Context: an optimization exercise on an open-source flow, tuned for small area, a short achievable clock period and few clock cycles per item. The choices shown serve that exercise and are no tape-out recipe. Where RTL was checked, it was by simulation tests only, not by an equivalence proof against the original. The series may have gaps, and a smaller design here may also do less where the tests do not look. For runs 3 to 7, only the layout was checked, not whether the RTL still works.

--- flow/config.mk ---
export PLATFORM = sky130hd
export DESIGN_NAME = md5
export DESIGN_NICKNAME = md5
export VERILOG_FILES = /design/flow/design.v
export SDC_FILE = /design/flow/constraint.sdc
export NUM_CORES = 4
export LEC_CHECK = 0
export CAP_MARGIN = 20
export CORE_MARGIN = 2
export CORE_UTILIZATION = 40
export PLACE_DENSITY = 0.6
export SLEW_MARGIN = 20
--- flow/constraint.sdc ---
create_clock -name core_clock -period 8.0 [get_ports {clk}]
set_input_delay 1.6000 -clock core_clock [delete_from_list [all_inputs] [get_ports {clk}]]
set_output_delay 1.6000 -clock core_clock [all_outputs]
set_load 0.01 [all_outputs]
--- flow/design.v ---
module md5(
  input enable,
  input reset_n,
  input clk,
  input [63:0] initial_msg,
  input [0:127] passwd_hash,
  output test_done,
  output cracked
);
localparam [31:0] IVA = 32'h67452301;
localparam [31:0] IVB = 32'hefcdab89;
localparam [31:0] IVC = 32'h98badcfe;
localparam [31:0] IVD = 32'h10325476;
reg run;           
reg done;          
reg hit;           
reg [6:0] i;       
reg [31:0] b, c, d, p;
wire start = reset_n & ~run & ~done & enable;
wire [31:0] m0 = {initial_msg[39:32], initial_msg[47:40], initial_msg[55:48], initial_msg[63:56]};
wire [31:0] m1 = {initial_msg[7:0], initial_msg[15:8], initial_msg[23:16], initial_msg[31:24]};
wire [6:0] inext = i + 7'd1;
wire [5:0] n = inext[5:0];
reg [31:0] kw;
always @(*) begin
  case (n)
      6'd0: kw = 32'h2e7d7303;
      6'd1: kw = 32'he8c7b756;
      6'd2: kw = 32'h2420715b;
      6'd3: kw = 32'hc1bdceee;
      6'd4: kw = 32'hf57c0faf;
      6'd5: kw = 32'h4787c62a;
      6'd6: kw = 32'ha8304613;
      6'd7: kw = 32'hfd469501;
      6'd8: kw = 32'h698098d8;
      6'd9: kw = 32'h8b44f7af;
      6'd10: kw = 32'hffff5bb1;
      6'd11: kw = 32'h895cd7be;
      6'd12: kw = 32'h6b901122;
      6'd13: kw = 32'hfd987193;
      6'd14: kw = 32'ha67943ce;
      6'd15: kw = 32'h49b40821;
      6'd16: kw = 32'hf61e2562;
      6'd17: kw = 32'hc040b340;
      6'd18: kw = 32'h265e5a51;
      6'd19: kw = 32'he9b6c7aa;
      6'd20: kw = 32'hd62f105d;
      6'd21: kw = 32'h02441453;
      6'd22: kw = 32'hd8a1e681;
      6'd23: kw = 32'he7d3fbc8;
      6'd24: kw = 32'h21e1cde6;
      6'd25: kw = 32'hc3370816;
      6'd26: kw = 32'hf4d50d87;
      6'd27: kw = 32'h455a14ed;
      6'd28: kw = 32'ha9e3e905;
      6'd29: kw = 32'hfcefa478;
      6'd30: kw = 32'h676f02d9;
      6'd31: kw = 32'h8d2a4c8a;
      6'd32: kw = 32'hfffa3942;
      6'd33: kw = 32'h8771f681;
      6'd34: kw = 32'h6d9d6122;
      6'd35: kw = 32'hfde5384c;
      6'd36: kw = 32'ha4beea44;
      6'd37: kw = 32'h4bdecfa9;
      6'd38: kw = 32'hf6bb4b60;
      6'd39: kw = 32'hbebfbc70;
      6'd40: kw = 32'h289b7ec6;
      6'd41: kw = 32'heaa127fa;
      6'd42: kw = 32'hd4ef3085;
      6'd43: kw = 32'h04881d05;
      6'd44: kw = 32'hd9d4d039;
      6'd45: kw = 32'he6db99e5;
      6'd46: kw = 32'h1fa27cf8;
      6'd47: kw = 32'hc4ac56e5;
      6'd48: kw = 32'hf4292244;
      6'd49: kw = 32'h432aff97;
      6'd50: kw = 32'hab9423e7;
      6'd51: kw = 32'hfc93a039;
      6'd52: kw = 32'h655b59c3;
      6'd53: kw = 32'h8f0ccc92;
      6'd54: kw = 32'hffeff47d;
      6'd55: kw = 32'h85845dd1;
      6'd56: kw = 32'h6fa87e4f;
      6'd57: kw = 32'hfe2ce6e0;
      6'd58: kw = 32'ha3014314;
      6'd59: kw = 32'h4e0811a1;
      6'd60: kw = 32'hf7537e82;
      6'd61: kw = 32'hbd3af235;
      6'd62: kw = 32'h2ad7d33b;
      6'd63: kw = 32'heb86d391;
    default: kw = 32'h0;
  endcase
end
wire sel0 = (n == 6'd0) | (n == 6'd19) | (n == 6'd41) | (n == 6'd48);
wire sel1 = (n == 6'd1) | (n == 6'd16) | (n == 6'd36) | (n == 6'd55);
wire [31:0] mw = ({32{sel0}} & m0) | ({32{sel1}} & m1);
wire [31:0] pn = d + kw + mw;
wire [1:0] rnd = i[5:4];
wire [1:0] q = i[1:0];
reg [31:0] f1, f0;
always @(*) begin
  case (rnd)
    2'd0: begin f1 = c;         f0 = d;        end
    2'd1: begin f1 = c | d;     f0 = c & ~d;   end
    2'd2: begin f1 = ~(c ^ d);  f0 = c ^ d;    end
    default: begin f1 = ~c;     f0 = c ^ ~d;   end
  endcase
end
wire [31:0] f = (b & f1) | (~b & f0);
wire [31:0] t = p + f;
reg [31:0] r1;
always @(*) begin
  case (q)
    2'd0: r1 = {t[27:0], t[31:28]};
    2'd1: r1 = {t[22:0], t[31:23]};
    2'd2: r1 = {t[17:0], t[31:18]};
    default: r1 = {t[11:0], t[31:12]};
  endcase
end
reg [1:0] dl;
always @(*) begin
  case ({rnd, q})
    4'd0, 4'd1, 4'd2: dl = 2'd3;
    4'd3: dl = 2'd2;
    4'd4: dl = 2'd1;
    4'd5, 4'd6, 4'd7: dl = 2'd0;
    4'd8: dl = 2'd0;
    4'd9, 4'd10: dl = 2'd2;
    4'd11: dl = 2'd3;
    4'd12: dl = 2'd2;
    default: dl = 2'd1;
  endcase
end
reg [31:0] r2;
always @(*) begin
  case (dl)
    2'd0: r2 = r1;
    2'd1: r2 = {r1[30:0], r1[31]};
    2'd2: r2 = {r1[29:0], r1[31:30]};
    default: r2 = {r1[28:0], r1[31:29]};
  endcase
end
wire [31:0] bn = b + r2;
wire [31:0] ha = passwd_hash[0:31];
wire [31:0] hb = passwd_hash[32:63];
wire [31:0] hc = passwd_hash[64:95];
wire [31:0] hd = passwd_hash[96:127];
reg [31:0] pw, cw;
always @(*) begin
  case (i[1:0])
    2'd1: begin pw = ha; cw = IVA; end
    2'd2: begin pw = hd; cw = IVD; end
    2'd3: begin pw = hc; cw = IVC; end
    default: begin pw = hb; cw = IVB; end
  endcase
end
wire [31:0] pb = {pw[7:0], pw[15:8], pw[23:16], pw[31:24]};
wire [31:0] z = b ^ cw ^ pb;
wire [31:0] cy = {(cw[30:0] & (b[30:0] | ~pb[30:0])) | (~cw[30:0] & b[30:0] & ~pb[30:0]), 1'b0};
wire eqw = (z == cy);
wire chk = (i == 7'd61) | (i == 7'd62) | (i == 7'd63) | (i == 7'd64);
wire last = i[6];
always @(posedge clk) begin
  if (run) begin
    b <= bn;
    c <= b;
    d <= c;
    i <= inext;
  end else begin
    b <= IVB;
    c <= IVC;
    d <= IVD;
    i <= start ? 7'd0 : 7'd127;
  end
  p <= pn;
end
always @(posedge clk) begin
  if (~reset_n) begin
    run <= 1'b0;
    done <= 1'b0;
    hit <= 1'b0;
  end else if (hit) begin
    done <= 1'b1;
  end else if (done) begin
    done <= 1'b0;
  end else if (run) begin
    if (chk & (~eqw | last)) begin
      run <= 1'b0;
      done <= 1'b1;
      hit <= eqw;
    end
  end else if (enable) begin
    run <= 1'b1;
  end
end
assign test_done = done;
assign cracked = hit;
endmodule
--- flow/run.sh ---
#!/bin/bash
# synth_recipe.tcl (not shown) runs the flow's synth.tcl, then flattens the netlist and writes it again
# the make line also repeats each setting of config.mk as NAME=value (left out here)
make -C /OpenROAD-flow-scripts/flow DESIGN_CONFIG=/design/flow/config.mk WORK_HOME=/design/flow/orfs CLKGATE_MAP_FILE= SYNTH_SCRIPT=/design/flow/synth_recipe.tcl finish
==> flow_summary_export.csv, run 1 <==
group,metric,value,unit
outcome,status,"finished clean",
placed_design,placed_area,22100,um2
yosys,syn_area,19000,um2
die,ios,197,
clock_network,cts_root_buffer,"clkbuf_16",
yosys,ys_seq_area_share,14.7,%
yosys,yosysWarnings,1,
routing,drtIter0Drc,1822,
placed_design,portBuffers,196,
yosys,synth_area_leaders,"dfxtp_1 (15%), ha_1 (12%), fa_1 (6.8%)",
sta,relSlewSlack,31.5,%
yosys,ys_dominant_reg_cell,"dfxtp_1",
sta,skew,0.0140,ns
global_routing,grt_overflow,0,
routing,ant_nets,0,
cells_and_area,area_delta_synth_final,18.9,%
die,die_area,49400,um2
worst_setup_path,cp_max_fo,5,
yosys,synthSimpleGateAreaFrac,15.3,%
placed_design,dp_cells,3186,
placed_design,hpwl,63.0,mm
yosys,yosys_register_bits,140,
sta,setup_viol,0,
yosys,synth_compound_area_share,27.8,%
yosys,yosysMostFrequentCell,"nand2_1",
routing,via_per_inst,6.15,
clock_network,cts_resized,0,
routing,vias,19800,
sta,worst_slack,0.517,ns
yosys,synth_adder_area_share,18.4,%
clock_network,worstSkewPairLatency,0.46,ns
cells_and_area,stdcell_count,3219,
yosys,syn_area_per_cell,7.79,um2
yosys,synth-async-reset-ratio,0,%
global_routing,grt_pass1_vias,19281,
yosys,synth_commonest_cells,"nand2_1 (239), a21oi_1 (193), o21ai_0 (180)",
yosys,synthCells,2446,
flow_run,cap_violations,0,
cells_and_area,stdcell_area,22600,um2
yosys,yosysTopAreaCell,"dfxtp_1",
placed_design,place_ws,0.575,ns
worst_hold_path,hp-class,"flop to flop",
routing,avgRoutedWirePerCell,24.7,um
clock_network,cts_tree,"done",
cells_and_area,drive_above_1_share,8.46,%
yosys,synthMuxAreaShare,9.76,%
sta,holdWs,0.503,ns
clock_network,cts_buffers,17,
worst_setup_path,end_kind,"flop",
die,row_count,79,
die,coreArea,46800,um2
worst_setup_path,required,8.34,ns
worst_setup_path,crit_top_cell,"ha_1",
yosys,synth_edf_count,0,
clock_network,cts_hold_buf,0,
sta,drv_slew,0,
global_routing,antenna_found_initial,1,
worst_setup_path,arrival,7.83,ns
die,start_util,40.7,%
yosys,syn_nets,2882,
die,dieHeight,222,um
global_routing,grt_max_degree,70,
global_routing,globalRouteTotalUtil,31.6,%
clock_network,htreeDepth,4,
clock_network,clockBufferDepth,2,
routing,dr.pass1.iters,7,
clock_network,post_cts_buffers,0,
worst_setup_path,crit_type,"flop to flop",
sta,fmax,134,MHz
worst_setup_path,cp-start-kind,"flop",
sta,finalHoldViolations,0,
yosys,synth_top_family_by_area,"compound AO/OA/AOI/OAI gates",
routing,wirelength,79.6,mm
sta,tightest_slew,1.02,ns
routing,drc,0,
cells_and_area,nNetsFinal,3034,
sta,rsz0062_at_grt,"false",
sta,tns,0,ns
die,die_x,222,um
clock_network,cts_sinks,140,
sta,min_period,7.48,ns
worst_setup_path,cp_slowest_cell,"mux4_2",
clock_network,path_clk_slew,0.07,ns
yosys,synth_top_cell_area_share,14.7,%
yosys,synth_xor_area_share,7.08,%
yosys,synth_cell_types,88,
worst_setup_path,slowest_delay,0.49,ns
cells_and_area,fill_cells,4601,
sta,min_period_over_period,93.5,%
placed_design,place_congestion,0.997,
global_routing,grt_pass1_wl,118,mm
Testbench counts for the RTL of run 1, summed over its fixed seeds: cycles 24,672, hashes 384.
run 1: area by class of cell:
type,instances,area [um2],share of cell area (%)
multi-input cells,1959,15000,66.3
repair buffers,302,2820,12.5
flip-flops and latches,140,2810,12.4
well taps,607,759,3.36
inverters,178,668,2.95
clock buffers,17,425,1.88
clock inverters,15,151,0.669
diodes,1,2.50,0.0111
run 1: placed cells by master, fill, tap and decap left out, types with 13 or more instances in the layout:
master           count
nand2_1            239
clkdlybuf4s50_1    196
a21oi_1            193
o21ai_0            180
inv_1              174
ha_1               172
nor2_1             161
dfxtp_1            137
buf_4              101
mux2i_1             98
xor2_1              79
xnor2_1             69
fa_1                65
and2_1              54
nand3_1             48
a21o_1              44
a22oi_1             36
a222oi_1            36
mux4_2              35
a31oi_1             32
a221oi_1            32
nor3_1              31
a211oi_1            25
nand2b_1            25
o211ai_1            22
o21a_1              22
and3_1              17
clkbuf_16           17
o31ai_1             16
nand4_1             14
a311oi_1            14
o21bai_1            14
o311ai_0            13
run 1: worst max-delay path: cells and delay by family, from the launching register on:
kind,cells,cell delay [ns]
buffers and inverters,3,0.42
muxes,3,0.89
AOI/OAI and AO/OA,12,3.02
DFF,1,0.38
adders and majority gates,4,1.38
xor gates and xnor gates,1,0.15
and+or+nand+nor,6,1.14
run 1: per-stage QoR:
stage / util, %
after floorplan: -
after global placement: 47.2
after detailed placement: 47.2
after CTS: 48.4
after global routing: 48.4
final: 48.4
run 1: final timing paths:
path / from / slack, ns / endpoint / cells past startpoint
setup / recovery: c[0]$_SDFF_PN0_ / 0.52 / b[31]$_SDFF_PN1_ / 29
hold / removal: hit$_SDFF_PN0_ / 0.50 / run$_SDFFE_PN0P_ / 2
setup reg to reg: c[0]$_SDFF_PN0_ / 0.52 / b[31]$_SDFF_PN1_ / 29
hold reg to reg: hit$_SDFF_PN0_ / 0.50 / run$_SDFFE_PN0P_ / 2
run 1: registers in the layout, summed over array words and instances, names as in the netlist:
signal and flops:
run 1, b 32, c 32, p 32, i 7, done 1, hit 1, d 32
dl 2
run 1: routing by layer:
metal	up-vias	GRT usage [%]	wire (um)
li1	9203	-	-
met3	226	4.69	5070
met4	2	18.5	5020
met5	-	0	13
met1	9463	38.8	32300
met2	906	52.8	37200
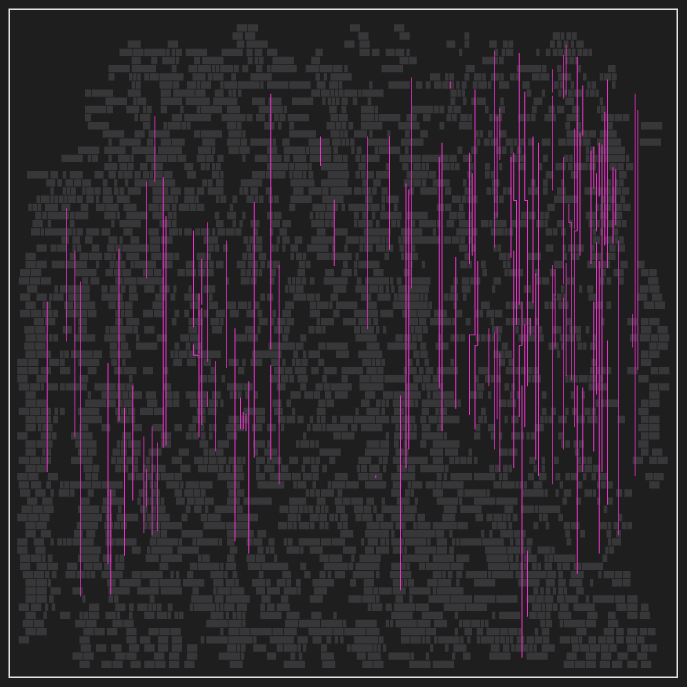
**Above:** run 1 (M4 wires).
Scale: 3 px per um. Cells faint in the background.
wire length on this layer: 5020 um
main direction: vertical
longest straight run: 127 um

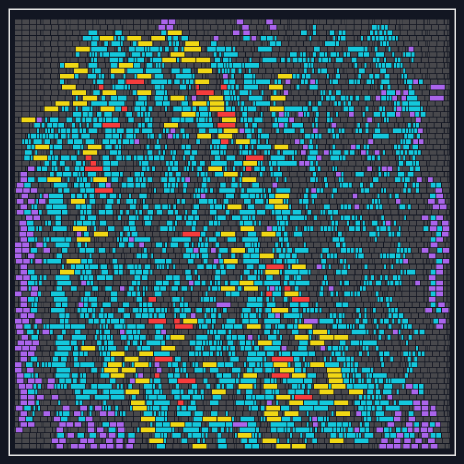
**Above:** run 1 (cells coloured by class).
Scale: 2 px per um. Fill, decap, tap and diode cells in grey.
| class | colour | cells | share of their area |
|---|---|---|---|
| clock drivers and dummy loads | red | 32 | 2.6% |
| registers | yellow | 140 | 13% |
| remaining logic cells | cyan | 2137 | 72% |
| remaining buffers and delay cells | purple | 302 | 13% |

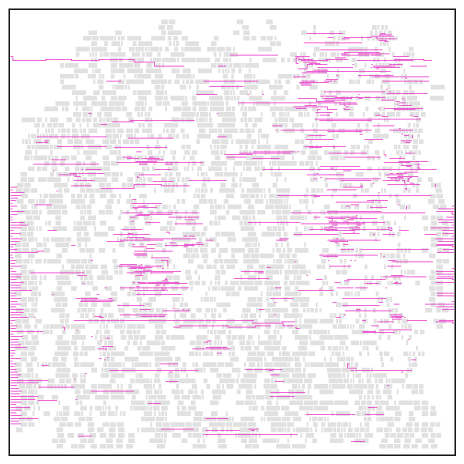
**Above:** run 1 (the metal 3 layer).
Scale: 2 px per um. Cells faint in the background.
wire length on this layer: 5070 um
nets with wire on the layer: 375
share of all routed wire: 6.4%
main direction: horizontal

**Run 1: placement view**

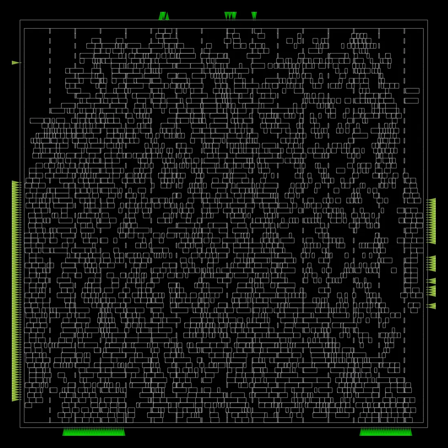

==> run 2, diff against run 1 <==
--- a/flow/config.mk
+++ b/flow/config.mk
@@ -7,2 +7,3 @@
 export LEC_CHECK = 0
+export ABC_AREA = 1
 export CAP_MARGIN = 20
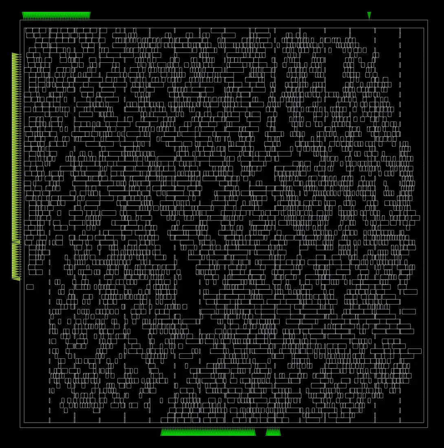
**Above:** run 2 (placement view).
fraction of area in registers: 12.4%
total core area: 47900 um2
Tap Count: 615
Filler cells: 5006

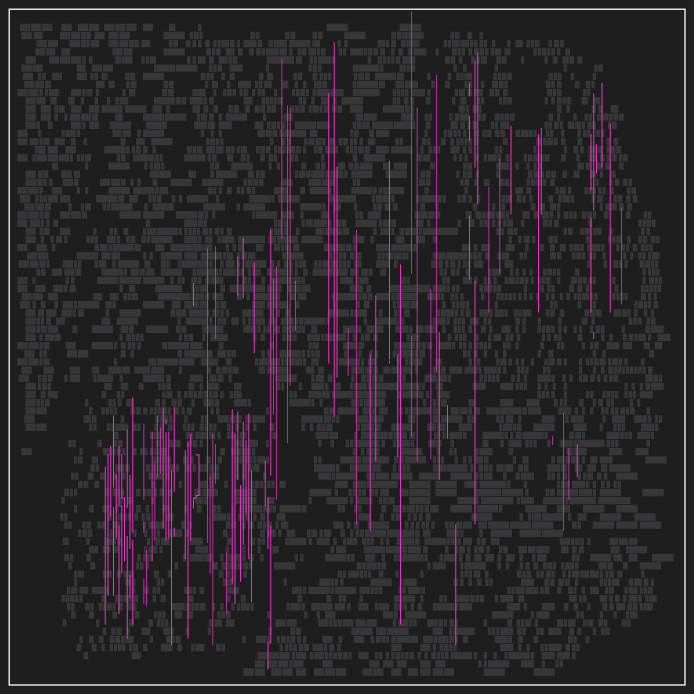
**Above:** run 2 (M4 wires).
Scale: 3 px per um. Cells faint in the background.
nets with wire on the layer: 91
longest straight run: 124 um
main direction: vertical
share of all routed wire: 4.8%
wire length on this layer: 4130 um

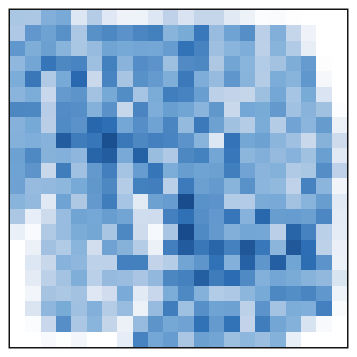
**Above:** run 2 (cell density map).
Scale: 1.5 px per um. The die is cut into 22 by 22 equal tiles; white is low, dark blue is high, 0 to 100% covered.
emptiest ninth of the die: bottom left
mean over tiles: 43%
fullest tile: 89%
tiles over 75% full: 4.1%
nearly empty tiles: 6.2%

==> run 2 against run 1 <==
Compared with the run above:
- synthesized cell count grew 31%
- maximum frequency grew 7.7%
- critical path type unchanged
- cell count grew 23%
- synthesized area grew 2.4%
- setup slack gained 0.53 ns
- flip-flop and latch count is the same
- first-iteration DRC count grew 48%
==> flow_summary_export.csv, run 2 <==
group,metric,value,unit
sta,finalHoldViolations,0,
yosys,ys_dominant_reg_cell,"dfxtp_1",
die,ios,197,
die,die_x,225,um
yosys,synthSimpleGateAreaFrac,28.0,%
clock_network,cts_buffers,17,
global_routing,grt_max_degree,76,
routing,ant_nets,0,
cells_and_area,regArea,2800,um2
yosys,synth_xor_area_share,3.00,%
cells_and_area,final_cell_mix,"nand2_1 (819), inv_1 (559), a21oi_1 (246)",
cells_and_area,final_common_cell,"nand2_1",
clock_network,cts_sinks,140,
cells_and_area,stdcell_count,3962,
yosys,ys_seq_area_share,14.4,%
placed_design,hpwl,70.5,mm
yosys,synthMuxAreaShare,0,%
clock_network,path_clk_slew,0.06,ns
yosys,synth_top_cell_area_share,15.8,%
cells_and_area,antenna_cells,0,
worst_setup_path,cp-start-kind,"flop",
yosys,syn_area_per_cell,6.08,um2
yosys,synthCells,3208,
global_routing,globalRouteTotalUtil,33.9,%
worst_setup_path,arrival,7.31,ns
outcome,status,"finished clean",
global_routing,antenna_found_initial,3,
sta,min_period,6.95,ns
sta,setup_viol,0,
routing,wirelength,86.9,mm
sta,fmax,144,MHz
sta,skew,0.0152,ns
sta,rsz0062_at_grt,"false",
cells_and_area,fin_util,47.3,%
die,start_util,40.7,%
global_routing,grt_overflow,0,
routing,via_per_inst,5.80,
yosys,synth-async-reset-ratio,0,%
yosys,synth_compound_area_share,23.2,%
sta,tightest_slew,1.01,ns
yosys,yosysMostFrequentCell,"nand2_1",
cells_and_area,drive_above_1_share,3.41,%
routing,drtIter0Drc,2699,
die,row_count,80,
global_routing,grt_pass1_vias,21861,
die,die_area,50500,um2
placed_design,place_congestion,1.04,
routing,dr.pass1.iters,8,
sta,tns,0,ns
worst_setup_path,end_kind,"flop",
yosys,yosys_register_bits,140,
worst_setup_path,crit_type,"flop to flop",
worst_setup_path,regToRegSetupSlack,1.05,ns
yosys,synth_top_family_by_area,"simple AND/OR/NAND/NOR gates",
worst_setup_path,crit_family,"compound AO/OA/AOI/OAI gates",
worst_setup_path,slowest_delay,0.87,ns
routing,avgRoutedWirePerCell,21.9,um
clock_network,cts_hold_buf,0,
yosys,synth_area_leaders,"nand2_1 (16%), dfxtp_1 (14%), ha_1 (11%)",
sta,relSlewSlack,32.1,%
routing,drc,0,
run 2: changes by cell type in the layout (fill, tap and decap cells not counted), sizes merged, moves of 61 or more:
cell / before / now
nand3: 49 / 178
buf: 106 / 32
inv: 184 / 573
nand2: 239 / 830
mux2i: 98 / 0
o22ai: 5 / 66
run 2: final timing paths:
kind               startpoint               end  cells after the start
min reg2reg  c[25]$_SDFF_PN0_  d[25]$_SDFF_PN0_                      2
max reg2reg      i[0]$_DFF_P_     p[22]$_DFF_P_                     21
min          c[25]$_SDFF_PN0_  d[25]$_SDFF_PN0_                      2
max              i[0]$_DFF_P_     p[22]$_DFF_P_                     21
run 2: metrics by stage:
stage                     hold slack, ns  area, um2  setup WS (ns)
after CTS                          0.474      22700           1.32
after floorplan                    0.447      19500           2.78
final                              0.475      22700           1.05
after global routing               0.493      22700          0.585
after global placement             0.452      22000           1.18
after detailed placement           0.467      22000           1.34
run 2: per-layer routing:
| layer | wire [um] | part of all wire, % | track usage (%) | vias to the layer above |
|---|---|---|---|---|
| li1 | - | - | - | 10818 |
| met1 | 35800 | 41 | 44.1 | 10695 |
| met5 | 51 | 0.059 | 0 | - |
| met4 | 4120 | 4.7 | 14.4 | 6 |
| met2 | 38500 | 44 | 54.5 | 1221 |
| met3 | 8380 | 9.7 | 7.00 | 223 |
run 2: cells by family after synthesis:
group | after synthesis
AOI/OAI and AO/OA | 750
xor gates and xnor gates | 66
adders and majority gates | 242
buffers and inverters | 690
DFF | 140
and+or+nand+nor | 1320
run 2: cell type report:
cell class                 instances  share of cell area (%)
clock inverter                    12                   0.921
sequential                       140                    12.4
multi-input combinational       2378                    62.2
tap                              615                    3.39
clock buffer                      19                    1.95
timing repair buffer             228                    9.76
inverter                         570                    9.43
--- run 3 (changed files replaced; the others as in run 2) ---
==> flow/design.v <==
module md5(
  input enable,
  input reset_n,
  input clk,
  input [63:0] initial_msg,
  input [0:127] passwd_hash,
  output test_done,
  output cracked
);
localparam [31:0] IVA = 32'h67452301;
localparam [31:0] IVB = 32'hefcdab89;
localparam [31:0] IVC = 32'h98badcfe;
localparam [31:0] IVD = 32'h10325476;
reg run;           
reg done;          
reg hit;           
reg [6:0] j;       
reg [3:0] fs;      
reg [1:0] qs;      
reg [1:0] ds;      
reg [31:0] b, c, d, p;
wire start = reset_n & ~run & ~done & enable;
wire [31:0] m0 = {initial_msg[39:32], initial_msg[47:40], initial_msg[55:48], initial_msg[63:56]};
wire [31:0] m1 = {initial_msg[7:0], initial_msg[15:8], initial_msg[23:16], initial_msg[31:24]};
reg [31:0] kw;
always @(*) begin
  case (j[5:0])
    6'd0: kw = 32'h2e7d7303;
    6'd1: kw = 32'he8c7b756;
    6'd2: kw = 32'h2420715b;
    6'd3: kw = 32'hc1bdceee;
    6'd4: kw = 32'hf57c0faf;
    6'd5: kw = 32'h4787c62a;
    6'd6: kw = 32'ha8304613;
    6'd7: kw = 32'hfd469501;
    6'd8: kw = 32'h698098d8;
    6'd9: kw = 32'h8b44f7af;
    6'd10: kw = 32'hffff5bb1;
    6'd11: kw = 32'h895cd7be;
    6'd12: kw = 32'h6b901122;
    6'd13: kw = 32'hfd987193;
    6'd14: kw = 32'ha67943ce;
    6'd15: kw = 32'h49b40821;
    6'd16: kw = 32'hf61e2562;
    6'd17: kw = 32'hc040b340;
    6'd18: kw = 32'h265e5a51;
    6'd19: kw = 32'he9b6c7aa;
    6'd20: kw = 32'hd62f105d;
    6'd21: kw = 32'h02441453;
    6'd22: kw = 32'hd8a1e681;
    6'd23: kw = 32'he7d3fbc8;
    6'd24: kw = 32'h21e1cde6;
    6'd25: kw = 32'hc3370816;
    6'd26: kw = 32'hf4d50d87;
    6'd27: kw = 32'h455a14ed;
    6'd28: kw = 32'ha9e3e905;
    6'd29: kw = 32'hfcefa478;
    6'd30: kw = 32'h676f02d9;
    6'd31: kw = 32'h8d2a4c8a;
    6'd32: kw = 32'hfffa3942;
    6'd33: kw = 32'h8771f681;
    6'd34: kw = 32'h6d9d6122;
    6'd35: kw = 32'hfde5384c;
    6'd36: kw = 32'ha4beea44;
    6'd37: kw = 32'h4bdecfa9;
    6'd38: kw = 32'hf6bb4b60;
    6'd39: kw = 32'hbebfbc70;
    6'd40: kw = 32'h289b7ec6;
    6'd41: kw = 32'heaa127fa;
    6'd42: kw = 32'hd4ef3085;
    6'd43: kw = 32'h04881d05;
    6'd44: kw = 32'hd9d4d039;
    6'd45: kw = 32'he6db99e5;
    6'd46: kw = 32'h1fa27cf8;
    6'd47: kw = 32'hc4ac56e5;
    6'd48: kw = 32'hf4292244;
    6'd49: kw = 32'h432aff97;
    6'd50: kw = 32'hab9423e7;
    6'd51: kw = 32'hfc93a039;
    6'd52: kw = 32'h655b59c3;
    6'd53: kw = 32'h8f0ccc92;
    6'd54: kw = 32'hffeff47d;
    6'd55: kw = 32'h85845dd1;
    6'd56: kw = 32'h6fa87e4f;
    6'd57: kw = 32'hfe2ce6e0;
    6'd58: kw = 32'ha3014314;
    6'd59: kw = 32'h4e0811a1;
    6'd60: kw = 32'hf7537e82;
    6'd61: kw = 32'hbd3af235;
    6'd62: kw = 32'h2ad7d33b;
    6'd63: kw = 32'heb86d391;
    default: kw = 32'h0;
  endcase
end
wire sel0 = (j[5:0] == 6'd0) | (j[5:0] == 6'd19) | (j[5:0] == 6'd41) | (j[5:0] == 6'd48);
wire sel1 = (j[5:0] == 6'd1) | (j[5:0] == 6'd16) | (j[5:0] == 6'd36) | (j[5:0] == 6'd55);
wire [31:0] mw = ({32{sel0}} & m0) | ({32{sel1}} & m1);
wire [31:0] pn = d + kw + mw;
reg [1:0] dln;
always @(*) begin
  case ({j[5:4], j[1:0]})
    4'd0: dln = 2'd3;
    4'd1: dln = 2'd3;
    4'd2: dln = 2'd3;
    4'd3: dln = 2'd2;
    4'd4: dln = 2'd1;
    4'd5: dln = 2'd0;
    4'd6: dln = 2'd0;
    4'd7: dln = 2'd0;
    4'd8: dln = 2'd0;
    4'd9: dln = 2'd2;
    4'd10: dln = 2'd2;
    4'd11: dln = 2'd3;
    4'd12: dln = 2'd2;
    4'd13: dln = 2'd1;
    4'd14: dln = 2'd1;
    4'd15: dln = 2'd1;
    default: dln = 2'd0;
  endcase
end
wire [31:0] f1 = ({32{fs[0]}} & c) | ({32{fs[1]}} & (c | d)) | ({32{fs[2]}} & ~(c ^ d)) | ({32{fs[3]}} & ~c);
wire [31:0] f0 = ({32{fs[0]}} & d) | ({32{fs[1]}} & (c & ~d)) | ({32{fs[2]}} & (c ^ d)) | ({32{fs[3]}} & (c ^ ~d));
wire [31:0] f = (b & f1) | (~b & f0);
wire [31:0] t = p + f;
reg [31:0] r1;
always @(*) begin
  case (qs)
    2'd0: r1 = {t[27:0], t[31:28]};
    2'd1: r1 = {t[22:0], t[31:23]};
    2'd2: r1 = {t[17:0], t[31:18]};
    default: r1 = {t[11:0], t[31:12]};
  endcase
end
reg [31:0] r2;
always @(*) begin
  case (ds)
    2'd0: r2 = r1;
    2'd1: r2 = {r1[30:0], r1[31]};
    2'd2: r2 = {r1[29:0], r1[31:30]};
    default: r2 = {r1[28:0], r1[31:29]};
  endcase
end
wire [31:0] bn = b + r2;
wire [31:0] ha = passwd_hash[0:31];
wire [31:0] hb = passwd_hash[32:63];
wire [31:0] hc = passwd_hash[64:95];
wire [31:0] hd = passwd_hash[96:127];
reg [31:0] pw, cw;
always @(*) begin
  case (j[1:0])
    2'd2: begin pw = ha; cw = IVA; end
    2'd3: begin pw = hd; cw = IVD; end
    2'd0: begin pw = hc; cw = IVC; end
    default: begin pw = hb; cw = IVB; end
  endcase
end
wire [31:0] pb = {pw[7:0], pw[15:8], pw[23:16], pw[31:24]};
wire [31:0] z = b ^ cw ^ pb;
wire [31:0] cy = {(cw[30:0] & (b[30:0] | ~pb[30:0])) | (~cw[30:0] & b[30:0] & ~pb[30:0]), 1'b0};
wire eqw = (z == cy);
wire chk = (j == 7'd62) | (j == 7'd63) | (j == 7'd64) | (j == 7'd65);
wire last = j[6] & j[0];
always @(posedge clk) begin
  if (run) begin
    b <= bn;
    c <= b;
    d <= c;
    j <= j + 7'd1;
  end else begin
    b <= IVB;
    c <= IVC;
    d <= IVD;
    j <= {6'd0, start};
  end
  p <= pn;
  fs <= 4'd1 << j[5:4];
  qs <= j[1:0];
  ds <= dln;
end
always @(posedge clk) begin
  if (~reset_n) begin
    run <= 1'b0;
    done <= 1'b0;
    hit <= 1'b0;
  end else if (hit) begin
    done <= 1'b1;
  end else if (done) begin
    done <= 1'b0;
  end else if (run) begin
    if (chk & (~eqw | last)) begin
      run <= 1'b0;
      done <= 1'b1;
      hit <= eqw;
    end
  end else if (enable) begin
    run <= 1'b1;
  end
end
assign test_done = done;
assign cracked = hit;
endmodule
==> flow/config.mk <==
export PLATFORM = sky130hd
export DESIGN_NAME = md5
export DESIGN_NICKNAME = md5
export VERILOG_FILES = /design/flow/design.v
export SDC_FILE = /design/flow/constraint.sdc
export NUM_CORES = 4
export LEC_CHECK = 0
export ABC_AREA = 1
export CAP_MARGIN = 20
export CORE_MARGIN = 2
export CORE_UTILIZATION = 40
export PLACE_DENSITY = 0.6
export SETUP_SLACK_MARGIN = 3
export SLEW_MARGIN = 20
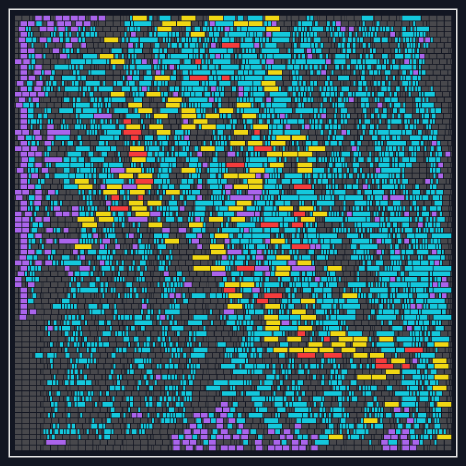
**Above:** run 3 (cells coloured by class).
Scale: 2 px per um. Fill, decap, tap and diode cells in grey.
| class | colour | cells | share of their area |
|---|---|---|---|
| remaining buffers and delay cells | purple | 348 | 13% |
| registers | yellow | 146 | 12% |
| remaining logic cells | cyan | 2812 | 73% |
| clock drivers and dummy loads | red | 32 | 2.3% |

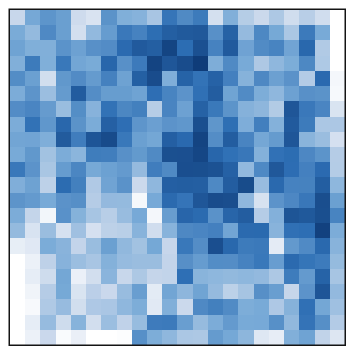
**Above:** run 3 (cell density map).
Scale: 1.5 px per um. The die is cut into 22 by 22 equal tiles; white is low, dark blue is high, 0 to 100% covered.
nearly empty tiles: 2.7%
emptiest ninth of the die: bottom left
fullest tile: 95%
mean over tiles: 52%

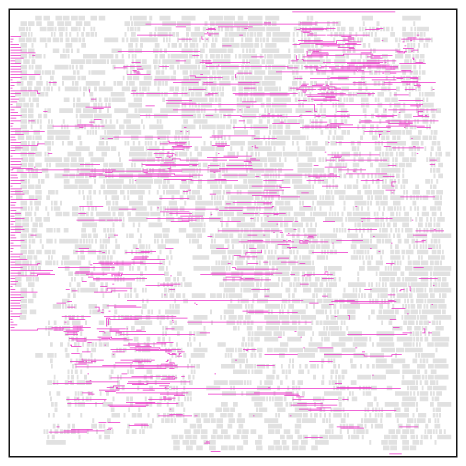
**Above:** run 3 (the metal 3 layer).
Scale: 2 px per um. Cells faint in the background.
share of all routed wire: 7.8%
nets with wire on the layer: 541
wire length on this layer: 7330 um
main direction: horizontal

==> run 3 against run 2 <==
Compared with the run above:
- still clean on timing, DRC and antenna
- clock skew increased by 0.0027 ns
- wire length increased by 8.1%
==> flow_summary_export.csv, run 3 <==
group,metric,value,unit
outcome,status,"finished clean",
yosys,synth_top_cell_area_share,15.3,%
global_routing,grt_overflow,0,
worst_setup_path,crit_top_cell,"nand4_1",
yosys,syn_area_per_cell,6.25,um2
global_routing,grt_max_degree,80,
yosys,synth-async-reset-ratio,0,%
sta,relSlewSlack,33.6,%
sta,min_period_over_period,64.5,%
worst_setup_path,slowest_delay,0.39,ns
routing,avgRoutedWirePerCell,23.7,um
sta,fmax,194,MHz
sta,min_period,5.16,ns
yosys,synth_cell_types,66,
routing,wl_met1,38.0,mm
yosys,yosys_register_bits,146,
worst_hold_path,worstHoldEndpoint,"d[3]$_SDFF_PN0_",
yosys,ys_dominant_reg_cell,"dfxtp_1",
placed_design,place_ws,1.78,ns
worst_setup_path,cp-start-kind,"flop",
worst_hold_path,hp-class,"flop to flop",
yosys,synth_area_leaders,"nand2_1 (15%), dfxtp_1 (15%), ha_1 (12%)",
yosys,synth_top_family_by_area,"simple AND/OR/NAND/NOR gates",
clock_network,cts_hold_buf,0,
flow_run,cap_violations,0,
sta,skew,0.0179,ns
global_routing,globalRouteTotalUtil,35.6,%
die,start_util,40.4,%
yosys,ys_seq_area_share,15.2,%
routing,wirelength,93.9,mm
worst_setup_path,path_buf_inv,6,
sta,tns,0,ns
worst_setup_path,cp_slowest_cell,"dfxtp_4",
routing,met3RoutedLength,7.33,mm
yosys,yosysWarnings,1,
yosys,synth_adder_area_share,18.6,%
routing,wl_met2,42.6,mm
yosys,synthSimpleGateAreaFrac,29.1,%
global_routing,antenna_found_initial,2,
sta,setup_viol,0,
routing,drc,0,
global_routing,grt_pass1_vias,22016,
worst_setup_path,regToRegSetupSlack,2.84,ns
yosys,synth_xor_area_share,2.97,%
routing,vias,23514,
routing,via_per_inst,5.95,
worst_setup_path,arrival,5.57,ns
die,ios,197,
yosys,synth_compound_area_share,22.6,%
clock_network,cts_tree,"done",
worst_setup_path,crit_type,"flop to flop",
cells_and_area,nNetsFinal,3768,
die,die_x,223,um
clock_network,worstSkewPairLatency,0.46,ns
clock_network,cts_root_buffer,"clkbuf_16",
sta,rsz0062_at_grt,"true",
cells_and_area,stdcell_area,26700,um2
worst_hold_path,min_from,"c[3]$_SDFF_PN1_",
cells_and_area,final_cell_mix,"nand2_1 (667), inv_1 (404), clkdlybuf4s50_1 (196)",
clock_network,cts_sinks,146,
placed_design,place_congestion,1.02,
global_routing,met3_usage,4.82,%
routing,top_layer,"met5",
sta,worst_slack,2.84,ns
global_routing,grt_pass1_wl,134,mm
routing,dr.pass1.iters,8,
sta,tightest_slew,0.971,ns
placed_design,portBuffers,196,
yosys,syn_area,19200,um2
routing,ant_nets,0,
clock_network,clockBufferDepth,2,
die,row_count,80,
worst_setup_path,r2r-end,"b[30]$_SDFF_PN1_",
yosys,synth_commonest_cells,"nand2_1 (782), inv_1 (453), a21oi_1 (246)",
clock_network,htreeDepth,4,
global_routing,grtUsageMet2,58.3,%
placed_design,hpwl,71.2,mm
die,die_area,49700,um2
worst_setup_path,cp_max_fo,7,
routing,drtIter0Drc,2568,
worst_setup_path,end_kind,"flop",
sta,finalHoldViolations,0,
placed_design,placed_area,21700,um2
yosys,syn_nets,3515,
worst_setup_path,required,8.40,ns
worst_setup_path,crit_family,"simple AND/OR/NAND/NOR gates",
die,coreArea,47500,um2
worst_setup_path,r2r-start,"fs[0]$_SDFF_PP0_",
global_routing,use_met1,45.7,%
sta,drv_slew,0,
yosys,synth_edf_count,0,
cells_and_area,final_common_cell,"nand2_1",
yosys,synthCells,3072,
clock_network,path_clk_slew,0.07,ns
yosys,synthMuxAreaShare,0,%
cells_and_area,area_delta_synth_final,38.9,%
cells_and_area,drive_above_1_share,22.9,%
yosys,yosysTopAreaCell,"nand2_1",
die,dieHeight,223,um
worst_setup_path,rr_worst_depth,32,
yosys,yosysMostFrequentCell,"nand2_1",
global_routing,busiest_layer,"met2",
worst_hold_path,worstHoldPathCells,2,
clock_network,cts_buffers,17,
-- run 3: cell count changes after synthesis, sizes merged, moves of 12 or more --
cell / delta
nor2: +19
a211oi: -30
nand2: -42
a31oi: -25
inv: -106
o221ai: -12
o22ai: -16
a22oi: +34
o21ai: -21
-- run 3: what timing repair did --
action                                  in CTS  in global routing
gates cloned                                 4                  3
pin swaps                                   69                161
buffers inserted                            47                 65
resized for setup                          284                448
endpoints found under the setup margin      55                 40
-- run 3: logic make-up (layout without fill, tap and decap cells) --
| group | Yosys count | after routing |
|---|---|---|
| and+or+nand+nor | 1324 | 1324 |
| AOI/OAI and AO/OA | 707 | 707 |
| buffers and inverters | 582 | 848 |
| adders and majority gates | 248 | 248 |
| DFF | 146 | 146 |
| xor gates and xnor gates | 65 | 65 |
| other | 0 | 1 |
-- run 3: through the flow --
stage | cells | hold slack [ns] | utilization [%]
after CTS | 3884 | 0.467 | 50.7
after global routing | 3954 | 0.476 | 56.1
after detailed placement | 3801 | 0.453 | 45.7
final | 3954 | 0.460 | 56.1
after global placement | 3801 | 0.448 | 45.7
after floorplan | 3072 | 0.401 | -
-- run 3: worst max-delay path by stage --
stage / start / to / slack (ns) / cells after the start
2_1_floorplan: j[1]$_SDFF_PN0_ / p[23]$_DFF_P_ / 3.20 / 30
3_5_place_dp: fs[0]$_SDFF_PP0_ / b[29]$_SDFF_PN1_ / 1.78 / 32
3_3_place_gp: fs[0]$_SDFF_PP0_ / b[16]$_SDFF_PN1_ / 1.85 / 30
6_report: fs[0]$_SDFF_PP0_ / b[30]$_SDFF_PN1_ / 2.84 / 32
4_1_cts: fs[0]$_SDFF_PP0_ / b[29]$_SDFF_PN1_ / 2.96 / 35
5_1_grt: c[12]$_SDFF_PN1_ / b[30]$_SDFF_PN1_ / 2.61 / 34
-- run 3: area by class of cell --
| class | instances | area [um2] |
|---|---|---|
| multi-input combinational | 2344 | 17000 |
| clock inverter | 15 | 183 |
| inverter | 467 | 1810 |
| sequential | 146 | 2980 |
| antenna | 1 | 2.50 |
| timing repair buffer | 348 | 3450 |
| tap | 615 | 769 |
| timing repair inverter | 1 | 6.26 |
| fill | 4531 | 20900 |
| clock buffer | 17 | 425 |
==> run 4, diff against run 3 <==
--- a/flow/design.v
+++ b/flow/design.v
@@ -13,2 +13,33 @@
 localparam [31:0] IVD = 32'h10325476;
+function [31:0] add_bk(input [31:0] x, input [31:0] y);
+  reg [31:0] gg, pp, G, P;
+  integer k, l;
+  begin
+    gg = x & y; pp = x ^ y; G = gg; P = pp;
+    for (l = 1; l < 32; l = l * 2)
+      for (k = 2*l - 1; k < 32; k = k + 2*l) begin
+        G[k] = G[k] | (P[k] & G[k-l]);
+        P[k] = P[k] & P[k-l];
+      end
+    for (l = 8; l >= 1; l = l / 2)
+      for (k = 3*l - 1; k < 32; k = k + 2*l) begin
+        G[k] = G[k] | (P[k] & G[k-l]);
+        P[k] = P[k] & P[k-l];
+      end
+    add_bk = pp ^ {G[30:0], 1'b0};
+  end
+endfunction
+function [31:0] add_ks(input [31:0] x, input [31:0] y);
+  reg [31:0] gg, pp, G, P;
+  integer k, l;
+  begin
+    gg = x & y; pp = x ^ y; G = gg; P = pp;
+    for (l = 1; l < 32; l = l * 2)
+      for (k = 31; k >= l; k = k - 1) begin
+        G[k] = G[k] | (P[k] & G[k-l]);
+        P[k] = P[k] & P[k-l];
+      end
+    add_ks = pp ^ {G[30:0], 1'b0};
+  end
+endfunction
 reg run;           
@@ -97,3 +128,5 @@
 wire [31:0] mw = ({32{sel0}} & m0) | ({32{sel1}} & m1);
-wire [31:0] pn = d + kw + mw;
+wire [31:0] ps = d ^ kw ^ mw;
+wire [31:0] pc = {(d[30:0] & kw[30:0]) | (d[30:0] & mw[30:0]) | (kw[30:0] & mw[30:0]), 1'b0};
+wire [31:0] pn = add_bk(ps, pc);
 reg [1:0] dln;
@@ -123,3 +156,3 @@
 wire [31:0] f = (b & f1) | (~b & f0);
-wire [31:0] t = p + f;
+wire [31:0] t = add_ks(p, f);
 reg [31:0] r1;
@@ -142,3 +175,3 @@
 end
-wire [31:0] bn = b + r2;
+wire [31:0] bn = add_ks(b, r2);
 wire [31:0] ha = passwd_hash[0:31];
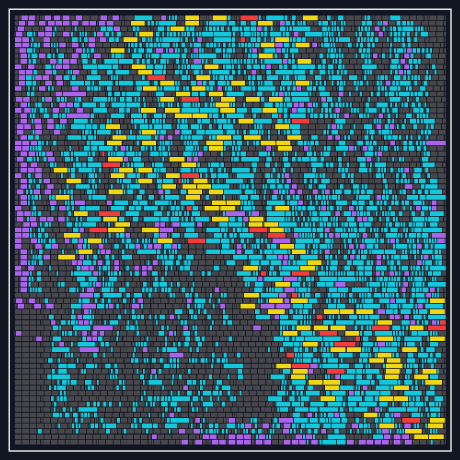
**Above:** run 4 (cells coloured by class).
Scale: 2 px per um. Fill, decap, tap and diode cells in grey.
| class | colour | cells | share of their area |
|---|---|---|---|
| registers | yellow | 146 | 12% |
| remaining logic cells | cyan | 2611 | 71% |
| clock drivers and dummy loads | red | 30 | 2.2% |
| remaining buffers and delay cells | purple | 410 | 15% |

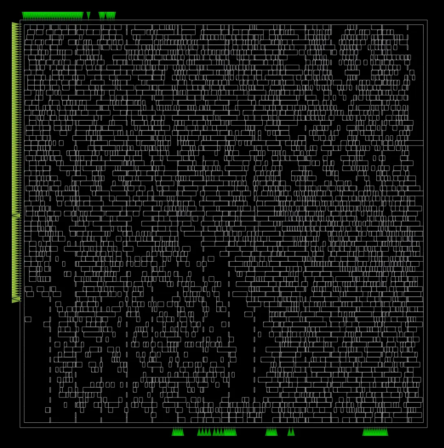
**Above:** run 4 (placement view).
fraction of area in registers: 11.4%
Non-Filler Instances: 3804

==> run 4 against run 3 <==
Compared with the run above:
- worst hold slack hardly changed
- highest routed layer unchanged
- first-iteration DRC count is 6.1% lower
- global-route usage is 1.6 points higher
- synthesized cell count is 6.5% lower
- still clean
==> flow_summary_export.csv, run 4 <==
group,metric,value,unit
routing,drtIter0Drc,2412,
cells_and_area,area_delta_synth_final,41.9,%
worst_setup_path,cp_max_fo,6,
global_routing,antenna_found_initial,2,
global_routing,grt_overflow,0,
sta,min_period,5.09,ns
yosys,synth_edf_count,0,
worst_setup_path,slowest_delay,0.38,ns
routing,via_per_inst,6.00,
yosys,syn_area_per_cell,6.51,um2
placed_design,dp_cells,3599,
worst_hold_path,hp-class,"flop to flop",
worst_setup_path,cp-start-kind,"flop",
global_routing,grt_max_degree,78,
sta,holdWs,0.461,ns
worst_setup_path,end_kind,"flop",
sta,skew,0.0140,ns
yosys,synth_area_leaders,"dfxtp_1 (16%), nand2_1 (13%), ha_1 (12%)",
worst_setup_path,cp_slowest_cell,"dfxtp_4",
cells_and_area,nNetsFinal,3641,
worst_setup_path,rr_worst_depth,30,
global_routing,globalRouteTotalUtil,37.2,%
routing,vias,22843,
worst_hold_path,worstHoldPathCells,2,
die,coreArea,46400,um2
die,start_util,40.3,%
clock_network,cts_tree,"done",
placed_design,portBuffers,196,
cells_and_area,final_cell_mix,"nand2_1 (526), inv_1 (403), clkdlybuf4s50_1 (194)",
cells_and_area,fill_cells,4330,
flow_run,cap_violations,0,
worst_setup_path,arrival,5.42,ns
worst_setup_path,startpoint,"fs[1]$_SDFF_PP0_",
cells_and_area,drive_above_1_share,26.8,%
sta,relSlewSlack,24.4,%
die,die_area,48500,um2
sta,finalHoldViolations,0,
yosys,yosysMostFrequentCell,"nand2_1",
yosys,yosys_register_bits,146,
yosys,yosysTopAreaCell,"dfxtp_1",
sta,min_period_over_period,63.7,%
clock_network,worstSkewPairLatency,0.47,ns
routing,drc,0,
worst_setup_path,required,8.32,ns
clock_network,cts_root_buffer,"clkbuf_16",
sta,tightest_slew,1.13,ns
sta,rsz0062_at_grt,"true",
routing,met3RoutedLength,8.47,mm
sta,drv_slew,0,
die,die_x,220,um
routing,wirelength,94.2,mm
yosys,ys_seq_area_share,15.6,%
placed_design,hpwl,71.0,mm
sta,tns,0,ns
cells_and_area,fin_util,57.2,%
placed_design,place_congestion,1.06,
sta,setup_viol,0,
clock_network,clockBufferDepth,2,
routing,avgRoutedWirePerCell,24.8,um
worst_hold_path,min_from,"c[30]$_SDFF_PN0_",
global_routing,grt_pass1_wl,134,mm
die,row_count,79,
yosys,syn_nets,3326,
clock_network,path_clk_slew,0.07,ns
worst_setup_path,r2r-start,"fs[1]$_SDFF_PP0_",
yosys,synthCells,2871,
die,dieHeight,220,um
yosys,synth_top_cell_area_share,15.6,%
routing,dr.pass1.iters,6,
sta,fmax,196,MHz
routing,top_layer,"met5",
clock_network,htreeDepth,4,
yosys,yosysWarnings,1,
die,ios,197,
routing,wl_met2,42.9,mm
yosys,synth_cell_types,67,
cells_and_area,antenna_cells,0,
yosys,ys_dominant_reg_cell,"dfxtp_1",
routing,ant_nets,0,
cells_and_area,final_common_cell,"nand2_1",
clock_network,cts_sinks,146,
worst_setup_path,regToRegSetupSlack,2.91,ns
routing,wl_met1,37.7,mm
yosys,syn_area,18700,um2
clock_network,cts_buffers,17,
yosys,synth_commonest_cells,"nand2_1 (633), inv_1 (440), a21oi_1 (220)",
outcome,status,"finished clean",
worst_setup_path,crit_type,"flop to flop",
global_routing,grt_pass1_vias,21441,
yosys,synth-async-reset-ratio,0,%
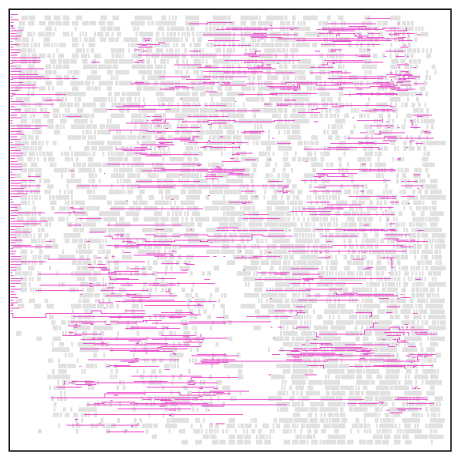
**Above:** run 4 (the metal 3 layer).
Scale: 2 px per um. Cells faint in the background.
share of all routed wire: 9.0%
main direction: horizontal
wire length on this layer: 8470 um
longest straight run: 116 um
nets with wire on the layer: 481

-- run 4: routing by layer --
metal | GRT usage (%) | up-vias
li1 | - | 10300
met1 | 47.7 | 11017
met2 | 60.1 | 1259
met3 | 7.45 | 265
met4 | 17.6 | 2
met5 | 0 | -
-- run 4: repair_timing --
| action | in CTS | in global routing |
|---|---|---|
| setup endpoints to repair | 56 | 31 |
| cloned | 4 | 1 |
| hold buffers | 0 | 0 |
| pin swaps | 106 | 181 |
| buffers inserted | 101 | 67 |
| resized for setup | 347 | 385 |
-- run 4: metrics by stage --
step           setup WS [ns]  cell area [um2]
2_1_floorplan           3.02            18700
3_3_place_gp            1.43            21300
3_5_place_dp            1.52            21300
4_1_cts                 3.00            24200
5_1_grt                 2.67            26500
6_report                2.91            26500
-- run 4: kinds of logic (layout without fill, tap and decap cells) --
logic type	after synthesis	count (layout)	share of synthesized area, %
flip-flops	146	146	15.6
AND/OR/NAND/NOR	1142	1142	26.0
buffers and inverters	567	893	11.6
XOR/XNOR	53	53	2.48
AO/OA/AOI/OAI	703	703	23.7
adder cells (fa/ha/maj)	260	260	20.6
-- run 4: worst max-delay path: cells and delay by family (launching register included) --
| family | cells | cell delay (ns) |
|---|---|---|
| AOI/OAI and AO/OA | 12 | 1.87 |
| buffers and inverters | 6 | 0.82 |
| adders and majority gates | 2 | 0.53 |
| DFF | 1 | 0.38 |
| and+or+nand+nor | 10 | 1.34 |
-- run 4: final timing paths --
| check | endpoint |
|---|---|
| worst min-delay path | d[30]$_SDFF_PN0_ |
| worst max-delay path | b[19]$_SDFF_PN1_ |
| worst min register to register | d[30]$_SDFF_PN0_ |
| worst max register to register | b[19]$_SDFF_PN1_ |
-- run 4: final cells by class --
cell class | count | area, um2 | share of cell area [%]
Tap cell | 607 | 759 | 2.86
Clock buffer | 20 | 437 | 1.65
Timing Repair Buffer | 410 | 3920 | 14.8
Clock inverter | 10 | 129 | 0.486
Sequential cell | 146 | 3040 | 11.4
Timing Repair inverter | 2 | 15.0 | 0.0566
Inverter | 451 | 1740 | 6.55
Multi-Input combinational cell | 2158 | 16500 | 62.2
==> run 5, diff against run 4 <==
--- a/flow/config.mk
+++ b/flow/config.mk
@@ -10,4 +10,4 @@
 export CORE_MARGIN = 2
-export CORE_UTILIZATION = 40
-export PLACE_DENSITY = 0.6
+export CORE_UTILIZATION = 65
+export PLACE_DENSITY = 0.75
 export SETUP_SLACK_MARGIN = 3
==> run 5 against run 4 <==
Compared with the run above:
- the flow now stops in 5_1_grt
- synthesized cell count stayed put
- synthesized area is the same
==> flow_summary_export.csv, run 5 <==
group,metric,value,unit
clock_network,cts_sinks,146,
placed_design,place_congestion,1.24,
clock_network,cts_root_buffer,"clkbuf_16",
yosys,synth_cell_types,67,
yosys,yosysWarnings,1,
yosys,synth-async-reset-ratio,0,%
yosys,synthCells,2871,
placed_design,placed_area,20900,um2
yosys,ys_dominant_reg_cell,"dfxtp_1",
outcome,error_line,"[ERROR GRT-0116] Global routing finished with congestion. Check the congestion regions in the DRC Viewer.",
yosys,synth_edf_count,0,
yosys,ys_seq_area_share,15.6,%
clock_network,cts_buffers,17,
clock_network,clockBufferDepth,2,
die,row_count,62,
clock_network,htreeDepth,4,
global_routing,grt_pass1_wl,173,mm
global_routing,globalRouteTotalUtil,74.0,%
placed_design,portBuffers,196,
die,die_x,174,um
yosys,yosysTopAreaCell,"dfxtp_1",
yosys,syn_area_per_cell,6.51,um2
die,ios,197,
global_routing,grt_max_degree,72,
yosys,syn_area,18700,um2
outcome,lastStage,"5_1_grt",
outcome,status,"aborted with a tool error",
global_routing,grt_pass1_vias,29081,
die,start_util,65.6,%
placed_design,hpwl,61.0,mm
yosys,yosys_register_bits,146,
yosys,synth_top_cell_area_share,15.6,%
yosys,syn_nets,3326,
yosys,synth_commonest_cells,"nand2_1 (633), inv_1 (440), a21oi_1 (220)",
yosys,yosysMostFrequentCell,"nand2_1",
yosys,synth_area_leaders,"dfxtp_1 (16%), nand2_1 (13%), ha_1 (12%)",
global_routing,grt_overflow,118,
die,dieHeight,174,um
clock_network,cts_hold_buf,0,
## run 5: cell counts after synthesis
No cell type changed its count.
## run 5: how the worst min path moves through the flow
stage | cells after the start | to | start
2_1_floorplan | 0 | qs[1]$_DFF_P_ | j[1]$_SDFF_PN0_
3_3_place_gp | 2 | d[30]$_SDFF_PN0_ | c[30]$_SDFF_PN0_
3_5_place_dp | 2 | d[22]$_SDFF_PN0_ | c[22]$_SDFF_PN0_
4_1_cts | 2 | d[24]$_SDFF_PN0_ | c[24]$_SDFF_PN0_
## run 5: logic make-up after synthesis
kind of cell	synth area share (%)
buffers and inverters	11.6
and+or+nand+nor	26.0
DFF	15.6
AOI/OAI and AO/OA	23.7
adders and majority gates	20.6
xor gates and xnor gates	2.48
## run 5: layer usage
| metal | overflow | GRT usage (%) |
|---|---|---|
| met1 | 4 | 72.8 |
| met2 | 72 | 93.7 |
| met5 | 1 | 16.7 |
| met4 | 38 | 74.6 |
| met3 | 3 | 57.5 |
## run 5: timing repair
action / 4_1_cts
resized for setup: 321
pin swaps: 106
gates cloned: 14
buffers inserted: 112
endpoints found under the setup margin: 59
## run 5: through the flow
stage	setup WS (ns)	hold slack, ns	std cells
floorplan	3.02	0.391	2871
global placement	1.69	0.444	3362
detailed placement	1.35	0.451	3362
CTS	2.99	0.471	3520
==> run 6, diff against run 5 <==
==> flow/flow/run.sh (new file) <==
#!/bin/bash
# The standard layout, with the port buffers made from the smallest buffer cell.
set -euo pipefail
bash standard.sh "BUFFER_PORTS_ARGS=-buffer_cell sky130_fd_sc_hd__buf_1" finish > standard.log 2>&1
==> flow/standard.sh (new file) <==
#!/bin/bash
# synth_recipe.tcl (not shown) runs the flow's synth.tcl, then flattens the netlist and writes it again
# the make line also repeats each setting of config.mk as NAME=value (left out here)
make -C /OpenROAD-flow-scripts/flow DESIGN_CONFIG=/design/flow/config.mk WORK_HOME=/design/flow/orfs CLKGATE_MAP_FILE= SYNTH_SCRIPT=/design/flow/synth_recipe.tcl "${@:-finish}"
--- a/flow/config.mk
+++ b/flow/config.mk
@@ -10,4 +10,4 @@
 export CORE_MARGIN = 2
-export CORE_UTILIZATION = 65
-export PLACE_DENSITY = 0.75
+export CORE_UTILIZATION = 40
+export PLACE_DENSITY = 0.6
 export SETUP_SLACK_MARGIN = 3
removed: flow/run.sh
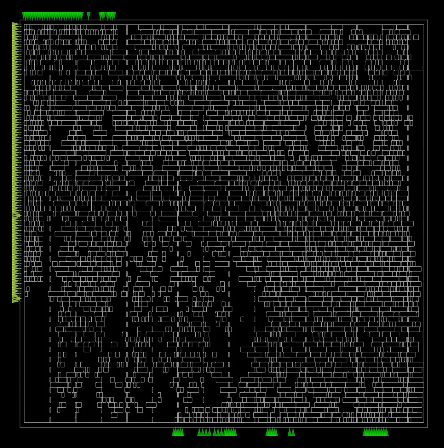
**Above:** run 6 (placement view).
Seq cells: 146
fraction of area in registers: 11.4%
Tap Count: 607
total core area: 46400 um2
Rows: 79

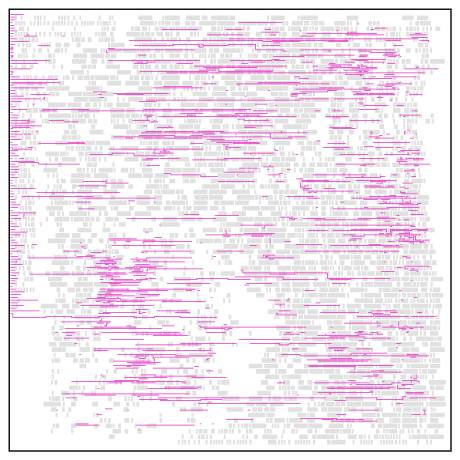
**Above:** run 6 (the metal 3 layer).
Scale: 2 px per um. Cells faint in the background.
wire length on this layer: 8490 um
main direction: horizontal

==> run 6 against run 5 <==
Compared with the run above:
- the run now finishes clean
- synthesized area unchanged
- synthesized cell count unchanged
==> flow_summary_export.csv, run 6 <==
group,metric,value,unit
cells_and_area,regArea,3030,um2
worst_setup_path,crit_family,"simple AND/OR/NAND/NOR gates",
sta,skew,0.0146,ns
sta,fmax,192,MHz
cells_and_area,final_cell_mix,"nand2_1 (508), inv_1 (397), buf_4 (207)",
clock_network,cts_buffers,17,
global_routing,globalRouteTotalUtil,38.0,%
placed_design,placed_area,20100,um2
placed_design,place_ws,1.48,ns
global_routing,grt_max_degree,78,
worst_setup_path,arrival,5.54,ns
cells_and_area,stdcell_area,26500,um2
yosys,synth-async-reset-ratio,0,%
yosys,yosysMostFrequentCell,"nand2_1",
yosys,synth_edf_count,0,
sta,holdWs,0.459,ns
yosys,ys_seq_area_share,15.6,%
die,start_util,40.3,%
cells_and_area,final_common_cell,"nand2_1",
worst_hold_path,worstHoldPathCells,2,
sta,tightest_slew,1.05,ns
yosys,ys_dominant_reg_cell,"dfxtp_1",
placed_design,portBuffers,196,
worst_setup_path,cp-start-kind,"flop",
worst_setup_path,slowest_delay,0.38,ns
cells_and_area,area_delta_synth_final,41.8,%
sta,worst_slack,2.79,ns
die,die_area,48500,um2
worst_setup_path,rr_worst_depth,36,
clock_network,cts_tree,"done",
yosys,synth_commonest_cells,"nand2_1 (633), inv_1 (440), a21oi_1 (220)",
routing,dr.pass1.iters,8,
worst_setup_path,cp_max_fo,5,
die,ios,197,
cells_and_area,nNetsFinal,3693,
clock_network,path_clk_slew,0.08,ns
routing,wl_met1,39.0,mm
global_routing,grt_pass1_vias,21652,
routing,avgRoutedWirePerCell,25.5,um
yosys,syn_nets,3326,
clock_network,cts_hold_buf,0,
placed_design,hpwl,71.7,mm
clock_network,clockBufferDepth,2,
routing,via_per_inst,6.04,
die,dieHeight,220,um
worst_setup_path,path_buf_inv,8,
clock_network,cts_root_buffer,"clkbuf_16",
routing,drc,0,
worst_hold_path,hp-class,"flop to flop",
global_routing,grt_pass1_wl,136,mm
worst_setup_path,cp_slowest_cell,"dfxtp_4",
yosys,yosysTopAreaCell,"dfxtp_1",
flow_run,cap_violations,0,
worst_setup_path,end_kind,"flop",
cells_and_area,drive_above_1_share,30.1,%
sta,tns,0,ns
global_routing,antenna_found_initial,1,
outcome,status,"finished clean",
routing,ant_nets,0,
global_routing,grt_overflow,0,
yosys,synthCells,2871,
sta,relSlewSlack,29.7,%
cells_and_area,multiInputGateArea,17000,um2
sta,rsz0062_at_grt,"true",
worst_setup_path,crit_type,"flop to flop",
sta,min_period_over_period,65.2,%
routing,top_layer,"met4",
routing,drtIter0Drc,2456,
yosys,yosysWarnings,1,
clock_network,htreeDepth,4,
routing,met3RoutedLength,8.49,mm
routing,wirelength,98.4,mm
yosys,synth_cell_types,67,
routing,vias,23320,
yosys,synth_top_cell_area_share,15.6,%
worst_setup_path,required,8.33,ns
cells_and_area,fill_cells,4225,
sta,setup_viol,0,
yosys,synth_area_leaders,"dfxtp_1 (16%), nand2_1 (13%), ha_1 (12%)",
clock_network,cts_sinks,146,
yosys,syn_area,18700,um2
sta,finalHoldViolations,0,
yosys,syn_area_per_cell,6.51,um2
routing,wl_met2,44.4,mm
sta,drv_slew,0,
sta,min_period,5.21,ns
worst_setup_path,cp.depth,36,
cells_and_area,antenna_cells,0,
die,die_x,220,um
clock_network,worstSkewPairLatency,0.48,ns
placed_design,place_congestion,1.05,
yosys,yosys_register_bits,146,
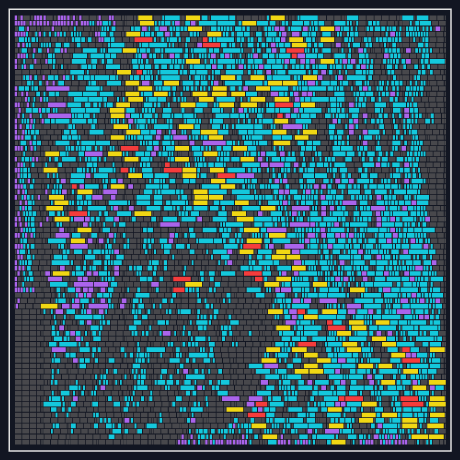
**Above:** run 6 (cells coloured by class).
Scale: 2 px per um. Fill, decap, tap and diode cells in grey.
| class | colour | cells | share of their area |
|---|---|---|---|
| clock drivers and dummy loads | red | 32 | 2.3% |
| registers | yellow | 146 | 12% |
| remaining logic cells | cyan | 2610 | 73% |
| remaining buffers and delay cells | purple | 463 | 13% |

-- run 6: worst paths after layout --
check / from / to / slack [ns]
setup / recovery: fs[2]$_SDFF_PN0_ / b[19]$_SDFF_PN1_ / 2.79
hold / removal: c[8]$_SDFF_PN0_ / d[8]$_SDFF_PN0_ / 0.46
setup reg to reg: fs[2]$_SDFF_PN0_ / b[19]$_SDFF_PN1_ / 2.79
hold reg to reg: c[8]$_SDFF_PN0_ / d[8]$_SDFF_PN0_ / 0.46
-- run 6: per-stage QoR --
step	cells	util, %
2_1_floorplan	2871	-
3_3_place_gp	3602	43.4
3_5_place_dp	3602	43.4
4_1_cts	3751	50.6
5_1_grt	3858	57.1
6_report	3858	57.1
-- run 6: logic make-up (layout without fill, tap and decap cells) --
kind of cell               Yosys count  count (layout)  synth area share, %
AOI/OAI and AO/OA                  703             703                 23.7
adders and majority gates          260             260                 20.6
xor gates and xnor gates            53              53                 2.48
buffers and inverters              567             947                 11.6
DFF                                146             146                 15.6
and+or+nand+nor                   1142            1142                 26.0
-- run 6: tightest hold or removal path, delay by kind of cell, from the launching register on --
family | cells | cell delay [ns]
buffers and inverters | 1 | 0.03
DFF | 1 | 0.34
and+or+nand+nor | 1 | 0.06
-- run 6: final cells by class --
class | instances | area share [%]
tap | 607 | 2.87
clock buffer | 17 | 1.61
inverter | 451 | 6.58
timing repair inverter | 1 | 0.0283
sequential | 146 | 11.4
timing repair buffer | 463 | 12.7
multi-input combinational | 2158 | 64.1
clock inverter | 15 | 0.652
-- run 6: per-layer routing --
| metal | vias up | track usage [%] |
|---|---|---|
| met4 | 0 | 21.3 |
| met1 | 11200 | 48.5 |
| met5 | - | 0 |
| met2 | 1376 | 60.6 |
| li1 | 10405 | - |
| met3 | 339 | 6.82 |
-- run 6: timing repair --
action                                  CTS  global route
endpoints found under the setup margin   56            30
pin swaps                               101           223
gates resized for setup                 387           497
cloned                                    7             6
setup buffers                           110           101
==> run 7: a larger rewrite; changed files in full <==
removed: flow/flow/run.sh
removed: flow/standard.sh
==> flow/design.v <==
`timescale 1ns / 1ps
module md5(
  input enable,
  input reset_n,
  input clk,
  input [63:0] initial_msg,
  input [0:127] passwd_hash,
  output test_done,
  output reg cracked
);
reg [3:0] state, nextstate;
parameter [0 : 64*32-1] r = {32'd7, 32'd12, 32'd17, 32'd22, 32'd7, 32'd12, 32'd17, 32'd22, 32'd7, 32'd12, 32'd17, 32'd22, 32'd7, 32'd12, 32'd17, 32'd22,
                             32'd5, 32'd9, 32'd14, 32'd20, 32'd5,  32'd9, 32'd14, 32'd20, 32'd5,  32'd9, 32'd14, 32'd20, 32'd5,  32'd9, 32'd14, 32'd20,
                             32'd4, 32'd11, 32'd16, 32'd23, 32'd4, 32'd11, 32'd16, 32'd23, 32'd4, 32'd11, 32'd16, 32'd23, 32'd4, 32'd11, 32'd16, 32'd23,
                             32'd6, 32'd10, 32'd15, 32'd21, 32'd6, 32'd10, 32'd15, 32'd21, 32'd6, 32'd10, 32'd15, 32'd21, 32'd6, 32'd10, 32'd15, 32'd21};
parameter [0 : 64*32-1] k = {32'hd76aa478, 32'he8c7b756, 32'h242070db, 32'hc1bdceee,
                             32'hf57c0faf, 32'h4787c62a, 32'ha8304613, 32'hfd469501,
                             32'h698098d8, 32'h8b44f7af, 32'hffff5bb1, 32'h895cd7be,
                             32'h6b901122, 32'hfd987193, 32'ha679438e, 32'h49b40821,
                             32'hf61e2562, 32'hc040b340, 32'h265e5a51, 32'he9b6c7aa,
                             32'hd62f105d, 32'h02441453, 32'hd8a1e681, 32'he7d3fbc8,
                             32'h21e1cde6, 32'hc33707d6, 32'hf4d50d87, 32'h455a14ed,
                             32'ha9e3e905, 32'hfcefa3f8, 32'h676f02d9, 32'h8d2a4c8a,
                             32'hfffa3942, 32'h8771f681, 32'h6d9d6122, 32'hfde5380c,
                             32'ha4beea44, 32'h4bdecfa9, 32'hf6bb4b60, 32'hbebfbc70,
                             32'h289b7ec6, 32'heaa127fa, 32'hd4ef3085, 32'h04881d05,
                             32'hd9d4d039, 32'he6db99e5, 32'h1fa27cf8, 32'hc4ac5665,
                             32'hf4292244, 32'h432aff97, 32'hab9423a7, 32'hfc93a039,
                             32'h655b59c3, 32'h8f0ccc92, 32'hffeff47d, 32'h85845dd1,
                             32'h6fa87e4f, 32'hfe2ce6e0, 32'ha3014314, 32'h4e0811a1,
                             32'hf7537e82, 32'hbd3af235, 32'h2ad7d2bb, 32'heb86d391};
parameter [0 : 64*32-1] c_32 = {32'd25, 32'd20, 32'd15, 32'd10, 32'd25, 32'd20, 32'd15, 32'd10, 32'd25, 32'd20, 32'd15, 32'd10, 32'd25, 32'd20, 32'd15, 32'd10,
                                32'd27, 32'd23, 32'd18, 32'd12, 32'd27, 32'd23, 32'd18, 32'd12, 32'd27, 32'd23, 32'd18, 32'd12, 32'd27, 32'd23, 32'd18, 32'd12,
                                32'd28, 32'd21, 32'd16, 32'd9, 32'd28, 32'd21, 32'd16, 32'd9, 32'd28, 32'd21, 32'd16, 32'd9, 32'd28, 32'd21, 32'd16, 32'd9,
                                32'd26, 32'd22, 32'd17, 32'd11, 32'd26, 32'd22, 32'd17, 32'd11, 32'd26, 32'd22, 32'd17, 32'd11, 32'd26, 32'd22, 32'd17, 32'd11};
reg [31:0] h0;
reg [31:0] h1;
reg [31:0] h2;
reg [31:0] h3;
reg [31:0] a;
reg [31:0] b;
reg [31:0] c;
reg [31:0] d;
reg [5:0] offset;
reg [31:0] i;
reg [31:0] temp;
integer j;
reg [31:0] f,g;
reg [31:0] w [15:0];
reg [127:0] hash;
reg [127:0] passwd_hash_r;
always@(*)begin
  case(state)
  0:
    if(enable) nextstate = 1;
    else nextstate = 0;
  1:
    nextstate = 2;
  2:
    nextstate = 8;
  8:
    nextstate = 3;
  3:
    if( i+1 >= 64 ) nextstate = 4;
    else nextstate = 2;
  4:
    nextstate = 5;
  5:
    nextstate = 6;
  6:
    if(cracked) nextstate = 7;
    else nextstate = 0;
  7:
    nextstate = 7;
  default:
    nextstate = 0;
  endcase
end
always @(posedge clk) begin
  if (~reset_n) state <= 0;
  else state <= nextstate;
end
always@(posedge clk) begin
  if(state == 0)
  begin
    cracked <= 0;
  end
  else if(state == 1)
  begin
    i<= 0;
    cracked <= 0;
    w[0] <= { initial_msg[32+:8], initial_msg[40+:8], initial_msg[48+:8], initial_msg[56+:8]};
    w[1] <= { initial_msg[ 0+:8], initial_msg[ 8+:8], initial_msg[16+:8], initial_msg[24+:8]};      
    a <= 32'h67452301;
    b <= 32'hefcdab89;
    c <= 32'h98badcfe;
    d <= 32'h10325476;
    h0 <= 32'h67452301;
    h1 <= 32'hefcdab89;
    h2 <= 32'h98badcfe;
    h3 <= 32'h10325476;
    for ( j = 0; j < 16; j = j+1) begin
      passwd_hash_r[j*8 +: 8] <= passwd_hash[j*8 +: 8];
    end
  end
  else if(state == 2)
  begin
    if(i < 16)
    begin
      f <= (b & c) | ((~b) & d);
      g <= i;
    end
    else if(i<32)
    begin
      f <= (d & b) | ((~d) & c);
      g <= (5*i + 1) % 16;
    end
    else if(i<48)
    begin
      f <= b ^ c ^ d;
      g <= (3*i + 5) % 16; 
    end
    else
    begin
      f <= c ^ (b | (~d));
      g <= (7*i) % 16;
    end
  end
  else if(state == 8)
  begin
    temp <= a + f + k[i*32 +: 32] + w[g];
  end  
  else if(state == 3)
  begin
    i <= i + 1;
    d <= c;
    c <= b;
    a <= d;
    b <= b + ((temp << r[i*32 +: 32])|(temp >> c_32[i*32 +: 32]));
  end
  else if(state == 4)
  begin
    hash[127:96] <= h3 + d;
    hash[95:64] <= h2 + c;
    hash[63:32] <= h1 + b;
    hash[31:0] <= h0 + a;
  end
  else if(state == 5)
  begin
    if(hash == passwd_hash_r) cracked <= 1;
    else cracked <= 0;
  end
end
assign test_done = (state == 6 || state == 7);
always@(posedge clk) begin
  w[ 2] <= 32'h00000080;
  w[ 3] <= 32'h00000000;
  w[ 4] <= 32'h00000000;
  w[ 5] <= 32'h00000000;
  w[ 6] <= 32'h00000000;
  w[ 7] <= 32'h00000000;
  w[ 8] <= 32'h00000000;
  w[ 9] <= 32'h00000000;
  w[10] <= 32'h00000000;
  w[11] <= 32'h00000000;
  w[12] <= 32'h00000000;
  w[13] <= 32'h00000000;
  w[14] <= 32'h00000040;
  w[15] <= 32'h00000000;
end
endmodule
==> flow/run.sh <==
#!/bin/bash
# synth_recipe.tcl (not shown) runs the flow's synth.tcl, then flattens the netlist and writes it again
# the make line also repeats each setting of config.mk as NAME=value (left out here)
make -C /OpenROAD-flow-scripts/flow DESIGN_CONFIG=/design/flow/config.mk WORK_HOME=/design/flow/orfs CLKGATE_MAP_FILE= SYNTH_SCRIPT=/design/flow/synth_recipe.tcl finish
==> flow/config.mk <==
export PLATFORM = sky130hd
export DESIGN_NAME = md5
export DESIGN_NICKNAME = md5
export VERILOG_FILES = /design/flow/design.v
export SDC_FILE = /design/flow/constraint.sdc
export NUM_CORES = 4
export LEC_CHECK = 0
export CAP_MARGIN = 20
export CORE_MARGIN = 2
export CORE_UTILIZATION = 40
export PLACE_DENSITY = 0.6
export SLEW_MARGIN = 20
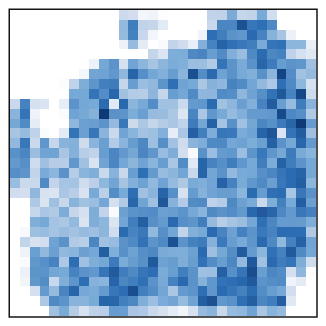
**Above:** run 7 (cell density map).
Scale: 1 px per um. The die is cut into 31 by 31 equal tiles; white is low, dark blue is high, 0 to 100% covered.
tiles over 75% full: 8.7%
nearly empty tiles: 15%
emptiest ninth of the die: top left
mean over tiles: 43%
fullest tile: 96%

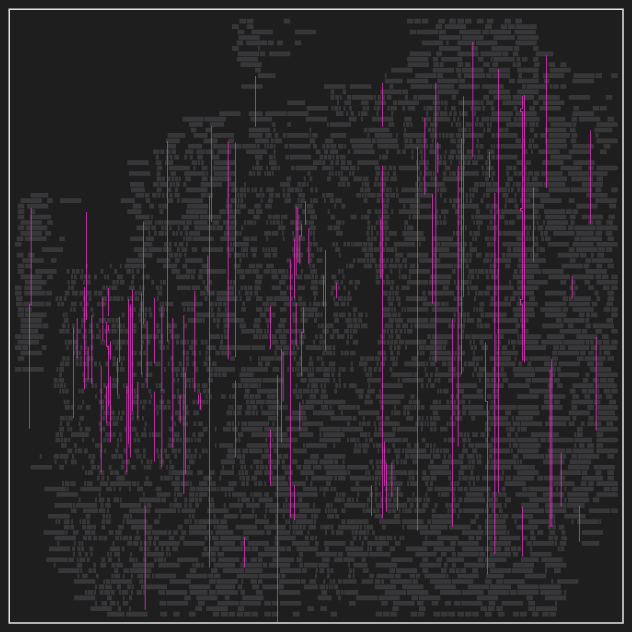
**Above:** run 7 (M4 wires).
Scale: 2 px per um. Cells faint in the background.
longest straight run: 212 um
main direction: vertical
nets with wire on the layer: 80

==> run 7 against run 6 <==
Compared with the run above:
- wire length up 24%
- critical path depth shrank 16
- utilization down 11 points
- synthesized cell count increased by 27%
- design area up 58%
- via count is 25% higher
- setup slack got worse by 1.5 ns
- first-iteration DRC count grew 57%
- flip-flop and latch count grew 407
==> flow_summary_export.csv, run 7 <==
group,metric,value,unit
worst_setup_path,path_buf_inv,2,
sta,finalHoldViolations,0,
global_routing,grt_max_degree,163,
placed_design,place_congestion,0.980,
worst_setup_path,regToRegSetupSlack,1.31,ns
cells_and_area,stdcell_count,4938,
worst_setup_path,r2r-start,"i[7]$_SDFFCE_PP0P_",
yosys,synth_commonest_cells,"edfxtp_1 (548), nand2_1 (416), nor2_1 (293)",
cells_and_area,nNonClkBuffers,270,
cells_and_area,regArea,16600,um2
worst_setup_path,crit_family,"compound AO/OA/AOI/OAI gates",
yosys,ys_dominant_reg_cell,"edfxtp_1",
yosys,syn_area,36500,um2
die,die_area,93700,um2
routing,top_layer,"met5",
worst_setup_path,crit_type,"flop to flop",
cells_and_area,nNetsFinal,4047,
sta,fmax,149,MHz
global_routing,antenna_found_initial,1,
clock_network,post_cts_buffers,0,
sta,min_period_over_period,83.7,%
die,ios,197,
worst_setup_path,cp_slowest_cell,"mux2_2",
clock_network,cts_hold_buf,0,
clock_network,cts_buffers,68,
sta,min_period,6.69,ns
global_routing,use_met1,35.2,%
yosys,synth-async-reset-ratio,0,%
worst_setup_path,cp_max_fo,36,
worst_hold_path,worstHoldPathCells,2,
die,start_util,40.4,%
worst_setup_path,arrival,7.03,ns
routing,via_per_inst,5.91,
yosys,yosysMostFrequentCell,"edfxtp_1",
worst_setup_path,slowest_delay,0.76,ns
cells_and_area,multi_input_area_share,44.0,%
die,dieHeight,306,um
cells_and_area,area_delta_synth_final,14.6,%
cells_and_area,drive_above_1_share,8.24,%
worst_setup_path,cp-start-kind,"flop",
die,nWellTaps,1176,
cells_and_area,multiInputGateArea,18400,um2
routing,wirelength,122,mm
yosys,ys_seq_area_share,45.3,%
placed_design,hpwl,88.9,mm
global_routing,grt_overflow,0,
worst_setup_path,end_kind,"flop",
clock_network,worstSkewPairLatency,0.64,ns
yosys,yosysTopAreaCell,"edfxtp_1",
clock_network,cts_tree,"done",
clock_network,cts_root_buffer,"clkbuf_16",
global_routing,busiest_layer,"met2",
routing,wl_met1,51.5,mm
routing,ant_nets,0,
routing,vias,29160,
sta,tightest_slew,1.09,ns
yosys,synthCells,3651,
yosys,yosysWarnings,2,
sta,drv_slew,0,
cells_and_area,final_common_cell,"edfxtp_1",
cells_and_area,seq_share,39.6,%
cells_and_area,clkCellAreaFrac,5.49,%
placed_design,place_ws,1.46,ns
sta,tns,0,ns
worst_setup_path,rr_worst_depth,20,
cells_and_area,nMultiInputCombCells,2687,
flow_run,cap_violations,0,
sta,skew,0.0294,ns
global_routing,globalRouteTotalUtil,25.5,%
yosys,yosys_register_bits,553,
global_routing,grt_pass1_wl,179,mm
routing,drtIter0Drc,3856,
routing,avgRoutedWirePerCell,24.6,um
routing,dr.pass1.iters,7,
yosys,synth_cell_types,95,
yosys,synth_edf_count,548,
clock_network,clockBufferDepth,3,
routing,drc,0,
cells_and_area,buf_share,6.19,%
sta,relSlewSlack,27.2,%
yosys,synth_top_cell_area_share,45.1,%
cells_and_area,inv_count,130,
die,row_count,110,
cells_and_area,n_clock_buffer,85,
worst_hold_path,worstHoldEndpoint,"cracked$_SDFFE_PP0P_",
sta,rsz0062_at_grt,"false",
clock_network,cts_resized,0,
worst_hold_path,min_from,"cracked$_SDFFE_PP0P_",
cells_and_area,seq_cells,553,
global_routing,met3_usage,3.59,%
cells_and_area,fill_cells,8402,
worst_setup_path,r2r-end,"b[22]$_SDFFCE_PP1P_",
yosys,syn_area_per_cell,10.0,um2
global_routing,grt_pass1_vias,27340,
yosys,syn_nets,3988,
clock_network,path_clk_slew,0.06,ns
yosys,synth_area_leaders,"edfxtp_1 (45%), nand2_1 (4.3%), xnor2_1 (4.2%)",
worst_hold_path,hp-class,"flop to flop",
sta,setup_viol,0,
cells_and_area,dominant_cells,"multi-input gates",
worst_setup_path,required,8.34,ns
die,die_x,306,um
routing,wl_met2,55.5,mm
cells_and_area,final_cell_mix,"edfxtp_1 (548), nand2_1 (415), nor2_1 (293)",
outcome,status,"finished clean",
die,coreArea,90300,um2
clock_network,cts_sinks,553,
cells_and_area,antenna_cells,1,
clock_network,htreeDepth,3,
placed_design,portBuffers,196,
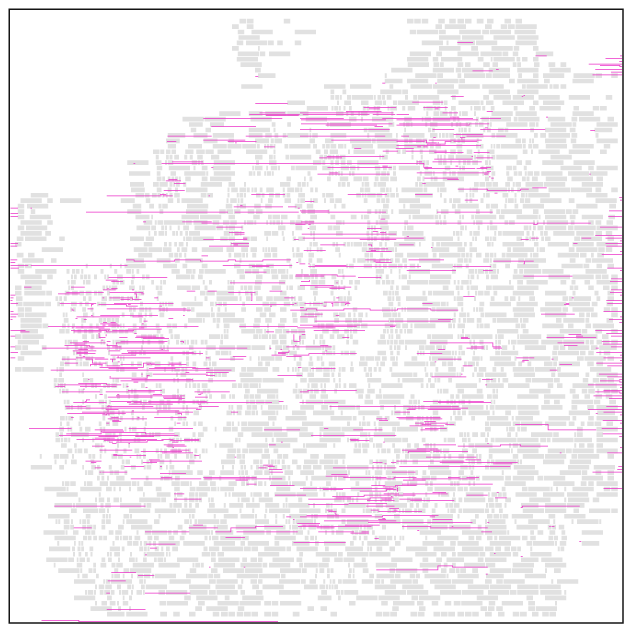
**Above:** run 7 (the metal 3 layer).
Scale: 2 px per um. Cells faint in the background.
nets with wire on the layer: 466
longest straight run: 167 um
main direction: horizontal

-- run 7: through the flow --
step | area, um2 | util [%] | hold WS (ns)
finish | 41800 | 46.3 | 0.567
global route | 41800 | 46.3 | 0.589
CTS | 41800 | 46.3 | 0.569
detailed placement | 39500 | 43.8 | 0.553
global placement | 39500 | 43.8 | 0.552
floorplan | 36500 | - | 0.539
-- run 7: cell families (layout without fill, tap and decap cells) --
| family | after synthesis | in the layout | synth area share [%] |
|---|---|---|---|
| AND/OR/NAND/NOR | 1175 | 1175 | 15.1 |
| AO/OA/AOI/OAI | 874 | 874 | 16.0 |
| flip-flops | 553 | 553 | 45.3 |
| buffers and inverters | 411 | 521 | 4.51 |
| XOR/XNOR | 318 | 318 | 7.66 |
| multiplexers | 177 | 177 | 5.21 |
| adder cells (fa/ha/maj) | 143 | 143 | 6.23 |
| other | 0 | 1 | 0 |
-- run 7: worst reg2reg max path: stages, from the launching register on --
cell and delay [ns]:
edfxtp_1 0.48, inv_1 0.08, ha_1 0.28, buf_4 0.26
nor3b_1 0.47, mux2_2 0.76, nand2_1 0.13, a21boi_0 0.59
mux2i_1 0.21, mux2i_1 0.35, mux2_2 0.25, ha_1 0.26
nor2b_1 0.17, o31a_1 0.27, o31ai_1 0.44, a2111oi_0 0.28
or2_2 0.36, a21o_1 0.21, or3_1 0.31, a211oi_1 0.18
o21ai_0 0.09
-- run 7: worst max-delay path by stage --
stage                             start                          to  slack [ns]  depth (start not counted)
floorplan           state[0]$_SDFF_PN0_  passwd_hash_r[0]$_DFFE_PP_        0.87                          6
global placement     i[7]$_SDFFCE_PP0P_         b[22]$_SDFFCE_PP1P_        1.44                         20
detailed placement   i[7]$_SDFFCE_PP0P_         b[22]$_SDFFCE_PP1P_        1.46                         20
CTS                  i[7]$_SDFFCE_PP0P_         b[22]$_SDFFCE_PP1P_        1.44                         20
global route         i[7]$_SDFFCE_PP0P_         b[22]$_SDFFCE_PP1P_        0.97                         20
finish               i[7]$_SDFFCE_PP0P_         b[22]$_SDFFCE_PP1P_        1.31                         20

[port drivers added, routing unchanged]
The flow's constraints put no driver on any port. The routed layouts listed below were extracted and timed again, unchanged, in two steps. Step 1 sets driving cells, clkbuf_16 on the clock port and buf_2 on the other inputs (assumed; they add their load-dependent delay and slew). Step 2, shift: input delay + t, output delay - t, t = (earliest + latest rising clock arrival at the registers) / 2. This alone moves slack from input paths to output paths. Slacks: no drivers / after step 1 / after step 2; pairs: no drivers / after step 1.
| run | t, ns | setup slack, ns | worst register clock-pin slew, ns | worst slew at a driven data input, ns | pins driven straight from the clock port |
|---|---|---|---|---|---|
| run 1 | 0.509 | 0.517 / 0.517 / 0.517 | 0.07 / 0.07 | 0.05 | 1 |
| run 2 | 0.487 | 1.052 / 1.052 / 1.052 | 0.07 / 0.07 | 0.07 | 1 |
| run 3 | 0.503 | 2.837 / 2.837 / 2.837 | 0.08 / 0.08 | 0.08 | 1 |
| run 4 | 0.521 | 2.907 / 2.907 / 2.773 | 0.07 / 0.07 | 0.07 | 1 |
| run 6 | 0.526 | 2.786 / 2.786 / 2.786 | 0.08 / 0.08 | 0.07 | 1 |
| run 7 | 0.684 | 1.306 / 1.306 / 1.306 | 0.06 / 0.06 | 0.06 | 1 |
After both steps setup and hold are still met in every run listed. For run 4, which loses most, drivers alone change the setup slack by 0.000 ns; drivers and shift together by -0.134 ns.
